Context: an optimization exercise on an open-source flow, tuned for a short achievable clock period and few clock cycles. The choices shown serve that exercise and are no tape-out recipe. RTL that was checked went through simulation tests only; none was proved equivalent to the original. The series may have gaps, and a smaller design here may also do less where the tests do not look. Function not checked in run 2: the RTL went through the layout flow alone.

Run 1, signal wires on met2:
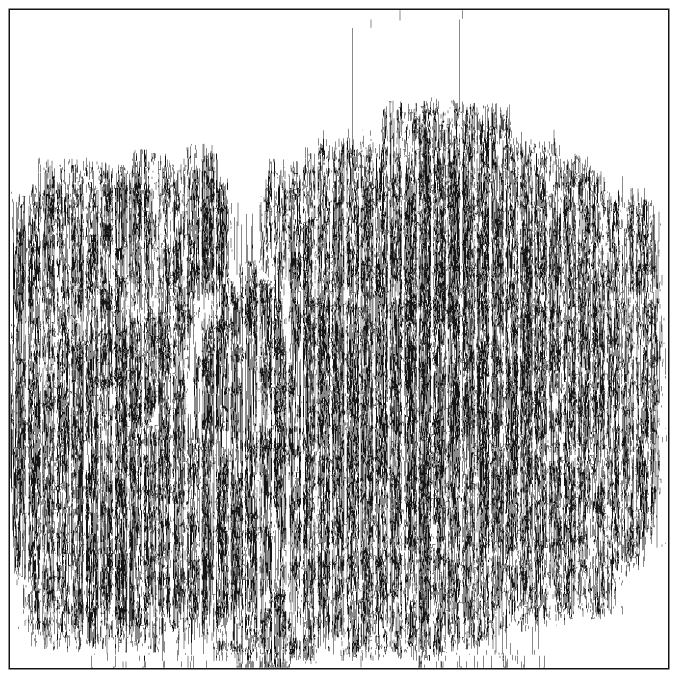
Run 1, routed metal, one colour a layer:
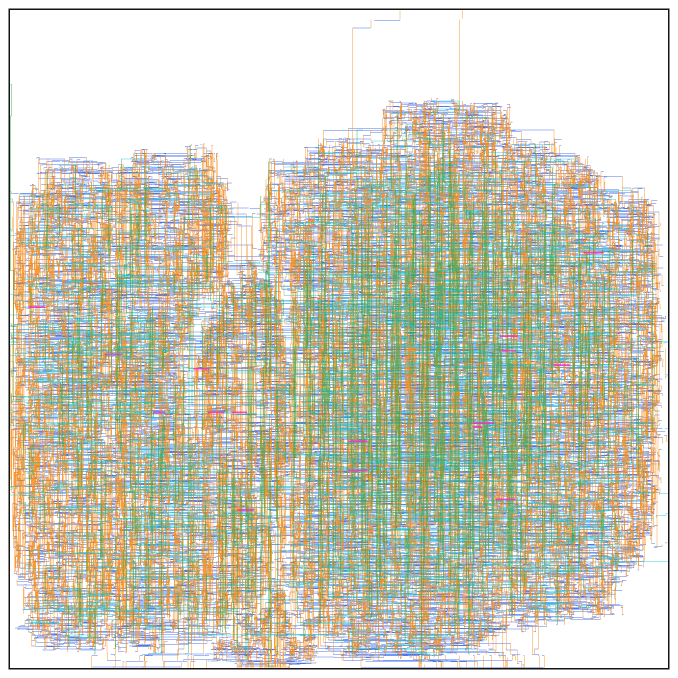
Run 1, sequential cells coloured by instance or generate block:
Scale bar: 200 um.
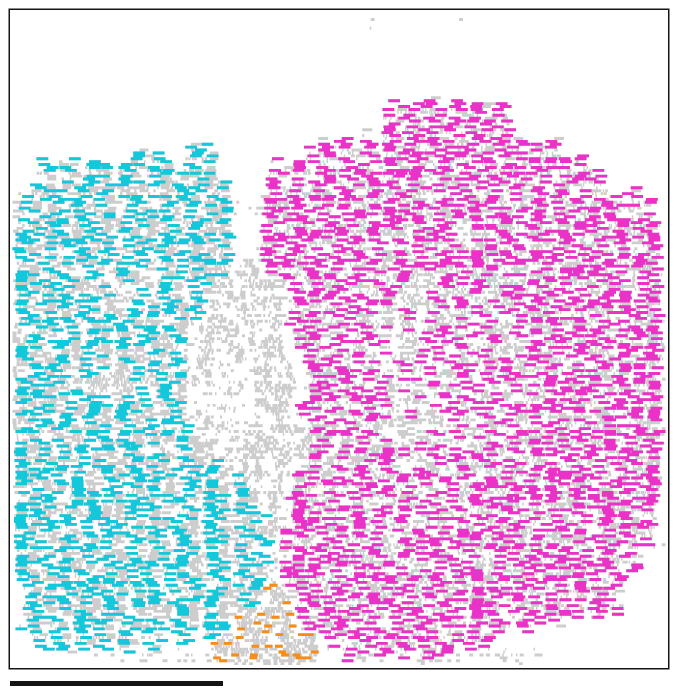
## design/flow/config.mk

```make
export PLATFORM = sky130hd
export DESIGN_NAME = riscv_single_cycle
export DESIGN_NICKNAME = riscv_single_cycle
export VERILOG_FILES = /design/flow/design.v
export SDC_FILE = /design/flow/constraint.sdc
export NUM_CORES = 4
export LEC_CHECK = 0
export CAP_MARGIN = 20
export CORE_MARGIN = 2
export CORE_UTILIZATION = 40
export SETUP_SLACK_MARGIN = 0.3
export SLEW_MARGIN = 20
```

## design/flow/constraint.sdc

```tcl
create_clock -name core_clock -period 12.0 [get_ports {clk}]
set_input_delay 2.4000 -clock core_clock [delete_from_list [all_inputs] [get_ports {clk}]]
set_output_delay 2.4000 -clock core_clock [all_outputs]
set_load 0.01 [all_outputs]
```

## design/flow/design.v

```verilog
module ALU( A, B, ALUcontrol_In, ALUResult, zero);
input [31:0] A,B;
input [3:0] ALUcontrol_In;
output reg zero;
output reg [31:0] ALUResult;
always @ (ALUcontrol_In or A or B)
begin
    case (ALUcontrol_In)
        4'b0000: begin zero<=0; ALUResult<=A&B; end
        4'b0001: begin zero<=0; ALUResult<=A|B; end
        4'b0010: begin zero<=0; ALUResult<=A+B; end
        4'b0110: begin if(A==B) zero<=1; else zero<=0; ALUResult<=A-B; end
        default: begin zero<=0; ALUResult<=A; end
    endcase
end
endmodule
module ALU_Control(ALUOp, funct7, funct3, ALUControl_out);
    input [1:0] ALUOp;
    input funct7;
    input [2:0] funct3;
    output reg [3:0] ALUControl_out;
    always @(*) begin
        case ({ALUOp, funct7, funct3})
            6'b00_0_000 : ALUControl_out <= 4'b0010;  
            6'b01_0_000 : ALUControl_out <= 4'b0110;  
            6'b10_0_000 : ALUControl_out <= 4'b0010;  
            6'b10_1_000 : ALUControl_out <= 4'b0110;  
            6'b10_0_111 : ALUControl_out <= 4'b0000;  
            6'b10_0_110 : ALUControl_out <= 4'b0001;  
            default: ALUControl_out <= 4'b0000;  
        endcase
    end
endmodule 
module And(branch, zero, andout);
    input branch, zero;
    output andout;
    assign andout = branch & zero;
endmodule 
module Control_Unit ( Opcode,Branch,MemRead,MemtoReg,MemWrite,ALUSrc,RegWrite, ALUOp);
    input [6:0] Opcode;
    output reg Branch,MemRead,MemtoReg,MemWrite,ALUSrc,RegWrite;
    output reg [1:0] ALUOp;
    always @(*)
    begin
        case (Opcode)
            7'b0110011:  
            begin 
                ALUSrc <= 0;
                MemtoReg <= 0;
                RegWrite <= 1;
                MemRead <= 0;
                MemWrite <= 0;
                Branch <= 0;
                ALUOp <= 2'b10;
            end
            7'b0000011:  
            begin 
                ALUSrc <= 1;
                MemtoReg <= 1;
                RegWrite <= 1;
                MemRead <= 1;
                MemWrite <= 0;
                Branch <= 0;
                ALUOp <= 2'b00;
            end
            7'b0100011:  
            begin 
                ALUSrc <= 1;
                MemtoReg <= 0;
                RegWrite <= 0;
                MemRead <= 0;
                MemWrite <= 1;
                Branch <= 0;
                ALUOp <= 2'b00;
            end
            7'b1100011:  
            begin 
                ALUSrc <= 0;
                MemtoReg <= 0;
                RegWrite <= 0;
                MemRead <= 0;
                MemWrite <= 0;
                Branch <= 1;
                ALUOp <= 2'b01;
            end
				7'b0010011:  
            begin 
                ALUSrc <= 1;
                MemtoReg <= 0;
                RegWrite <= 1;
                MemRead <= 0;
                MemWrite <= 0;
                Branch <= 0;
                ALUOp <= 2'b10;
            end
            default:  
            begin 
                ALUSrc <= 0;
                MemtoReg <= 0;
                RegWrite <= 1;
                MemRead <= 0;
                MemWrite <= 0;
                Branch <= 0;
                ALUOp <= 2'b10;
            end
        endcase
    end
endmodule 
module Data_Memory(clk, reset, MemWrite, MemRead, address, Writedata, Data_out);
    input clk, reset, MemWrite, MemRead;
    input [31:0] address, Writedata;
    output [31:0] Data_out;
    reg [31:0] DataMemory [63:0];
    assign Data_out = (MemRead) ? DataMemory[address[5:0]] : 32'b0;
    integer k;
    always @(posedge clk)
    begin
        if (reset == 1'b1) begin
            for (k = 0; k < 64; k = k + 1)
                DataMemory[k] = 32'b0;
        end
        else if (MemWrite) begin
            DataMemory[address[5:0]] = Writedata;
        end
    end
endmodule 
module immediate_Generator (
    input [6:0] Opcode,
    input [31:0] instruction,
    output reg [31:0] ImmExt
);
always @* begin
    case (Opcode)
        7'b0010011: ImmExt = {{20{instruction[31]}}, instruction[31:20]};   
        7'b0100011: ImmExt = {{20{instruction[31]}}, instruction[31:25], instruction[11:7]};   
		  7'b1100011: ImmExt = {{19{instruction[31]}}, instruction[31], instruction[7], instruction[30:25], instruction[11:8], 1'b0};   
        default: ImmExt = {{22{instruction[29]}}, instruction[29:20]};   
    endcase
end
endmodule 
module Mux1(Sel, A1, B1, Mux1_out);
    input Sel;
    input [31:0] A1, B1;
    output [31:0] Mux1_out;
    assign Mux1_out = (Sel == 1'b0) ? A1 : B1;
endmodule 
module Mux2(Sel, A2, B2, Mux2_out);
    input Sel;
    input [31:0] A2, B2;
    output [31:0] Mux2_out;
    assign Mux2_out = (Sel == 1'b0) ? A2 : B2;
endmodule 
module Mux3(Sel, A3, B3, Mux3_out);
    input Sel;
    input [31:0] A3, B3;
    output [31:0] Mux3_out;
    assign Mux3_out = (Sel == 1'b0) ? A3 : B3;
endmodule 
module PCplus4(fromPC, NexttoPC);
	input  [31:0] fromPC;
	output [31:0] NexttoPC;
	assign NexttoPC = fromPC + 32'h00000001;
endmodule 
module Program_Counter (clk, reset, PC_in, PC_out);
input clk, reset;
input [31:0] PC_in;
output reg [31:0] PC_out;
always @ (posedge clk)
begin
    if(reset==1'b1)
        PC_out <= 32'h0;
    else
        PC_out <= PC_in;
end
endmodule
module Register_File(clk, reset, RegWrite, Rs1, Rs2, Rd, Write_data, Read_data1, Read_data2);
input clk, reset, RegWrite;
input [4:0] Rs1, Rs2, Rd;
input [31:0] Write_data;
output [31:0] Read_data1, Read_data2;
reg [31:0] Registers [31:0];
integer k;
always @(posedge clk) begin
    if (reset == 1'b1) begin
        for (k = 0; k < 32; k = k + 1) begin
            Registers[k] = 32'h0;
        end
    end
    else if (RegWrite == 1'b1) begin
        Registers[Rd] = Write_data;
    end
end
assign Read_data1 = Registers[Rs1];
assign Read_data2 = Registers[Rs2];
endmodule 
module seletor_bits (
    input [31:0] data_in,
    output [6:0] instruction_control,
	 output [4:0] intruction_r_register1,
	 output [4:0] intruction_r_register2,
	 output [4:0] instruction_w_register
);
assign instruction_control = data_in[6:0];
assign intruction_r_register1 = data_in[19:15];
assign intruction_r_register2 = data_in[24:20];
assign instruction_w_register = data_in[11:7];
endmodule 
module seletor_bits_2 (
    input [31:0] data_in,
	 output func7,
	 output [2:0] func3
);
assign func7 = data_in[30];
assign func3 = data_in[14:12];
endmodule 
module PC_Next(
    input [31:0] fromPC,
    input [31:0] Imediato,
    input jump,
    output [31:0] NexttoPC
);
    assign NexttoPC = jump ? (fromPC + Imediato) : (fromPC + 32'd1);
endmodule
module riscv_single_cycle (
    input         clk,
    input         reset,
    input  [31:0] instr,
    output [31:0] pc,
    output        rf_we,
    output [4:0]  rf_rd,
    output [31:0] rf_wdata,
    output        dm_we,
    output [5:0]  dm_addr,
    output [31:0] dm_wdata
);
    wire [31:0] pc_next;
    wire [6:0]  opcode;
    wire [4:0]  rs1, rs2, rd;
    wire        funct7;
    wire [2:0]  funct3;
    wire        Branch, MemRead, MemtoReg, MemWrite, ALUSrc, RegWrite;
    wire [1:0]  ALUOp;
    wire [3:0]  alu_ctl;
    wire [31:0] read_data1, read_data2, imm, alu_b, alu_result, mem_data, write_back;
    wire        zero, jump;
    Program_Counter u_pc (.clk(clk), .reset(reset), .PC_in(pc_next), .PC_out(pc));
    seletor_bits u_sel (.data_in(instr), .instruction_control(opcode),
        .intruction_r_register1(rs1), .intruction_r_register2(rs2),
        .instruction_w_register(rd));
    seletor_bits_2 u_sel2 (.data_in(instr), .func7(funct7), .func3(funct3));
    Control_Unit u_ctrl (.Opcode(opcode), .Branch(Branch), .MemRead(MemRead),
        .MemtoReg(MemtoReg), .MemWrite(MemWrite), .ALUSrc(ALUSrc),
        .RegWrite(RegWrite), .ALUOp(ALUOp));
    Register_File u_rf (.clk(clk), .reset(reset), .RegWrite(RegWrite),
        .Rs1(rs1), .Rs2(rs2), .Rd(rd), .Write_data(write_back),
        .Read_data1(read_data1), .Read_data2(read_data2));
    immediate_Generator u_imm (.Opcode(opcode), .instruction(instr), .ImmExt(imm));
    Mux1 u_alusrc (.Sel(ALUSrc), .A1(read_data2), .B1(imm), .Mux1_out(alu_b));
    ALU_Control u_aluctl (.ALUOp(ALUOp), .funct7(funct7), .funct3(funct3),
        .ALUControl_out(alu_ctl));
    ALU u_alu (.A(read_data1), .B(alu_b), .ALUcontrol_In(alu_ctl),
        .ALUResult(alu_result), .zero(zero));
    Data_Memory u_dmem (.clk(clk), .reset(reset), .MemWrite(MemWrite),
        .MemRead(MemRead), .address(alu_result), .Writedata(read_data2),
        .Data_out(mem_data));
    Mux3 u_wb (.Sel(MemtoReg), .A3(alu_result), .B3(mem_data), .Mux3_out(write_back));
    And u_and (.branch(Branch), .zero(zero), .andout(jump));
    PC_Next u_pcnext (.fromPC(pc), .Imediato(imm), .jump(jump), .NexttoPC(pc_next));
    assign rf_we    = RegWrite;
    assign rf_rd    = rd;
    assign rf_wdata = write_back;
    assign dm_we    = MemWrite;
    assign dm_addr  = alu_result[5:0];
    assign dm_wdata = read_data2;
endmodule
```

## design/flow/run.sh

```bash
#!/bin/bash
# synth_recipe.tcl (not shown) runs the flow's synth.tcl, then flattens the netlist and writes it again
# the make line also repeats each setting of config.mk as NAME=value (left out here)
make -C /OpenROAD-flow-scripts/flow DESIGN_CONFIG=/design/flow/config.mk WORK_HOME=/design/flow/orfs CLKGATE_MAP_FILE= SYNTH_SCRIPT=/design/flow/synth_recipe.tcl finish
```

==> report_table.html, run 1 <==
<table>
<tr><th>Metric</th><th>Value</th></tr>
<tr><th colspan="2">Run status</th></tr>
<tr><td>Status</td><td>no timing/DRC/antenna violations</td></tr>
<tr><th colspan="2">Timing</th></tr>
<tr><td>Crit share post-route</td><td>0.9881</td></tr>
<tr><td>Final Max Slew Viols</td><td>0</td></tr>
<tr><td>Time the final worst path needs with I/O delays and setup</td><td>between 10000 and 15000 ps</td></tr>
<tr><th colspan="2">Global route</th></tr>
<tr><td>Vias in the first global route</td><td>105800</td></tr>
<tr><td>Global routing usage on met3</td><td>0.08814</td></tr>
<tr><th colspan="2">Die</th></tr>
<tr><td>Floorplan row count</td><td>225</td></tr>
<tr><td>Number of primary I/O pins</td><td>143</td></tr>
<tr><td>Placeable core area</td><td>around 0.37 sq mm</td></tr>
<tr><th colspan="2">Min path</th></tr>
<tr><td>Terminating pin of the worst hold path</td><td>u_pc.PC_out[0]$_SDFF_PP0_</td></tr>
<tr><td>Min-Delay Path Class</td><td>reg -&gt; reg</td></tr>
<tr><th colspan="2">Worst setup path</th></tr>
<tr><td>Critical Path Sink Type</td><td>primary output</td></tr>
<tr><td>Endpoint of the most critical register-to-register path</td><td>u_pc.PC_out[30]$_SDFF_PP0_</td></tr>
<tr><th colspan="2">Finish</th></tr>
<tr><td>Most frequent standard cell in the layout excluding fill and tap cells</td><td>edfxtp_1</td></tr>
<tr><td>Layout cell share with drive strength beyond 1</td><td>0.2100</td></tr>
<tr><th colspan="2">Clock tree</th></tr>
<tr><td>Clk Tree Root Cell</td><td>clkbuf_16</td></tr>
<tr><td>Clk sinks</td><td>around 3100</td></tr>
<tr><td>CTS tree</td><td>done</td></tr>
<tr><td>Clock latency on the worst-skew pair</td><td>between 900 and 1000 ps</td></tr>
<tr><th colspan="2">Run</th></tr>
<tr><td>Max Cap Violations</td><td>0</td></tr>
<tr><th colspan="2">Yosys</th></tr>
<tr><td>Flops &amp; latches, synth</td><td>3104</td></tr>
<tr><td>Synthesis Warnings</td><td>7</td></tr>
<tr><td>Multiplexer fraction of the synthesized cell area</td><td>0.1367</td></tr>
<tr><td>Number of enable-type register cells in the synthesized netlist</td><td>about 3100</td></tr>
<tr><td>Area share of the largest cell type after synthesis</td><td>0.6141</td></tr>
<tr><th colspan="2">Detailed routing</th></tr>
<tr><td>Uppermost signal routing layer after detailed routing</td><td>met5</td></tr>
<tr><td>Mean number of vias per cell</td><td>roughly 6.5</td></tr>
<tr><td>Antenna-violating nets left</td><td>0</td></tr>
<tr><th colspan="2">Placement</th></tr>
<tr><td>Number of cells after detailed placement</td><td>approximately 16000</td></tr>
</table>
Testbench counts for the RTL of run 1, summed over its fixed seeds: cycles 19,357.
-- 'signal wires on met2' (at the start) --
share of all routed wire: 44%
wire length on this layer: 273 mm
nets with wire on the layer: 10202
main direction: vertical
longest straight run: 156 um
DR vias: 109600
fraction of met2 tracks used by global routing: 0.4782
Post-Route WL: 613700 um

-- 'routed metal, one colour a layer' (at the start) --
[metal 1] blue | wire length: 213 mm
[metal 5] magenta | wire length: 227 um
[metal 3] cyan | wire length: 80.9 mm
[metal 2] orange | wire length: 273 mm
[metal 4] green | wire length: 46.5 mm
per-cell routed wire length: 36.24 um
Tot GR Track Use: 0.3149

-- 'sequential cells coloured by instance or generate block' (at the start) --
[u_dmem] magenta | flops: 2048
[u_rf] cyan | flops: 1024
[u_pc] orange | flops: 32 | where: bottom centre
non-filler cells in the finished layout: 16940
final cell utilization of the core: 0.4615
Die ar.: 0.3804 sq mm

==> run 1: sequential cells by signal, summed over array words and instances (netlist names) <==
name,cells
u_pc.PC_out,32
u_dmem.DataMemory,2048
u_rf.Registers,1024
==> run 1: repair_timing <==
item | CTS | global route
pin swaps | 4 | 6
gates resized for setup | 31 | 22
hold endpoints to repair | 0 | 0
setup endpoints to repair | 27 | 27
buffers inserted | 7 | 4
gates cloned | 2 | 3
==> run 1: Yosys cell counts (59+ instances only) <==
cell type and n:
a21oi_1 175, o21ai_0 165, nand2_1 619, clkbuf_1 719, a311oi_1 59, buf_2 281
nor2_1 2743, and2_1 339, a31oi_1 95, a211oi_1 129, buf_1 98, nand3_1 156
o22ai_1 73, mux2_2 158, a22oi_1 123, mux4_2 747, and3_1 136, a221oi_1 180
edfxtp_1 3072, inv_1 142, mux2i_1 189, nor3_1 205, ha_1 126
==> run 1: critical path: stages <==
cell and delay, ps:
clkbuf_16 250, mux4_2 520, mux4_2 490, mux2i_4 260, a21oi_1 180, ha_1 270, fa_1 490, xor2_1 180
nand3_1 90, mux2i_1 100, nor3_2 310, buf_12 210, clkinv_8 240, nor2_2 760, buf_4 290, a22oi_1 90
o22ai_1 750, a22o_1 460, o31ai_4 170, buf_12 200, inv_2 90, clkdlybuf4s50_1 540
==> run 1: worst max-delay path by stage <==
stage | slack (ps) | endpoint | depth (start not counted) | start
floorplan | 980 | rf_wdata[17] | 25 | instr[20]
global placement | -480 | rf_wdata[2] | 22 | instr[2]
detailed placement | -150 | rf_wdata[4] | 23 | instr[20]
CTS | 270 | rf_wdata[29] | 25 | instr[20]
global route | 310 | rf_wdata[4] | 24 | instr[15]
finish | 140 | rf_wdata[15] | 22 | instr[20]
==> run 1: cell type report <==
| cell class | instances | share of cell area |
|---|---|---|
| Multi-Input combinational cell | 7052 | 0.3069 |
| Inverter | 154 | 0.003581 |
| Clock buffer | 402 | 0.04956 |
| Timing Repair Buffer | 1030 | 0.05688 |
| Tap cell | 4994 | 0.03613 |
| Sequential cell | 3104 | 0.5371 |
| Clock inverter | 187 | 0.009637 |
| Antenna cell | 12 | 0.0001736 |
==> run 1: per-stage QoR <==
step                hold slack, ps  worst slack (ps)
global route                 684.8             311.1
CTS                          615.6             270.1
finish                       608.5             142.7
global placement             586.2            -476.5
detailed placement           595.1            -147.7
floorplan                    628.8             983.9
==> run 2, diff against run 1 <==
==> design/flow/design.v (replaced) <==
module riscv_single_cycle (
    input         clk,
    input         reset,
    input  [31:0] instr,
    output [31:0] pc,
    output        rf_we,
    output [4:0]  rf_rd,
    output [31:0] rf_wdata,
    output        dm_we,
    output [5:0]  dm_addr,
    output [31:0] dm_wdata
);
    reg  [9:0]  pc_q;
    reg  [31:0] regs [0:31];
    reg  [31:0] mem  [0:63];
    reg         e_wr;         
    reg         e_ld;         
    reg         e_st;         
    reg  [4:0]  e_rd;
    reg  [31:0] e_a;          
    reg  [31:0] e_b;          
    reg  [31:0] e_s;          
    reg         e_fa, e_fb, e_fs;  
    reg         e_add, e_sub, e_or;  
    reg         o_rf_we;
    reg  [4:0]  o_rf_rd;
    reg  [31:0] o_rf_wdata;
    reg         o_dm_we;
    reg  [5:0]  o_dm_addr;
    reg  [31:0] o_dm_wdata;
    wire [6:0] op  = instr[6:0];
    wire [4:0] rd  = instr[11:7];
    wire [2:0] f3  = instr[14:12];
    wire [4:0] rs1 = instr[19:15];
    wire [4:0] rs2 = instr[24:20];
    wire       f7  = instr[30];
    wire is_ld = (op == 7'b0000011);
    wire is_st = (op == 7'b0100011);
    wire is_br = (op == 7'b1100011);
    wire is_i  = (op == 7'b0010011);
    wire is_r  = !(is_ld | is_st | is_br | is_i);
    wire f_base = !f7 && (f3 == 3'b000);
    wire [31:0] imm_i = {{20{instr[31]}}, instr[31:20]};
    wire [31:0] imm_l = {{22{instr[29]}}, instr[29:20]};
    wire [31:0] imm_s = {{20{instr[31]}}, instr[31:25], instr[11:7]};
    wire [9:0]  imm_b = {instr[29:25], instr[11:8], 1'b0};
    wire [31:0] r1 = regs[rs1];
    wire [31:0] r2 = regs[rs2];
    wire dep1 = e_wr && (e_rd == rs1);
    wire dep2 = e_wr && (e_rd == rs2);
    wire br_cond = is_br && f_base;
    wire br_same = (rs1 == rs2);
    wire stall   = br_cond && !br_same && (dep1 || dep2);
    wire taken   = br_cond && (br_same || (r1 == r2));
    wire [9:0] pc_next = stall ? pc_q : taken ? (pc_q + imm_b) : (pc_q + 10'd1);
    wire use_imm = is_i | is_ld | is_st;
    wire fn_add  = (is_r | is_i) ? (f3 == 3'b000 && !f7) : f_base;
    wire fn_sub  = (is_r | is_i) && (f3 == 3'b000 && f7);
    wire fn_or   = (is_r | is_i) && (f3 == 3'b110 && !f7);
    wire [31:0] f_imm = is_i ? imm_i : is_ld ? imm_l : imm_s;
    wire        f_go  = !stall && !is_br && !is_st;
    wire [31:0] a = e_fa ? o_rf_wdata : e_a;
    wire [31:0] b = e_fb ? o_rf_wdata : e_b;
    wire [31:0] s = e_fs ? o_rf_wdata : e_s;
    wire [31:0] sum  = a + (e_sub ? ~b : b) + {31'd0, e_sub};
    wire [31:0] alu  = (e_add | e_sub) ? sum : e_or ? (a | b) : (a & b);
    wire [5:0]  addr = alu[5:0];
    wire [31:0] ldata = mem[addr];
    wire [31:0] wdata = e_ld ? ldata : alu;
    integer k;
    always @(posedge clk) begin
        if (reset) begin
            pc_q <= 10'd0;
            e_wr <= 1'b0; e_ld <= 1'b0; e_st <= 1'b0;
            o_rf_we <= 1'b0; o_dm_we <= 1'b0;
            for (k = 0; k < 32; k = k + 1) regs[k] <= 32'd0;
            for (k = 0; k < 64; k = k + 1) mem[k] <= 32'd0;
        end else begin
            pc_q <= pc_next;
            e_wr  <= f_go;
            e_ld  <= !stall && is_ld;
            e_st  <= !stall && is_st;
            o_rf_we <= e_wr;
            o_dm_we <= e_st;
            if (e_wr) regs[e_rd] <= wdata;
            if (e_st) mem[addr] <= s;
        end
        e_rd  <= rd;
        e_a   <= r1;
        e_b   <= use_imm ? f_imm : r2;
        e_s   <= r2;
        e_fa  <= dep1;
        e_fb  <= dep2 && !use_imm;
        e_fs  <= dep2;
        e_add <= fn_add;
        e_sub <= fn_sub;
        e_or  <= fn_or;
        o_rf_rd    <= e_rd;
        o_rf_wdata <= wdata;
        o_dm_addr  <= addr;
        o_dm_wdata <= s;
    end
    assign pc       = {22'd0, pc_q};
    assign rf_we    = o_rf_we;
    assign rf_rd    = o_rf_rd;
    assign rf_wdata = o_rf_wdata;
    assign dm_we    = o_dm_we;
    assign dm_addr  = o_dm_addr;
    assign dm_wdata = o_dm_wdata;
endmodule
--- a/design/flow/config.mk
+++ b/design/flow/config.mk
@@ -6,7 +6,8 @@
 export NUM_CORES = 4
 export LEC_CHECK = 0
+export ABC_CLOCK_PERIOD_IN_PS = 3000
 export CAP_MARGIN = 20
 export CORE_MARGIN = 2
 export CORE_UTILIZATION = 40
-export SETUP_SLACK_MARGIN = 0.3
+export SETUP_SLACK_MARGIN = 5
 export SLEW_MARGIN = 20
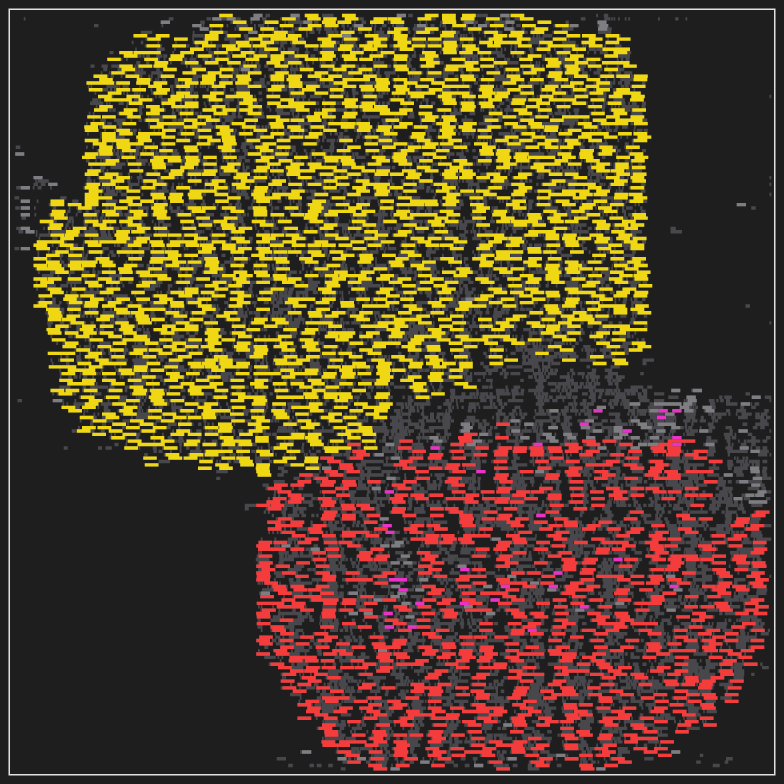
Run 2: register map, names as in the netlist
[e_a] magenta | flops: 32
[mem] yellow | flops: 2048
[regs] red | flops: 1024
register area: 0.09621 sq mm
final cell utilization of the core: 0.4539

==> run 2 against run 1 <==
Net effect: largest cell class unchanged; worst hold slack got worse by 150 ps; cell count grew 0.96%; synthesized cell count rose by 5.5%; global-route usage increased by 1.2 points; via count increased by 4.1%; flip-flop and latch count is 165 higher; die area decreased by 0.57%; non-clock buffer count shrank 477; first-iteration DRC count grew 25%; highest routed layer unchanged; core utilization fell by 0.76 points; design area is 2.4% lower; wire length grew 4.5%; still clean.
==> report_table.html, run 2 <==
<table>
<tr><th>Metric</th><th>Value</th></tr>
<tr><th colspan="2">Run status</th></tr>
<tr><td>Status</td><td>no timing/DRC/antenna violations</td></tr>
<tr><th colspan="2">Global route</th></tr>
<tr><td>Vias in the first global route</td><td>approximately 110k</td></tr>
<tr><td>Maximum number of pins on one net before global-route repair</td><td>between 100 and 150</td></tr>
<tr><td>Global-route wire length before repair</td><td>between 800000 and 900000 um</td></tr>
<tr><th colspan="2">Placement</th></tr>
<tr><td>Count of input and output buffers</td><td>120</td></tr>
<tr><td>Post-detailed-placement cell area</td><td>between 0.15 and 0.2 sq mm</td></tr>
<tr><td>Weighted congestion at the end of routability-driven global placement</td><td>0.9523</td></tr>
<tr><th colspan="2">Die</th></tr>
<tr><td>Floorplan row count</td><td>approximately 220</td></tr>
<tr><td>Placeable core area</td><td>0.3719 sq mm</td></tr>
<tr><td>Number of primary I/O pins</td><td>143</td></tr>
<tr><td>Die ar.</td><td>0.3783 sq mm</td></tr>
<tr><th colspan="2">Clock tree</th></tr>
<tr><td>Clock-pin slew of the registers on the worst-case setup and hold paths</td><td>~60 ps</td></tr>
<tr><td>Clk sinks</td><td>roughly 3300</td></tr>
<tr><td>Clk Tree Root Cell</td><td>clkbuf_16</td></tr>
<tr><td>Deepest level of the CTS H-tree</td><td>5</td></tr>
<tr><td>Number of hold buffers added after CTS</td><td>0</td></tr>
<tr><td>CTS tree</td><td>done</td></tr>
<tr><td>Clock latency on the worst-skew pair</td><td>approximately 1000 ps</td></tr>
<tr><th colspan="2">Yosys</th></tr>
<tr><td>Top cells by count, synth</td><td>3198 x nor2_1, 3072 x edfxtp_1, 727 x clkbuf_1</td></tr>
<tr><td>Most frequent cell after synthesis</td><td>nor2_1</td></tr>
<tr><td>Synthesis Warnings</td><td>1</td></tr>
<tr><td>Flops &amp; latches, synth</td><td>approximately 3300</td></tr>
<tr><td>Leading cell types by total area after synthesis</td><td>edfxtp_1 62%, nor2_1 8.0%, mux4_2 4.9%, mux2i_1 3.8%, a22oi_1 2.7%</td></tr>
<tr><td>Number of enable-type register cells in the synthesized netlist</td><td>slightly above 3000</td></tr>
<tr><td>Area share of the largest cell type after synthesis</td><td>0.6177</td></tr>
<tr><td>Portion of the post-synthesis area used by sequential elements</td><td>0.6441</td></tr>
<tr><td>Area of the mapped netlist</td><td>roughly 0.15 sq mm</td></tr>
<tr><th colspan="2">Timing</th></tr>
<tr><td>Final worst hold slack</td><td>~460 ps</td></tr>
<tr><td>Slew of the pin with the lowest slew margin</td><td>approximately 1300 ps</td></tr>
<tr><td>Final Max Slew Viols</td><td>0</td></tr>
<tr><td>Time the final worst path needs with I/O delays and setup</td><td>~7200 ps</td></tr>
<tr><td>Crit share post-route</td><td>0.6037</td></tr>
<tr><td>Max transition margin</td><td>0.1004</td></tr>
<tr><td>Setup_tns</td><td>0 ps</td></tr>
<tr><td>Setup repair after global routing missed its margin</td><td>true</td></tr>
<tr><th colspan="2">Finish</th></tr>
<tr><td>Most frequent standard cell in the layout excluding fill and tap cells</td><td>nor2_1</td></tr>
<tr><td>Max reg flops</td><td>between 2000 and 2500</td></tr>
<tr><td>Layout cell share with drive strength beyond 1</td><td>0.1371</td></tr>
<tr><td>Final standard cell area without fillers</td><td>around 0.17 sq mm</td></tr>
<tr><th colspan="2">Worst setup path</th></tr>
<tr><td>Cell occurring most often along the worst timing path</td><td>buf_4</td></tr>
<tr><td>Category of cells accounting for the largest share of critical-path delay</td><td>simple AND/OR/NAND/NOR gates</td></tr>
<tr><td>Buffering stage count on the worst path with inverters included</td><td>5</td></tr>
<tr><td>Critical Path Sink Type</td><td>register</td></tr>
<tr><td>Sequence of cells on the critical path</td><td>buf_6, mux2_2, ha_1, a21oi_1, o41ai_2, xor2_1, mux2i_4, inv_1, buf_4, nor2_1, nand2_1, buf_4, o21ai_1, and4b_1, or2_0, buf_4, nor2_1</td></tr>
<tr><td>CP peak stage delay</td><td>about 860 ps</td></tr>
<tr><td>WP depth</td><td>17</td></tr>
<tr><td>Slowest library cell on the worst path</td><td>o21ai_1</td></tr>
<tr><td>Endpoint required time on the critical path</td><td>between 10000 and 15000 ps</td></tr>
<tr><th colspan="2">Run</th></tr>
<tr><td>Max Cap Violations</td><td>0</td></tr>
<tr><th colspan="2">Detailed routing</th></tr>
<tr><td>Antenna-violating nets left</td><td>0</td></tr>
<tr><td>Mean number of vias per cell</td><td>between 6 and 7</td></tr>
<tr><th colspan="2">Min path</th></tr>
<tr><td>Min-Delay Path Class</td><td>reg -&gt; reg</td></tr>
</table>
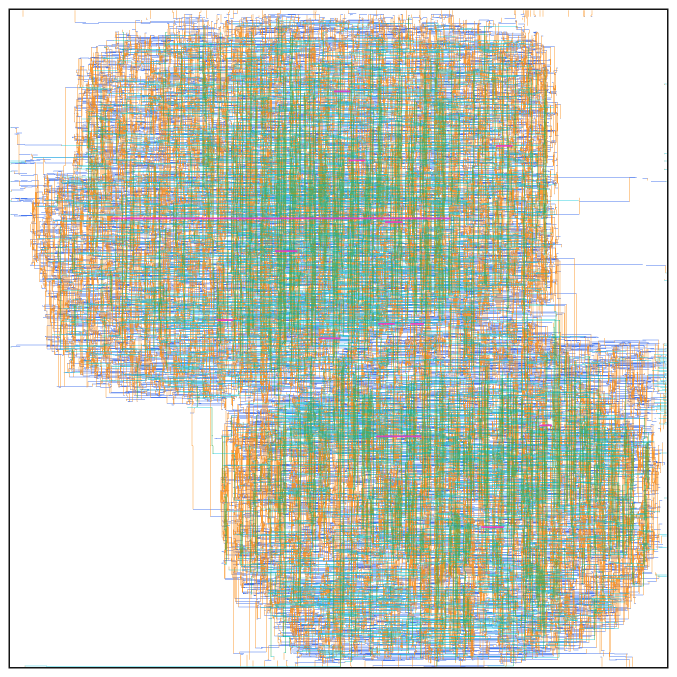
Run 2: routed metal, one colour a layer
[metal 1] blue | wire length: 220 mm
[metal 4] green | wire length: 50.0 mm
[metal 2] orange | wire length: 266 mm
[metal 3] cyan | wire length: 105 mm
[metal 5] magenta | wire length: 519 um
Tot GR Track Use: 0.3270
DR vias: 114100
Post-Route WL: 641300 um
per-cell routed wire length: 37.51 um

[run 2: cell count changes in the layout (fill, tap and decap cells not counted), sizes merged, moves of 333 or more]
cell   change
a22oi    +406
and2     -333
buf      -459
mux2i    +383
mux4     -424
nor2     +454
[run 2: metal layers]
metal | up-vias | share of wire | track usage
li1 | 44080 | - | -
met1 | 56940 | 0.34 | 0.4218
met2 | 10830 | 0.41 | 0.4631
met3 | 2218 | 0.16 | 0.1162
met4 | 26 | 0.078 | 0.2156
met5 | - | 0.00081 | 0.001515
[run 2: final cells by class]
cell class,count,area (sq um)
Antenna cell,23,57.56
Clock buffer,483,9851
Clock inverter,167,1749
Fill cell,32990,203100
Inverter,100,400.4
Multi-Input combinational cell,7531,49290
Sequential cell,3269,96210
Tap cell,4972,6221
Timing Repair Buffer,553,5036
[run 2: worst paths after layout]
| kind | startpoint | to | slack (ps) |
|---|---|---|---|
| min reg2reg | e_rd[0]$_DFF_P_ | o_rf_rd[0]$_DFF_P_ | 460 |
| max reg2reg | e_fa$_DFF_P_ | regs[10][24]$_SDFFCE_PN0P_ | 4760 |
| max | e_fa$_DFF_P_ | regs[10][24]$_SDFFCE_PN0P_ | 4760 |
| min | e_rd[0]$_DFF_P_ | o_rf_rd[0]$_DFF_P_ | 460 |
[run 2: what timing repair did]
action	CTS	global route
endpoints found under the setup margin	1059	785
endpoints found under the hold margin	0	0
resized for setup	63	25
gates cloned	5	2
pin swaps	9	3
buffers inserted	12	8
[run 2: cell families (layout without fill, tap and decap cells)]
kind of cell | count (synthesis) | after routing | synth area share
AO/OA/AOI/OAI | 1991 | 1995 | 0.09706
XOR/XNOR | 130 | 130 | 0.007624
adder cells (fa/ha/maj) | 45 | 45 | 0.003737
buffers and inverters | 1330 | 1303 | 0.03877
flip-flops | 3269 | 3269 | 0.6441
multiplexers | 945 | 945 | 0.09082
other | 1 | 45 | 0.00002511
AND/OR/NAND/NOR | 4393 | 4394 | 0.1179
[run 2: through the flow]
step           setup WS, ps  cells
3_5_place_dp           3900  16390
2_1_floorplan          6181  12130
6_report               4756  17100
3_3_place_gp           3893  16390
4_1_cts                4986  17060
5_1_grt                4985  17080
Run 2, signal wires on met2:
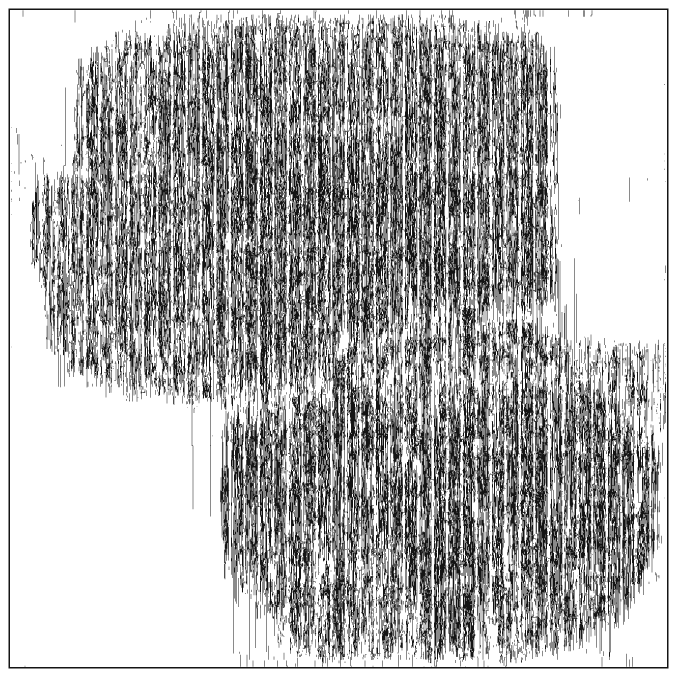

## Run 3: files that changed since run 2, shown whole
removed: design/flow/run.sh
==> design/flow/design.v <==
module riscv_single_cycle (
    input         clk,
    input         reset,
    input  [31:0] instr,
    output [31:0] pc,
    output        rf_we,
    output [4:0]  rf_rd,
    output [31:0] rf_wdata,
    output        dm_we,
    output [5:0]  dm_addr,
    output [31:0] dm_wdata
);
    reg  [9:0]  pc_q;
    reg  [31:0] regs [0:31];
    reg  [31:0] mem  [0:63];
    reg         clr;          
    reg         e_wr;         
    reg         e_ld;         
    reg         e_st;         
    reg         e_br;         
    reg  [4:0]  e_rd;
    reg  [31:0] e_a;          
    reg  [31:0] e_b;          
    reg  [31:0] e_s;          
    reg  [5:0]  e_addr;       
    reg  [9:0]  e_pc1;        
    reg         e_fa, e_fb, e_fs;  
    reg         e_add, e_sub, e_or;  
    reg         o_rf_we;
    reg  [4:0]  o_rf_rd;
    reg  [31:0] o_rf_wdata;
    reg         o_dm_we;
    reg  [5:0]  o_dm_addr;
    reg  [31:0] o_dm_wdata;
    wire [31:0] a = e_fa ? o_rf_wdata : e_a;
    wire [31:0] b = e_fb ? o_rf_wdata : e_b;
    wire [31:0] s = e_fs ? o_rf_wdata : e_s;
    wire [31:0] sum   = a + (e_sub ? ~b : b) + {31'd0, e_sub};
    wire [31:0] alu   = (e_add | e_sub) ? sum : e_or ? (a | b) : (a & b);
    wire [31:0] ldata = mem[e_addr];
    wire [31:0] wdata = e_ld ? ldata : alu;
    wire        miss  = e_br && (a != s);    
    wire [6:0] op  = instr[6:0];
    wire [4:0] rd  = instr[11:7];
    wire [2:0] f3  = instr[14:12];
    wire [4:0] rs1 = instr[19:15];
    wire [4:0] rs2 = instr[24:20];
    wire       f7  = instr[30];
    wire is_ld = (op == 7'b0000011);
    wire is_st = (op == 7'b0100011);
    wire is_br = (op == 7'b1100011);
    wire is_i  = (op == 7'b0010011);
    wire is_r  = !(is_ld | is_st | is_br | is_i);
    wire f_base = !f7 && (f3 == 3'b000);
    wire [31:0] imm_i = {{20{instr[31]}}, instr[31:20]};
    wire [31:0] imm_l = {{22{instr[29]}}, instr[29:20]};
    wire [31:0] imm_s = {{20{instr[31]}}, instr[31:25], instr[11:7]};
    wire [9:0]  imm_b = {instr[29:25], instr[11:8], 1'b0};
    wire [31:0] r1 = clr ? 32'd0 : regs[rs1];
    wire [31:0] r2 = clr ? 32'd0 : regs[rs2];
    wire dep1 = e_wr && (e_rd == rs1);
    wire dep2 = e_wr && (e_rd == rs2);
    wire br_take = is_br && f_base;
    wire stall   = (is_ld | is_st) && dep1;
    wire [5:0] f_imm6 = is_ld ? imm_l[5:0] : imm_s[5:0];
    wire [5:0] f_addr = f_base ? (r1[5:0] + f_imm6) : (r1[5:0] & f_imm6);
    wire [9:0] pc_seq  = pc_q + 10'd1;
    wire [9:0] pc_next = miss ? e_pc1 : stall ? pc_q : br_take ? (pc_q + imm_b) : pc_seq;
    wire use_imm = is_i;
    wire fn_add  = f3 == 3'b000 && !f7;
    wire fn_sub  = f3 == 3'b000 && f7;
    wire fn_or   = f3 == 3'b110 && !f7;
    wire go = !miss && !stall;
    integer k;
    always @(posedge clk) begin
        clr <= reset;
        if (reset) begin
            pc_q <= 10'd0;
            e_wr <= 1'b0; e_ld <= 1'b0; e_st <= 1'b0; e_br <= 1'b0;
            o_rf_we <= 1'b0; o_dm_we <= 1'b0;
        end else begin
            pc_q <= pc_next;
            e_wr  <= go && !is_br && !is_st;
            e_ld  <= go && is_ld;
            e_st  <= go && is_st;
            e_br  <= go && br_take && (rs1 != rs2);
            o_rf_we <= e_wr;
            o_dm_we <= e_st;
        end
        if (clr) begin
            for (k = 0; k < 32; k = k + 1) regs[k] <= 32'd0;
            for (k = 0; k < 64; k = k + 1) mem[k] <= 32'd0;
        end else begin
            if (e_wr) regs[e_rd] <= wdata;
            if (e_st) mem[e_addr] <= s;
        end
        e_rd   <= rd;
        e_a    <= r1;
        e_b    <= use_imm ? imm_i : r2;
        e_s    <= r2;
        e_addr <= f_addr;
        e_pc1  <= pc_seq;
        e_fa   <= dep1;
        e_fb   <= dep2 && !use_imm;
        e_fs   <= dep2;
        e_add  <= fn_add;
        e_sub  <= fn_sub;
        e_or   <= fn_or;
        o_rf_rd    <= e_rd;
        o_rf_wdata <= wdata;
        o_dm_addr  <= e_addr;
        o_dm_wdata <= s;
    end
    assign pc       = {22'd0, pc_q};
    assign rf_we    = o_rf_we;
    assign rf_rd    = o_rf_rd;
    assign rf_wdata = o_rf_wdata;
    assign dm_we    = o_dm_we;
    assign dm_addr  = o_dm_addr;
    assign dm_wdata = o_dm_wdata;
endmodule
==> design/flow/flow/run.sh <==
#!/bin/bash
# Standard ORFS layout, with timing repair aimed well below the 12 ns
# constraint: the SDC is unchanged, only repair_timing's setup margin is raised.
set -euo pipefail
MARGIN=$(cat flow/margin.txt)
bash standard.sh SETUP_SLACK_MARGIN=$MARGIN finish > flow_standard.log 2>&1
==> design/flow/flow/margin.txt <==
8
==> design/flow/standard.sh <==
#!/bin/bash
# synth_recipe.tcl (not shown) runs the flow's synth.tcl, then flattens the netlist and writes it again
# the make line also repeats each setting of config.mk as NAME=value (left out here)
make -C /OpenROAD-flow-scripts/flow DESIGN_CONFIG=/design/flow/config.mk WORK_HOME=/design/flow/orfs CLKGATE_MAP_FILE= SYNTH_SCRIPT=/design/flow/synth_recipe.tcl "${@:-finish}"
==> design/flow/config.mk <==
export PLATFORM = sky130hd
export DESIGN_NAME = riscv_single_cycle
export DESIGN_NICKNAME = riscv_single_cycle
export VERILOG_FILES = /design/flow/design.v
export SDC_FILE = /design/flow/constraint.sdc
export NUM_CORES = 4
export LEC_CHECK = 0
export ABC_CLOCK_PERIOD_IN_PS = 3000
export CAP_MARGIN = 20
export CORE_MARGIN = 2
export CORE_UTILIZATION = 40
export SLEW_MARGIN = 20
export TNS_END_PERCENT = 5
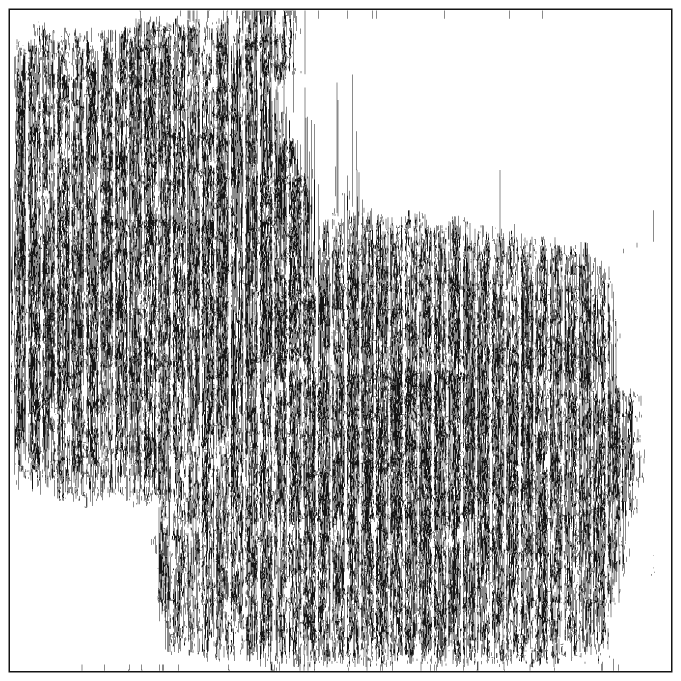
Run 3: signal wires on met2
share of all routed wire: 45%
wire length on this layer: 271 mm
longest straight run: 161 um
fraction of met2 tracks used by global routing: 0.4733
DR vias: 108200
Post-Route WL: 609500 um

==> run 3 against run 2 <==
Net effect: critical path depth fell by 6; global-route usage decreased by 1.9 points; die area increased by 1.3%; flip-flop and latch count rose by 18; synthesized cell count shrank 6.5%; first-iteration DRC count shrank 14%; clock skew decreased by 11 ps; core utilization is 1.3 points higher; cell count fell by 2.9%; clock-buffer cell count is 20 lower; critical path type unchanged; highest routed layer unchanged.
==> report_table.html, run 3 <==
<table>
<tr><th>Metric</th><th>Value</th></tr>
<tr><th colspan="2">Detailed routing</th></tr>
<tr><td>Per-cell routed wire length</td><td>between 30 and 40 um</td></tr>
<tr><td>Mean number of vias per cell</td><td>6.521</td></tr>
<tr><th colspan="2">Yosys</th></tr>
<tr><td>Synthesis Warnings</td><td>1</td></tr>
<tr><td>Most frequent cell after synthesis</td><td>nor2_1</td></tr>
<tr><td>Portion of the post-synthesis area used by sequential elements</td><td>0.6383</td></tr>
<tr><td>Multiplexer fraction of the synthesized cell area</td><td>0.1424</td></tr>
<tr><td>Top cells by count, synth</td><td>3268 x nor2_1, 3072 x edfxtp_1, 743 x clkbuf_1</td></tr>
<tr><td>Post-synthesis share of cell area spent on and, or, nand and nor gates</td><td>0.1083</td></tr>
<tr><th colspan="2">Die</th></tr>
<tr><td>Floorplan row count</td><td>~230</td></tr>
<tr><th colspan="2">Global route</th></tr>
<tr><td>Maximum number of pins on one net before global-route repair</td><td>about 110</td></tr>
<tr><th colspan="2">Timing</th></tr>
<tr><td>Crit share post-route</td><td>0.3939</td></tr>
<tr><td>Final Max Slew Viols</td><td>0</td></tr>
<tr><td>Slew of the pin with the lowest slew margin</td><td>between 1000 and 1500 ps</td></tr>
<tr><td>Time the final worst path needs with I/O delays and setup</td><td>between 4000 and 5000 ps</td></tr>
<tr><td>Setup repair after global routing missed its margin</td><td>true</td></tr>
<tr><th colspan="2">Run status</th></tr>
<tr><td>Status</td><td>no timing/DRC/antenna violations</td></tr>
<tr><th colspan="2">Finish</th></tr>
<tr><td>Layout cell share with drive strength beyond 1</td><td>0.2214</td></tr>
<tr><th colspan="2">Clock tree</th></tr>
<tr><td>CTS tree</td><td>done</td></tr>
<tr><td>Number of hold buffers added after CTS</td><td>0</td></tr>
<tr><td>Clock-pin slew of the registers on the worst-case setup and hold paths</td><td>approximately 60 ps</td></tr>
<tr><td>Clk Tree Root Cell</td><td>clkbuf_16</td></tr>
<tr><th colspan="2">Worst setup path</th></tr>
<tr><td>Endpoint required time on the critical path</td><td>12630 ps</td></tr>
<tr><th colspan="2">Run</th></tr>
<tr><td>Max Cap Violations</td><td>0</td></tr>
</table>
Testbench counts for the RTL of run 3, summed over its fixed seeds: cycles 20,532.
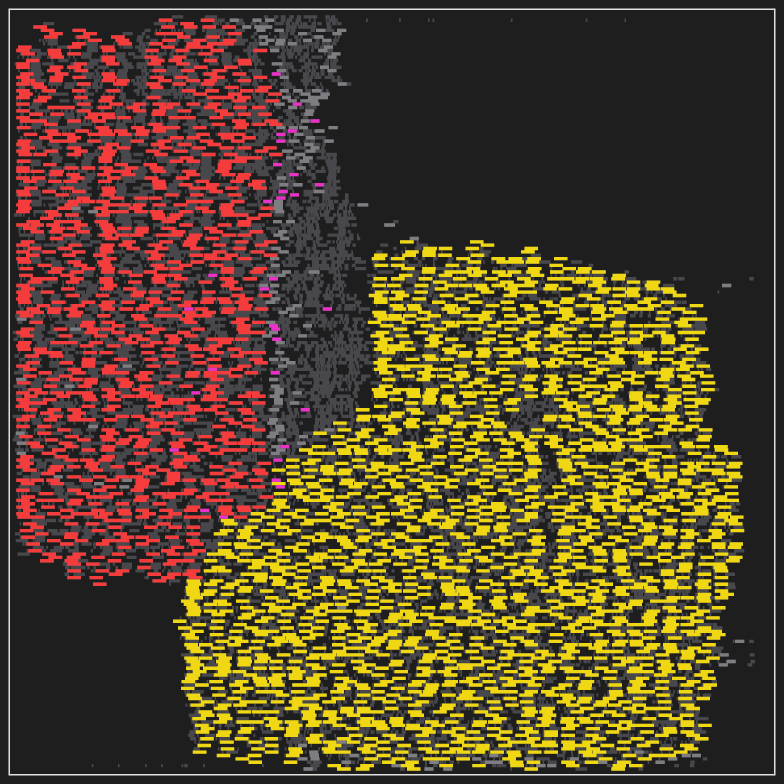
Run 3: register map, names as in the netlist
[regs] red | flops: 1024
[e_a] magenta | flops: 32
[mem] yellow | flops: 2048
Seq/total area: 0.5505
final cell utilization of the core: 0.4667
register area: 0.09663 sq mm

[run 3: cell count changes in the layout (fill, tap and decap cells not counted), moves of 45 or more]
cell      change
mux2_2      +156
a21oi_1      -80
o21ai_0     -140
a22oi_1     -284
mux2i_1     -295
nand3_1      -97
nor2_1       +62
a22o_1       -50
a222oi_1     -94
nand2_1     -386
xnor2_1      +45
mux4_2      +395
[run 3: per-stage QoR]
stage               worst slack [ps]  area, sq um  cells  utilization
floorplan                       6871       151900  11340            -
global placement                4788       158000  15670       0.4200
detailed placement              4921       158200  15680       0.4206
CTS                             7452       174400  16530       0.4636
global route                    7419       175500  16580       0.4666
finish                          7274       175500  16600       0.4667
[run 3: worst max-delay path: stages, from the launching register on]
cell,delay (ps)
dfxtp_1,320
buf_4,530
clkinv_4,380
nand2_1,220
or2_2,460
buf_4,370
a41oi_1,190
a21oi_2,490
o2111ai_1,420
o21ai_2,380
buf_4,440
nor2_1,110
[run 3: timing repair]
item	CTS	global route
buffers inserted	157	30
pin swaps	59	14
gates cloned	60	15
gates resized for setup	452	102
setup endpoints to repair	2578	1511
[run 3: cell type report]
| class | count | area (sq um) |
|---|---|---|
| antenna | 15 | 37.54 |
| clock buffer | 463 | 9544 |
| clock inverter | 176 | 1510 |
| fill | 32890 | 200600 |
| inverter | 97 | 389.1 |
| multi-input combinational | 6815 | 52100 |
| sequential | 3287 | 96630 |
| tap | 4994 | 6248 |
| timing repair buffer | 751 | 9075 |
[run 3: path summary, 6_finish.rpt]
kind,from,end,slack [ps],depth (start not counted)
max reg2reg,e_addr[3]$_DFF_P_,regs[21][12]$_SDFFCE_PN0P_,7270,11
min reg2reg,e_pc1[2]$_DFF_P_,pc_q[2]$_SDFFE_PP0P_,440,2
min,e_pc1[2]$_DFF_P_,pc_q[2]$_SDFFE_PP0P_,440,2
max,e_addr[3]$_DFF_P_,regs[21][12]$_SDFFCE_PN0P_,7270,11
[run 3: layer usage]
metal	global-route usage	vias to the layer above	routed length [um]
met5	0.001768	-	376
met4	0.1932	24	47010
met3	0.09539	1978	89290
met2	0.4733	9121	271500
met1	0.3798	55080	201400
li1	-	42040	-
Run 3, routed metal, one colour a layer:
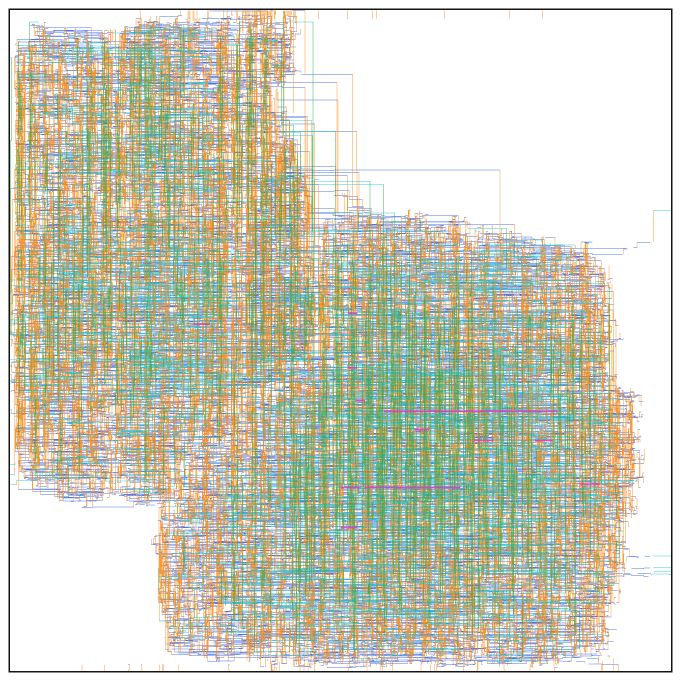

==> run 4, diff against run 3 <==
==> design/flow/flow/run.sh (replaced) <==
#!/bin/bash
# Standard ORFS layout (standard.sh), with these changes to how it is
# made; the SDC is unchanged:
#  - synthesis is synth_recipe.tcl with ABC run on flow/abc_fast.script:
#    ORFS's abc_speed.script without area recovery in &nf (-p instead) and
#    without the final dnsize; registers are untouched;
#  - timing repair aims well below the 12 ns constraint (a larger setup
#    margin than config.mk may set);
#  - ports are buffered with buf_4 instead of the smallest buffer.
# make's full output goes to flow_standard.log; each ORFS step also keeps its
# own log under orfs/logs/.
set -euo pipefail
MARGIN=$(cat flow/margin.txt)
bash standard.sh SETUP_SLACK_MARGIN=$MARGIN \
  "BUFFER_PORTS_ARGS=-buffer_cell sky130_fd_sc_hd__buf_4" \
  SYNTH_SCRIPT=$PWD/flow/own_synth.tcl OWN_ABC_SCRIPT=$PWD/flow/abc_fast.script \
  finish > flow_standard.log 2>&1
==> design/flow/flow/abc_fast.script (new file) <==
&get -n
&st
&dch
&nf -p
&st
&syn2
&if -g -K 6
&synch2
&nf -p
&st
&syn2
&if -g -K 6
&synch2
&nf -p
&st
&syn2
&if -g -K 6
&synch2
&nf -p
&st
&syn2
&if -g -K 6
&synch2
&nf -p
&st
&syn2
&if -g -K 6
&synch2
&nf -p
&put
buffer -c
topo
stime -c
upsize -c
==> design/flow/flow/own_synth.tcl (new file) <==
proc synth {args} { yosys synth -nofsm -noshare {*}$args }
# Use our own ABC script in place of ORFS's abc_speed.script.
proc abc {args} {
  set i [lsearch -exact $args -script]
  if {$i >= 0} { lset args [expr {$i + 1}] $::env(OWN_ABC_SCRIPT) }
  yosys abc {*}$args
}
source $::env(SCRIPTS_DIR)/synth.tcl
# left out here: clear keep_hierarchy, flatten, clean up, hide names made inside functions, write 1_2_yosys.v
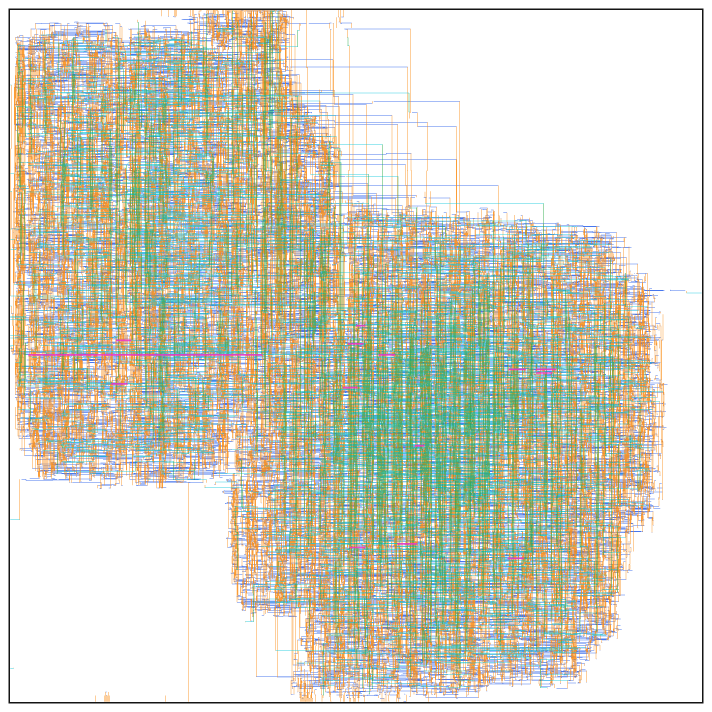
Run 4: routed metal, one colour a layer
[metal 3] cyan | wire length: 88.3 mm
[metal 2] orange | wire length: 280 mm
[metal 4] green | wire length: 47.0 mm
[metal 5] magenta | wire length: 387 um
[metal 1] blue | wire length: 210 mm
DR vias: 109200
per-cell routed wire length: 36.57 um
Post-Route WL: 625100 um
Tot GR Track Use: 0.2835

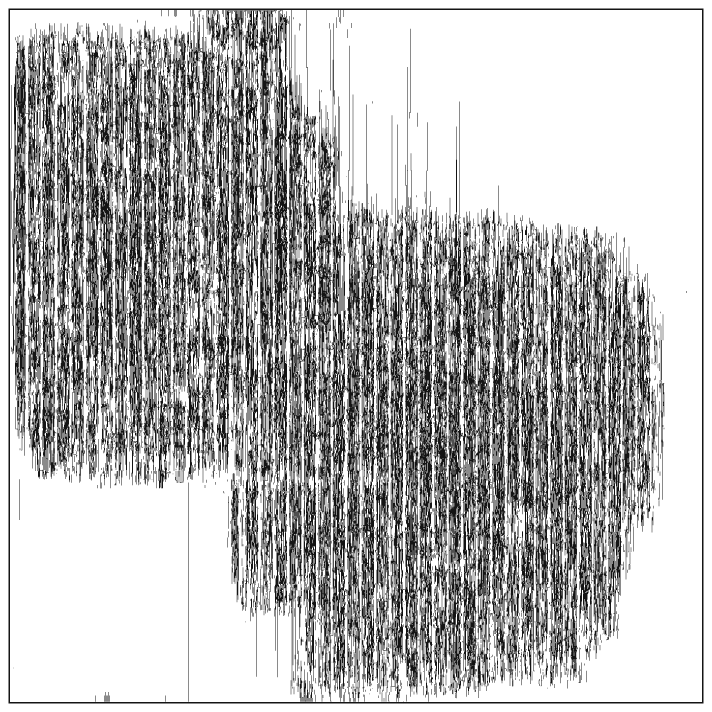
Run 4: signal wires on met2
nets with wire on the layer: 9880
share of all routed wire: 45%
fraction of met2 tracks used by global routing: 0.4394

==> run 4 against run 3 <==
Net effect: still clean on timing, DRC and antenna; wire length is 2.6% higher; sequential share of layout area decreased by 1.6 points; critical path depth grew 4; first-iteration DRC count down 4.5%; global-route usage fell by 2.5 points; largest cell class unchanged; highest routed layer unchanged.
==> report_table.html, run 4 <==
<table>
<tr><th>Metric</th><th>Value</th></tr>
<tr><th colspan="2">Yosys</th></tr>
<tr><td>Number of enable-type register cells in the synthesized netlist</td><td>a little over 3000</td></tr>
<tr><td>Leading cell types by total area after synthesis</td><td>edfxtp_1 56%, mux4_1 11%, clkbuf_8 7.9%, nor2_1 7.2%, dfxtp_1 2.6%</td></tr>
<tr><td>Portion of the post-synthesis area used by sequential elements</td><td>0.5835</td></tr>
<tr><td>Synthesis Warnings</td><td>1</td></tr>
<tr><td>Area share of the largest cell type after synthesis</td><td>0.5575</td></tr>
<tr><td>Flops &amp; latches, synth</td><td>around 3300</td></tr>
<tr><td>Top cells by count, synth</td><td>3153 x nor2_1, 3072 x edfxtp_1, 948 x clkbuf_8</td></tr>
<tr><td>Area of the mapped netlist</td><td>around 0.17 sq mm</td></tr>
<tr><th colspan="2">Finish</th></tr>
<tr><td>Final standard cell area without fillers</td><td>0.1806 sq mm</td></tr>
<tr><td>Layout cell share with drive strength beyond 1</td><td>0.2147</td></tr>
<tr><td>Most frequent standard cell in the layout excluding fill and tap cells</td><td>nor2_1</td></tr>
<tr><td>Fill cell total of the finished layout</td><td>approximately 36000</td></tr>
<tr><td>Final cell utilization of the core</td><td>0.4378</td></tr>
<tr><td>Max reg flops</td><td>about 2000</td></tr>
<tr><td>Multi-input logic area</td><td>roughly 0.056 sq mm</td></tr>
<tr><td>Register area</td><td>between 0.09 and 0.1 sq mm</td></tr>
<tr><th colspan="2">Clock tree</th></tr>
<tr><td>Clock latency on the worst-skew pair</td><td>1010 ps</td></tr>
<tr><td>Number of hold buffers added after CTS</td><td>0</td></tr>
<tr><td>Clk sinks</td><td>3287</td></tr>
<tr><td>CTS tree</td><td>done</td></tr>
<tr><td>Clock-pin slew of the registers on the worst-case setup and hold paths</td><td>roughly 60 ps</td></tr>
<tr><td>Clk Tree Root Cell</td><td>clkbuf_16</td></tr>
<tr><th colspan="2">Timing</th></tr>
<tr><td>Final Max Slew Viols</td><td>0</td></tr>
<tr><td>Slew of the pin with the lowest slew margin</td><td>roughly 1300 ps</td></tr>
<tr><td>Setup repair after global routing missed its margin</td><td>true</td></tr>
<tr><td>Setup_tns</td><td>0 ps</td></tr>
<tr><td>Time the final worst path needs with I/O delays and setup</td><td>4615 ps</td></tr>
<tr><th colspan="2">Global route</th></tr>
<tr><td>Vias in the first global route</td><td>103700</td></tr>
<tr><td>Global routing usage on met3</td><td>0.08781</td></tr>
<tr><td>Busiest layer in global routing</td><td>met2</td></tr>
<tr><td>Maximum number of pins on one net before global-route repair</td><td>between 100 and 150</td></tr>
<tr><td>Global-route wire length before repair</td><td>about 830000 um</td></tr>
<tr><td>Global routing met1 resource utilization</td><td>0.3426</td></tr>
<tr><th colspan="2">Worst setup path</th></tr>
<tr><td>Sequence of cells on the critical path</td><td>buf_6, buf_16, buf_16, buf_4, and2b_2, buf_4, a21oi_1, o22ai_1, a21oi_1, nor2_1, a21oi_2, o21ai_0, o21ai_2, buf_4, nor2_1</td></tr>
<tr><td>Category of cells accounting for the largest share of critical-path delay</td><td>compound AO/OA/AOI/OAI gates</td></tr>
<tr><td>CP peak stage delay</td><td>approximately 560 ps</td></tr>
<tr><td>Endpoint required time on the critical path</td><td>around 13000 ps</td></tr>
<tr><td>Slowest library cell on the worst path</td><td>a21oi_2</td></tr>
<tr><td>Buffering stage count on the worst path with inverters included</td><td>6</td></tr>
<tr><td>Critical Path Sink Type</td><td>register</td></tr>
<tr><th colspan="2">Run</th></tr>
<tr><td>Max Cap Violations</td><td>0</td></tr>
<tr><th colspan="2">Die</th></tr>
<tr><td>Number of primary I/O pins</td><td>between 100 and 150</td></tr>
<tr><td>Placeable core area</td><td>between 0.4 and 0.5 sq mm</td></tr>
<tr><td>Initial core utilization</td><td>0.4011</td></tr>
<tr><td>Die ar.</td><td>between 0.4 and 0.5 sq mm</td></tr>
<tr><td>Floorplan row count</td><td>around 240</td></tr>
<tr><th colspan="2">Placement</th></tr>
<tr><td>Post-detailed-placement cell area</td><td>0.1613 sq mm</td></tr>
<tr><td>Weighted congestion at the end of routability-driven global placement</td><td>0.9400</td></tr>
<tr><th colspan="2">Detailed routing</th></tr>
<tr><td>Uppermost signal routing layer after detailed routing</td><td>met5</td></tr>
<tr><td>Met3 Routed Length</td><td>between 80000 and 90000 um</td></tr>
<tr><td>Antenna-violating nets left</td><td>0</td></tr>
<tr><td>Mean number of vias per cell</td><td>between 6 and 7</td></tr>
<tr><td>Detailed-routed wire length on met2</td><td>between 200000 and 300000 um</td></tr>
<tr><td>Met1 WL</td><td>approximately 210000 um</td></tr>
<tr><th colspan="2">Min path</th></tr>
<tr><td>Min-Delay Path Class</td><td>reg -&gt; reg</td></tr>
<tr><th colspan="2">Run status</th></tr>
<tr><td>Status</td><td>no timing/DRC/antenna violations</td></tr>
</table>
[run 4: cell count changes after synthesis, moves of 129 or more]
cell,before,now
buf_2,231,0
clkbuf_1,743,12
or2b_2,0,129
mux4_1,0,716
nand2b_1,131,1
clkbuf_8,0,948
mux4_2,718,0
[run 4: timing repair]
item | CTS | global route
pin swaps | 47 | 123
hold endpoints to repair | 0 | 0
endpoints found under the setup margin | 3527 | 2492
buffers inserted | 116 | 82
resized for setup | 362 | 364
cloned | 53 | 44
[run 4: worst paths after layout]
check	start	end	slack [ps]	depth (start not counted)
max	e_addr[2]$_DFF_P_	regs[26][16]$_SDFFCE_PN0P_	7390	15
min	e_pc1[2]$_DFF_P_	pc_q[2]$_SDFFE_PP0P_	440	2
max reg2reg	e_addr[2]$_DFF_P_	regs[26][16]$_SDFFCE_PN0P_	7390	15
min reg2reg	e_pc1[2]$_DFF_P_	pc_q[2]$_SDFFE_PP0P_	440	2
[run 4: layout make-up]
cell class,instances,share of cell area
clock inverter,204,0.01043
multi-input combinational,6803,0.3105
sequential,3287,0.5349
tap,5474,0.03793
clock buffer,442,0.05181
antenna,17,0.0002356
timing repair buffer,773,0.05207
inverter,94,0.002134
[run 4: worst reg2reg max path: cells and delay by family (launching register included)]
family	cells	cell delay (ps)
compound gates	6	2160
buf+inv	6	1390
simple gates	3	420
flops	1	380
[run 4: kinds of logic (layout without fill, tap and decap cells)]
| family | Yosys count | after routing | share of synthesized area |
|---|---|---|---|
| buf+inv | 1252 | 1513 | 0.09536 |
| fa+ha+maj | 65 | 65 | 0.004771 |
| compound gates | 1304 | 1314 | 0.05824 |
| flops | 3287 | 3287 | 0.5835 |
| other cells | 1 | 39 | 0.00002266 |
| simple gates | 4011 | 4015 | 0.1030 |
| mux | 1225 | 1225 | 0.1464 |
| xor+xnor | 162 | 162 | 0.008711 |
[run 4: per-stage QoR]
step	hold slack, ps	cells	worst slack [ps]
floorplan	329.8	11330	6907
global placement	421.8	16130	5173
finish	439.9	17090	7385
CTS	442.1	16950	7484
global route	459.8	17080	7488
detailed placement	433.9	16130	5131
Run 4, register map, names as in the netlist:
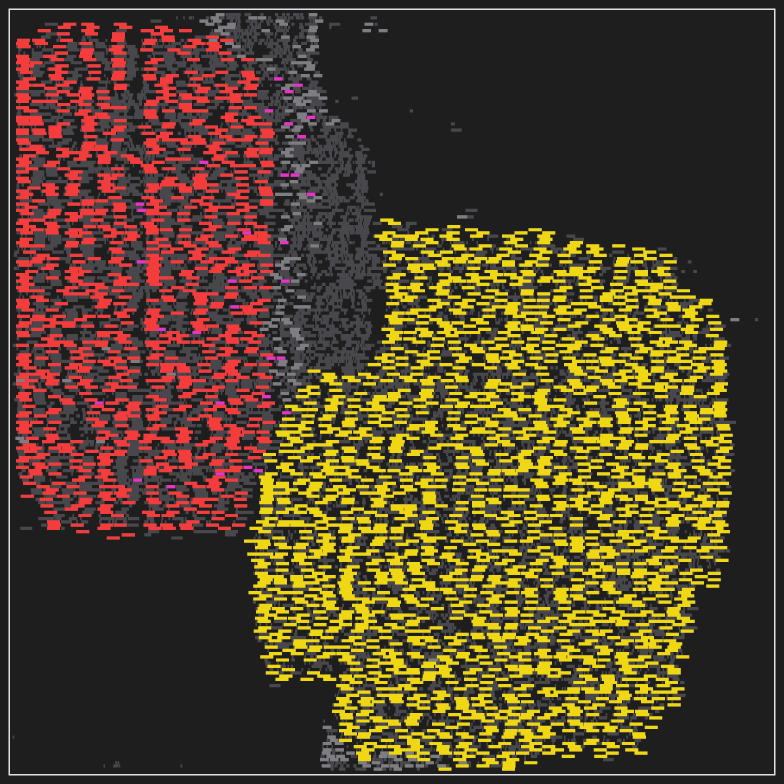

--- run 5 (changed files replaced; the others as in run 4) ---
removed: design/flow/flow/abc_fast.script
removed: design/flow/flow/own_synth.tcl
==> design/flow/design.v <==
module ks_add #(parameter W = 32, parameter L = 5) (
    input  [W-1:0] a,
    input  [W-1:0] b,
    input          cin,
    output [W-1:0] s
);
    wire [W-1:0] p = a ^ b;
    wire [W-1:0] g [0:L];
    wire [W-1:0] t [0:L];
    assign g[0] = (a & b) | {{(W-1){1'b0}}, p[0] & cin};
    assign t[0] = p;
    genvar l, i;
    generate
        for (l = 0; l < L; l = l + 1) begin : lvl
            for (i = 0; i < W; i = i + 1) begin : bt
                if (i >= (1 << l)) begin : cb
                    assign g[l+1][i] = g[l][i] | (t[l][i] & g[l][i-(1<<l)]);
                    assign t[l+1][i] = t[l][i] & t[l][i-(1<<l)];
                end else begin : ps
                    assign g[l+1][i] = g[l][i];
                    assign t[l+1][i] = t[l][i];
                end
            end
        end
    endgenerate
    assign s = p ^ {g[L][W-2:0], cin};
endmodule
module riscv_single_cycle (
    input         clk,
    input         reset,
    input  [31:0] instr,
    output [31:0] pc,
    output        rf_we,
    output [4:0]  rf_rd,
    output [31:0] rf_wdata,
    output        dm_we,
    output [5:0]  dm_addr,
    output [31:0] dm_wdata
);
    reg  [9:0]  pc_q;
    reg  [31:0] regs [0:31];
    reg  [31:0] mem  [0:63];
    reg  [31:0] vld;          
    reg  [63:0] mvld;         
    reg         d_v;          
    reg  [31:0] ir;
    reg  [31:0] sel1, sel2;   
    reg  [9:0]  d_pc1;        
    reg         e_wr;         
    reg         e_ld;         
    reg         e_st;         
    reg  [4:0]  e_rd;
    reg  [31:0] e_a;          
    reg  [31:0] e_b;          
    reg  [31:0] e_s;          
    reg  [5:0]  e_addr;       
    reg  [63:0] e_asel;       
    reg         e_fa, e_fb, e_fs;  
    reg         e_add, e_sub, e_or;  
    reg         o_rf_we;
    reg  [4:0]  o_rf_rd;
    reg  [31:0] o_rf_wdata;
    reg         o_dm_we;
    reg  [5:0]  o_dm_addr;
    reg  [31:0] o_dm_wdata;
    reg  [4:0]  w_rd;         
    reg  [31:0] w_n;          
    wire [31:0] w_data = ~w_n;
    integer k;
    wire [31:0] a  = e_fa ? w_data : e_a;
    wire [31:0] bx = e_fb ? (w_data ^ {32{e_sub}}) : e_b;
    wire [31:0] s  = e_fs ? w_data : e_s;
    wire [31:0] sum;
    ks_add #(32, 5) u_add (.a(a), .b(bx), .cin(e_sub), .s(sum));
    wire [31:0] alu = (e_add | e_sub) ? sum : e_or ? (a | bx) : (a & bx);
    reg  [31:0] ldata;
    always @(*) begin
        ldata = 32'd0;
        for (k = 0; k < 64; k = k + 1)
            ldata = ldata | ({32{e_asel[k]}} & mem[k]);
    end
    wire mv = |(e_asel & mvld);
    wire [31:0] wdata = ({32{e_ld && mv}} & ldata) | ({32{!e_ld}} & alu);
    wire [6:0] op  = ir[6:0];
    wire [4:0] rd  = ir[11:7];
    wire [2:0] f3  = ir[14:12];
    wire [4:0] rs1 = ir[19:15];
    wire [4:0] rs2 = ir[24:20];
    wire       f7  = ir[30];
    wire is_ld = (op == 7'b0000011);
    wire is_st = (op == 7'b0100011);
    wire is_br = (op == 7'b1100011);
    wire is_i  = (op == 7'b0010011);
    wire f_base = !f7 && (f3 == 3'b000);
    wire [31:0] imm_i = {{20{ir[31]}}, ir[31:20]};
    wire [5:0]  imm6  = is_ld ? ir[25:20] : {ir[25], ir[11:7]};
    reg  [31:0] q1, q2;
    always @(*) begin
        q1 = 32'd0;
        q2 = 32'd0;
        for (k = 0; k < 32; k = k + 1) begin
            q1 = q1 | ({32{sel1[k]}} & regs[k]);
            q2 = q2 | ({32{sel2[k]}} & regs[k]);
        end
    end
    wire byp1 = o_rf_we && (w_rd == rs1);
    wire byp2 = o_rf_we && (w_rd == rs2);
    wire [31:0] g1 = |(sel1 & vld) ? q1 : 32'd0;
    wire [31:0] g2 = |(sel2 & vld) ? q2 : 32'd0;
    wire [31:0] r1 = byp1 ? w_data : g1;
    wire [31:0] r2 = byp2 ? w_data : g2;
    wire eq_qq = (g1 == g2);
    wire eq_wq = (w_data == g2);
    wire eq_qw = (g1 == w_data);
    wire eq    = byp1 ? (byp2 ? 1'b1 : eq_wq) : (byp2 ? eq_qw : eq_qq);
    wire dep1 = e_wr && (e_rd == rs1);
    wire dep2 = e_wr && (e_rd == rs2);
    wire br_cond = is_br && f_base && (rs1 != rs2);    
    wire stall   = d_v && (((is_ld | is_st) && dep1) || (br_cond && (dep1 || dep2)));
    wire miss    = d_v && !stall && br_cond && !eq;
    wire go      = d_v && !stall;
    wire [5:0] a_sum;
    ks_add #(6, 3) u_aadd (.a(r1[5:0]), .b(imm6), .cin(1'b0), .s(a_sum));
    wire [5:0] d_addr = f_base ? a_sum : (r1[5:0] & imm6);
    wire fn_add = f3 == 3'b000 && !f7;
    wire fn_sub = f3 == 3'b000 && f7;
    wire fn_or  = f3 == 3'b110 && !f7;
    wire [31:0] bval = is_i ? imm_i : r2;
    wire [9:0] imm_b   = {instr[29:25], instr[11:8], 1'b0};
    wire       predict = (instr[6:0] == 7'b1100011) && (instr[14:12] == 3'b000) && !instr[30];
    wire [9:0] pc_seq, pc_tgt;
    ks_add #(10, 4) u_inc (.a(pc_q), .b(10'd0), .cin(1'b1), .s(pc_seq));
    ks_add #(10, 4) u_tgt (.a(pc_q), .b(imm_b), .cin(1'b0), .s(pc_tgt));
    wire [9:0] pc_next = miss ? d_pc1 : stall ? pc_q : predict ? pc_tgt : pc_seq;
    always @(posedge clk) begin
        if (reset) begin
            vld  <= 32'd0;
            mvld <= 64'd0;
            pc_q <= 10'd0;
            d_v  <= 1'b0;
            e_wr <= 1'b0; e_ld <= 1'b0; e_st <= 1'b0;
            o_rf_we <= 1'b0; o_dm_we <= 1'b0;
        end else begin
            pc_q <= pc_next;
            if (!stall) d_v <= !miss;
            e_wr  <= go && !is_br && !is_st;
            e_ld  <= go && is_ld;
            e_st  <= go && is_st;
            o_rf_we <= e_wr;
            o_dm_we <= e_st;
            if (o_rf_we) vld[w_rd] <= 1'b1;
            if (e_st) mvld <= mvld | e_asel;
        end
        if (o_rf_we) regs[w_rd] <= w_data;
        for (k = 0; k < 64; k = k + 1)
            if (e_st && e_asel[k]) mem[k] <= s;
        if (!stall) begin
            ir    <= instr;
            d_pc1 <= pc_seq;
            for (k = 0; k < 32; k = k + 1) begin
                sel1[k] <= (instr[19:15] == k);
                sel2[k] <= (instr[24:20] == k);
            end
        end
        e_rd   <= rd;
        e_a    <= r1;
        e_b    <= fn_sub ? ~bval : bval;
        e_s    <= r2;
        e_addr <= d_addr;
        for (k = 0; k < 64; k = k + 1) e_asel[k] <= (d_addr == k);
        e_fa   <= dep1;
        e_fb   <= dep2 && !is_i;
        e_fs   <= dep2;
        e_add  <= fn_add;
        e_sub  <= fn_sub;
        e_or   <= fn_or;
        o_rf_rd    <= e_rd;
        o_rf_wdata <= wdata;
        o_dm_addr  <= e_addr;
        o_dm_wdata <= s;
        if (e_wr) w_rd <= e_rd;
        w_n <= ~wdata;
    end
    assign pc       = {22'd0, pc_q};
    assign rf_we    = o_rf_we;
    assign rf_rd    = o_rf_rd;
    assign rf_wdata = o_rf_wdata;
    assign dm_we    = o_dm_we;
    assign dm_addr  = o_dm_addr;
    assign dm_wdata = o_dm_wdata;
endmodule
==> design/flow/flow/run.sh <==
#!/bin/bash
# Standard ORFS layout (standard.sh), with two changes to how it is
# made; the SDC is unchanged:
#  - timing repair aims well below the 12 ns constraint (a larger setup
#    margin than config.mk may set);
#  - ports are buffered with buf_4 instead of the smallest buffer.
# make's full output goes to flow_standard.log; each ORFS step also keeps its
# own log under orfs/logs/.
set -euo pipefail
MARGIN=$(cat flow/margin.txt)
bash standard.sh SETUP_SLACK_MARGIN=$MARGIN \
  "BUFFER_PORTS_ARGS=-buffer_cell sky130_fd_sc_hd__buf_4" finish > flow_standard.log 2>&1
==> design/flow/config.mk <==
export PLATFORM = sky130hd
export DESIGN_NAME = riscv_single_cycle
export DESIGN_NICKNAME = riscv_single_cycle
export VERILOG_FILES = /design/flow/design.v
export SDC_FILE = /design/flow/constraint.sdc
export NUM_CORES = 4
export LEC_CHECK = 0
export CAP_MARGIN = 20
export CORE_MARGIN = 2
export CORE_UTILIZATION = 40
export SLEW_MARGIN = 20
export TNS_END_PERCENT = 5
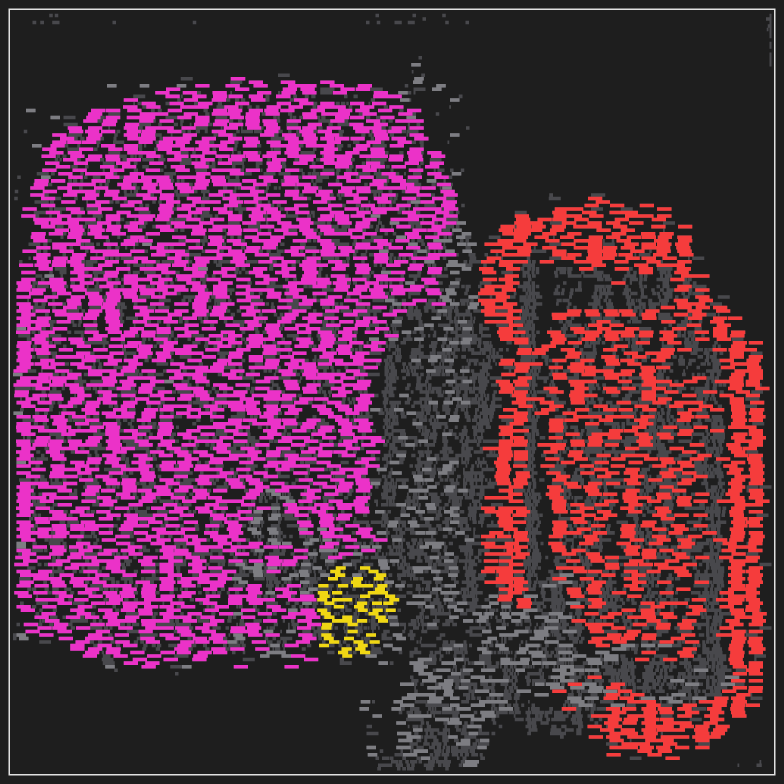
Run 5: register map, names as in the netlist
[mem] magenta | flops: 2048
[regs] red | flops: 1024
[e_asel] yellow | flops: 64 | where: bottom centre
not coloured: 443
Seq/total area: 0.6418
final cell utilization of the core: 0.4711

==> run 5 against run 4 <==
Net effect: highest routed layer unchanged; global-route usage up 8.2 points; worst setup slack improved by 220 ps; area after synthesis decreased by 17%; sequential share of layout area rose by 11 points; maximum frequency up 4.9%; worst hold slack lost 110 ps; critical path depth is the same; critical path type unchanged; largest cell class unchanged; clock skew down 3.8 ps; register-to-register slack better by 220 ps.
==> report_table.html, run 5 <==
<table>
<tr><th>Metric</th><th>Value</th></tr>
<tr><th colspan="2">Timing</th></tr>
<tr><td>Crit share post-route</td><td>0.3665</td></tr>
<tr><td>Slew of the pin with the lowest slew margin</td><td>around 1300 ps</td></tr>
<tr><td>Final worst hold slack</td><td>around 330 ps</td></tr>
<tr><td>Setup ws final</td><td>around 7600 ps</td></tr>
<tr><td>Time the final worst path needs with I/O delays and setup</td><td>~4400 ps</td></tr>
<tr><td>Max transition margin</td><td>0.1309</td></tr>
<tr><td>Setup repair after global routing missed its margin</td><td>true</td></tr>
<tr><td>Final Max Slew Viols</td><td>0</td></tr>
<tr><th colspan="2">Clock tree</th></tr>
<tr><td>Clock-pin slew of the registers on the worst-case setup and hold paths</td><td>60 ps</td></tr>
<tr><td>Number of hold buffers added after CTS</td><td>0</td></tr>
<tr><td>Clock latency on the worst-skew pair</td><td>~1000 ps</td></tr>
<tr><td>Deepest level of the CTS H-tree</td><td>5</td></tr>
<tr><td>CTS tree</td><td>done</td></tr>
<tr><td>Clk sinks</td><td>3579</td></tr>
<tr><td>Clk Tree Root Cell</td><td>clkbuf_16</td></tr>
<tr><th colspan="2">Yosys</th></tr>
<tr><td>Number of enable-type register cells in the synthesized netlist</td><td>roughly 3200</td></tr>
<tr><td>Top cells by count, synth</td><td>3183 x edfxtp_1, 1248 x a22oi_1, 486 x clkbuf_1</td></tr>
<tr><td>Leading cell types by total area after synthesis</td><td>edfxtp_1 70%, a22oi_1 6.8%, dfxtp_1 5.8%, a221oi_1 2.8%, a22o_1 2.7%</td></tr>
<tr><td>Synthesis Warnings</td><td>5</td></tr>
<tr><td>Flops &amp; latches, synth</td><td>approximately 3600</td></tr>
<tr><td>Area of the mapped netlist</td><td>between 0.1 and 0.15 sq mm</td></tr>
<tr><td>Most frequent cell after synthesis</td><td>edfxtp_1</td></tr>
<tr><td>Area share of the largest cell type after synthesis</td><td>0.6950</td></tr>
<tr><th colspan="2">Finish</th></tr>
<tr><td>Most frequent standard cell in the layout excluding fill and tap cells</td><td>edfxtp_1</td></tr>
<tr><td>Max reg flops</td><td>2048</td></tr>
<tr><td>Layout cell share with drive strength beyond 1</td><td>0.1787</td></tr>
<tr><td>Register area</td><td>around 0.10 sq mm</td></tr>
<tr><td>Multi-input logic area</td><td>0.03279 sq mm</td></tr>
<tr><th colspan="2">Die</th></tr>
<tr><td>Placeable core area</td><td>about 0.34 sq mm</td></tr>
<tr><td>Number of primary I/O pins</td><td>between 100 and 150</td></tr>
<tr><td>Initial core utilization</td><td>0.4013</td></tr>
<tr><td>Floorplan row count</td><td>215</td></tr>
<tr><th colspan="2">Worst setup path</th></tr>
<tr><td>Reg2Reg Setup Slack</td><td>roughly 7600 ps</td></tr>
<tr><td>Number of cells traversed by the worst register-to-register path</td><td>15</td></tr>
<tr><td>Launching instance or port of the critical path</td><td>sel1[24]$_DFFE_PN_</td></tr>
<tr><td>Worst reg2reg path startpoint</td><td>sel1[24]$_DFFE_PN_</td></tr>
<tr><td>Last element of the critical path</td><td>pc_q[6]$_SDFFE_PP0P_</td></tr>
<tr><td>Endpoint of the most critical register-to-register path</td><td>pc_q[6]$_SDFFE_PP0P_</td></tr>
<tr><th colspan="2">Detailed routing</th></tr>
<tr><td>Antenna-violating nets left</td><td>0</td></tr>
<tr><td>Mean number of vias per cell</td><td>around 7.4</td></tr>
<tr><th colspan="2">Global route</th></tr>
<tr><td>Global-route wire length before repair</td><td>857800 um</td></tr>
<tr><td>Vias in the first global route</td><td>about 95000</td></tr>
<tr><td>Maximum number of pins on one net before global-route repair</td><td>78</td></tr>
<tr><td>Tot GR Track Use</td><td>0.3651</td></tr>
<tr><th colspan="2">Min path</th></tr>
<tr><td>Min-Delay Path Class</td><td>reg -&gt; reg</td></tr>
<tr><td>Count of cells along the worst hold path</td><td>0</td></tr>
<tr><th colspan="2">Placement</th></tr>
<tr><td>Weighted congestion at the end of routability-driven global placement</td><td>about 1.0</td></tr>
<tr><td>Pre-CTS setup slack</td><td>slightly below 7000 ps</td></tr>
<tr><th colspan="2">Run</th></tr>
<tr><td>Max Cap Violations</td><td>0</td></tr>
<tr><th colspan="2">Run status</th></tr>
<tr><td>Status</td><td>no timing/DRC/antenna violations</td></tr>
</table>
Testbench counts for the RTL of run 5, summed over its fixed seeds: cycles 20,918.
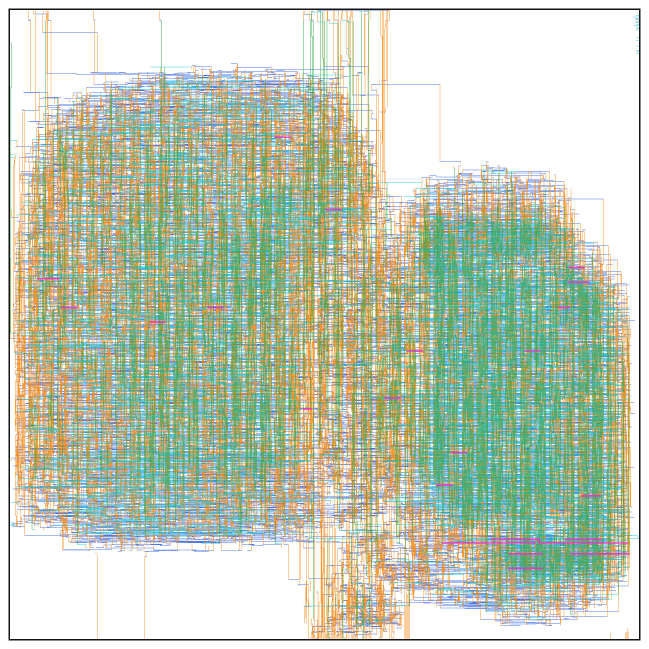
Run 5: routed metal, one colour a layer
[metal 1] blue | wire length: 203 mm
[metal 4] green | wire length: 69.5 mm
[metal 3] cyan | wire length: 112 mm
[metal 2] orange | wire length: 273 mm
[metal 5] magenta | wire length: 589 um
per-cell routed wire length: 46.87 um
Post-Route WL: 657100 um
DR vias: 103300

run 5: area by class of cell:
type | count | area share
repair buffers | 669 | 0.04125
repair inverters | 11 | 0.0003410
inverters | 163 | 0.004076
well taps | 4557 | 0.03531
flip-flops and latches | 3579 | 0.6418
clock inverters | 203 | 0.01314
multi-input cells | 4341 | 0.2031
diodes | 33 | 0.0005115
clock buffers | 462 | 0.06049
run 5: worst min-delay path by stage:
stage / from / endpoint / slack [ps]
2_1_floorplan: e_addr[0]$_DFF_P_ / o_dm_addr[0]$_DFF_P_ / 310
3_3_place_gp: e_addr[4]$_DFF_P_ / o_dm_addr[4]$_DFF_P_ / 320
3_5_place_dp: e_addr[4]$_DFF_P_ / o_dm_addr[4]$_DFF_P_ / 320
4_1_cts: e_addr[4]$_DFF_P_ / o_dm_addr[4]$_DFF_P_ / 330
5_1_grt: e_addr[4]$_DFF_P_ / o_dm_addr[4]$_DFF_P_ / 360
6_report: e_addr[4]$_DFF_P_ / o_dm_addr[4]$_DFF_P_ / 330
run 5: stage by stage:
stage / instance area, sq um / cells
after floorplan: 137700 / 8689
final: 161500 / 14020
after global routing: 161400 / 13990
after detailed placement: 145500 / 13150
after global placement: 145400 / 13150
after CTS: 160900 / 13970
run 5: logic make-up (layout without fill, tap and decap cells):
family | count (synthesis) | count (layout) | share of synthesized area
simple gates | 1398 | 1401 | 0.05252
fa+ha+maj | 87 | 87 | 0.008134
xor+xnor | 176 | 176 | 0.01121
mux | 120 | 120 | 0.009380
other cells | 1 | 55 | 0.00002727
compound gates | 2535 | 2535 | 0.1439
buf+inv | 772 | 1508 | 0.02221
flops | 3579 | 3579 | 0.7527
run 5: worst max-delay path: stages, from the launching register on:
cell	delay, ps
edfxtp_1	400
buf_4	290
buf_8	290
a22o_1	270
a221oi_1	220
nand4_1	180
nor3_4	590
nor2_2	190
xnor2_2	320
nand4_1	140
or4_4	560
o311ai_4	90
buf_12	180
buf_12	140
nor4b_4	50
a221o_1	290
run 5: what timing repair did:
action / in CTS / in global routing
setup buffers: 120 / 11
endpoints found under the hold margin: 0 / 0
resized for setup: 394 / 50
pin swaps: 65 / 33
endpoints found under the setup margin: 160 / 127
cloned: 35 / 2
run 5: metal layers:
layer	part of all wire	up-vias	GRT usage
met1	0.31	50770	0.4264
met2	0.41	12050	0.5320
met3	0.17	3902	0.1500
met5	0.00090	-	0.008484
met4	0.11	44	0.2869
li1	-	36580	-

what the ideal ports hide:
The flow's constraints put no driver on any port. The routed layouts listed below were extracted and timed again, unchanged, in two steps.
Step 1 sets driving cells, clkbuf_16 on the clock port and buf_2 on the other inputs (assumed; they add their load-dependent delay and slew).
Step 2 moves the port delays by t, midway between the first and last clock arrival at a register: inputs arrive t later, outputs are due t later. That takes back most of the time a late clock gives input paths.
Slacks: ideal / step 1 / step 2; pairs: ideal / step 1.
run | shift t [ns] | setup slack, ns | hold slack, ns | cell pins on the clock port's net
run 1 | 1.069 | 0.143 / -0.145 / -0.145 | 0.609 / 0.609 / 0.609 | 1
run 2 | 1.058 | 4.756 / 4.756 / 4.039 | 0.456 / 0.456 / 0.456 | 1
run 3 | 1.049 | 7.274 / 7.274 / 6.285 | 0.443 / 0.443 / 0.443 | 1
run 4 | 1.056 | 7.385 / 7.319 / 6.262 | 0.440 / 0.440 / 0.440 | 1
run 5 | 1.078 | 7.602 / 7.602 / 7.257 | 0.329 / 0.329 / 0.329 | 1
With both steps, setup timing fails in run 1, where it was met with ideal ports. The setup slack of run 4, which loses most, moves by -0.066 ns with the drivers and by -1.123 ns with both steps.
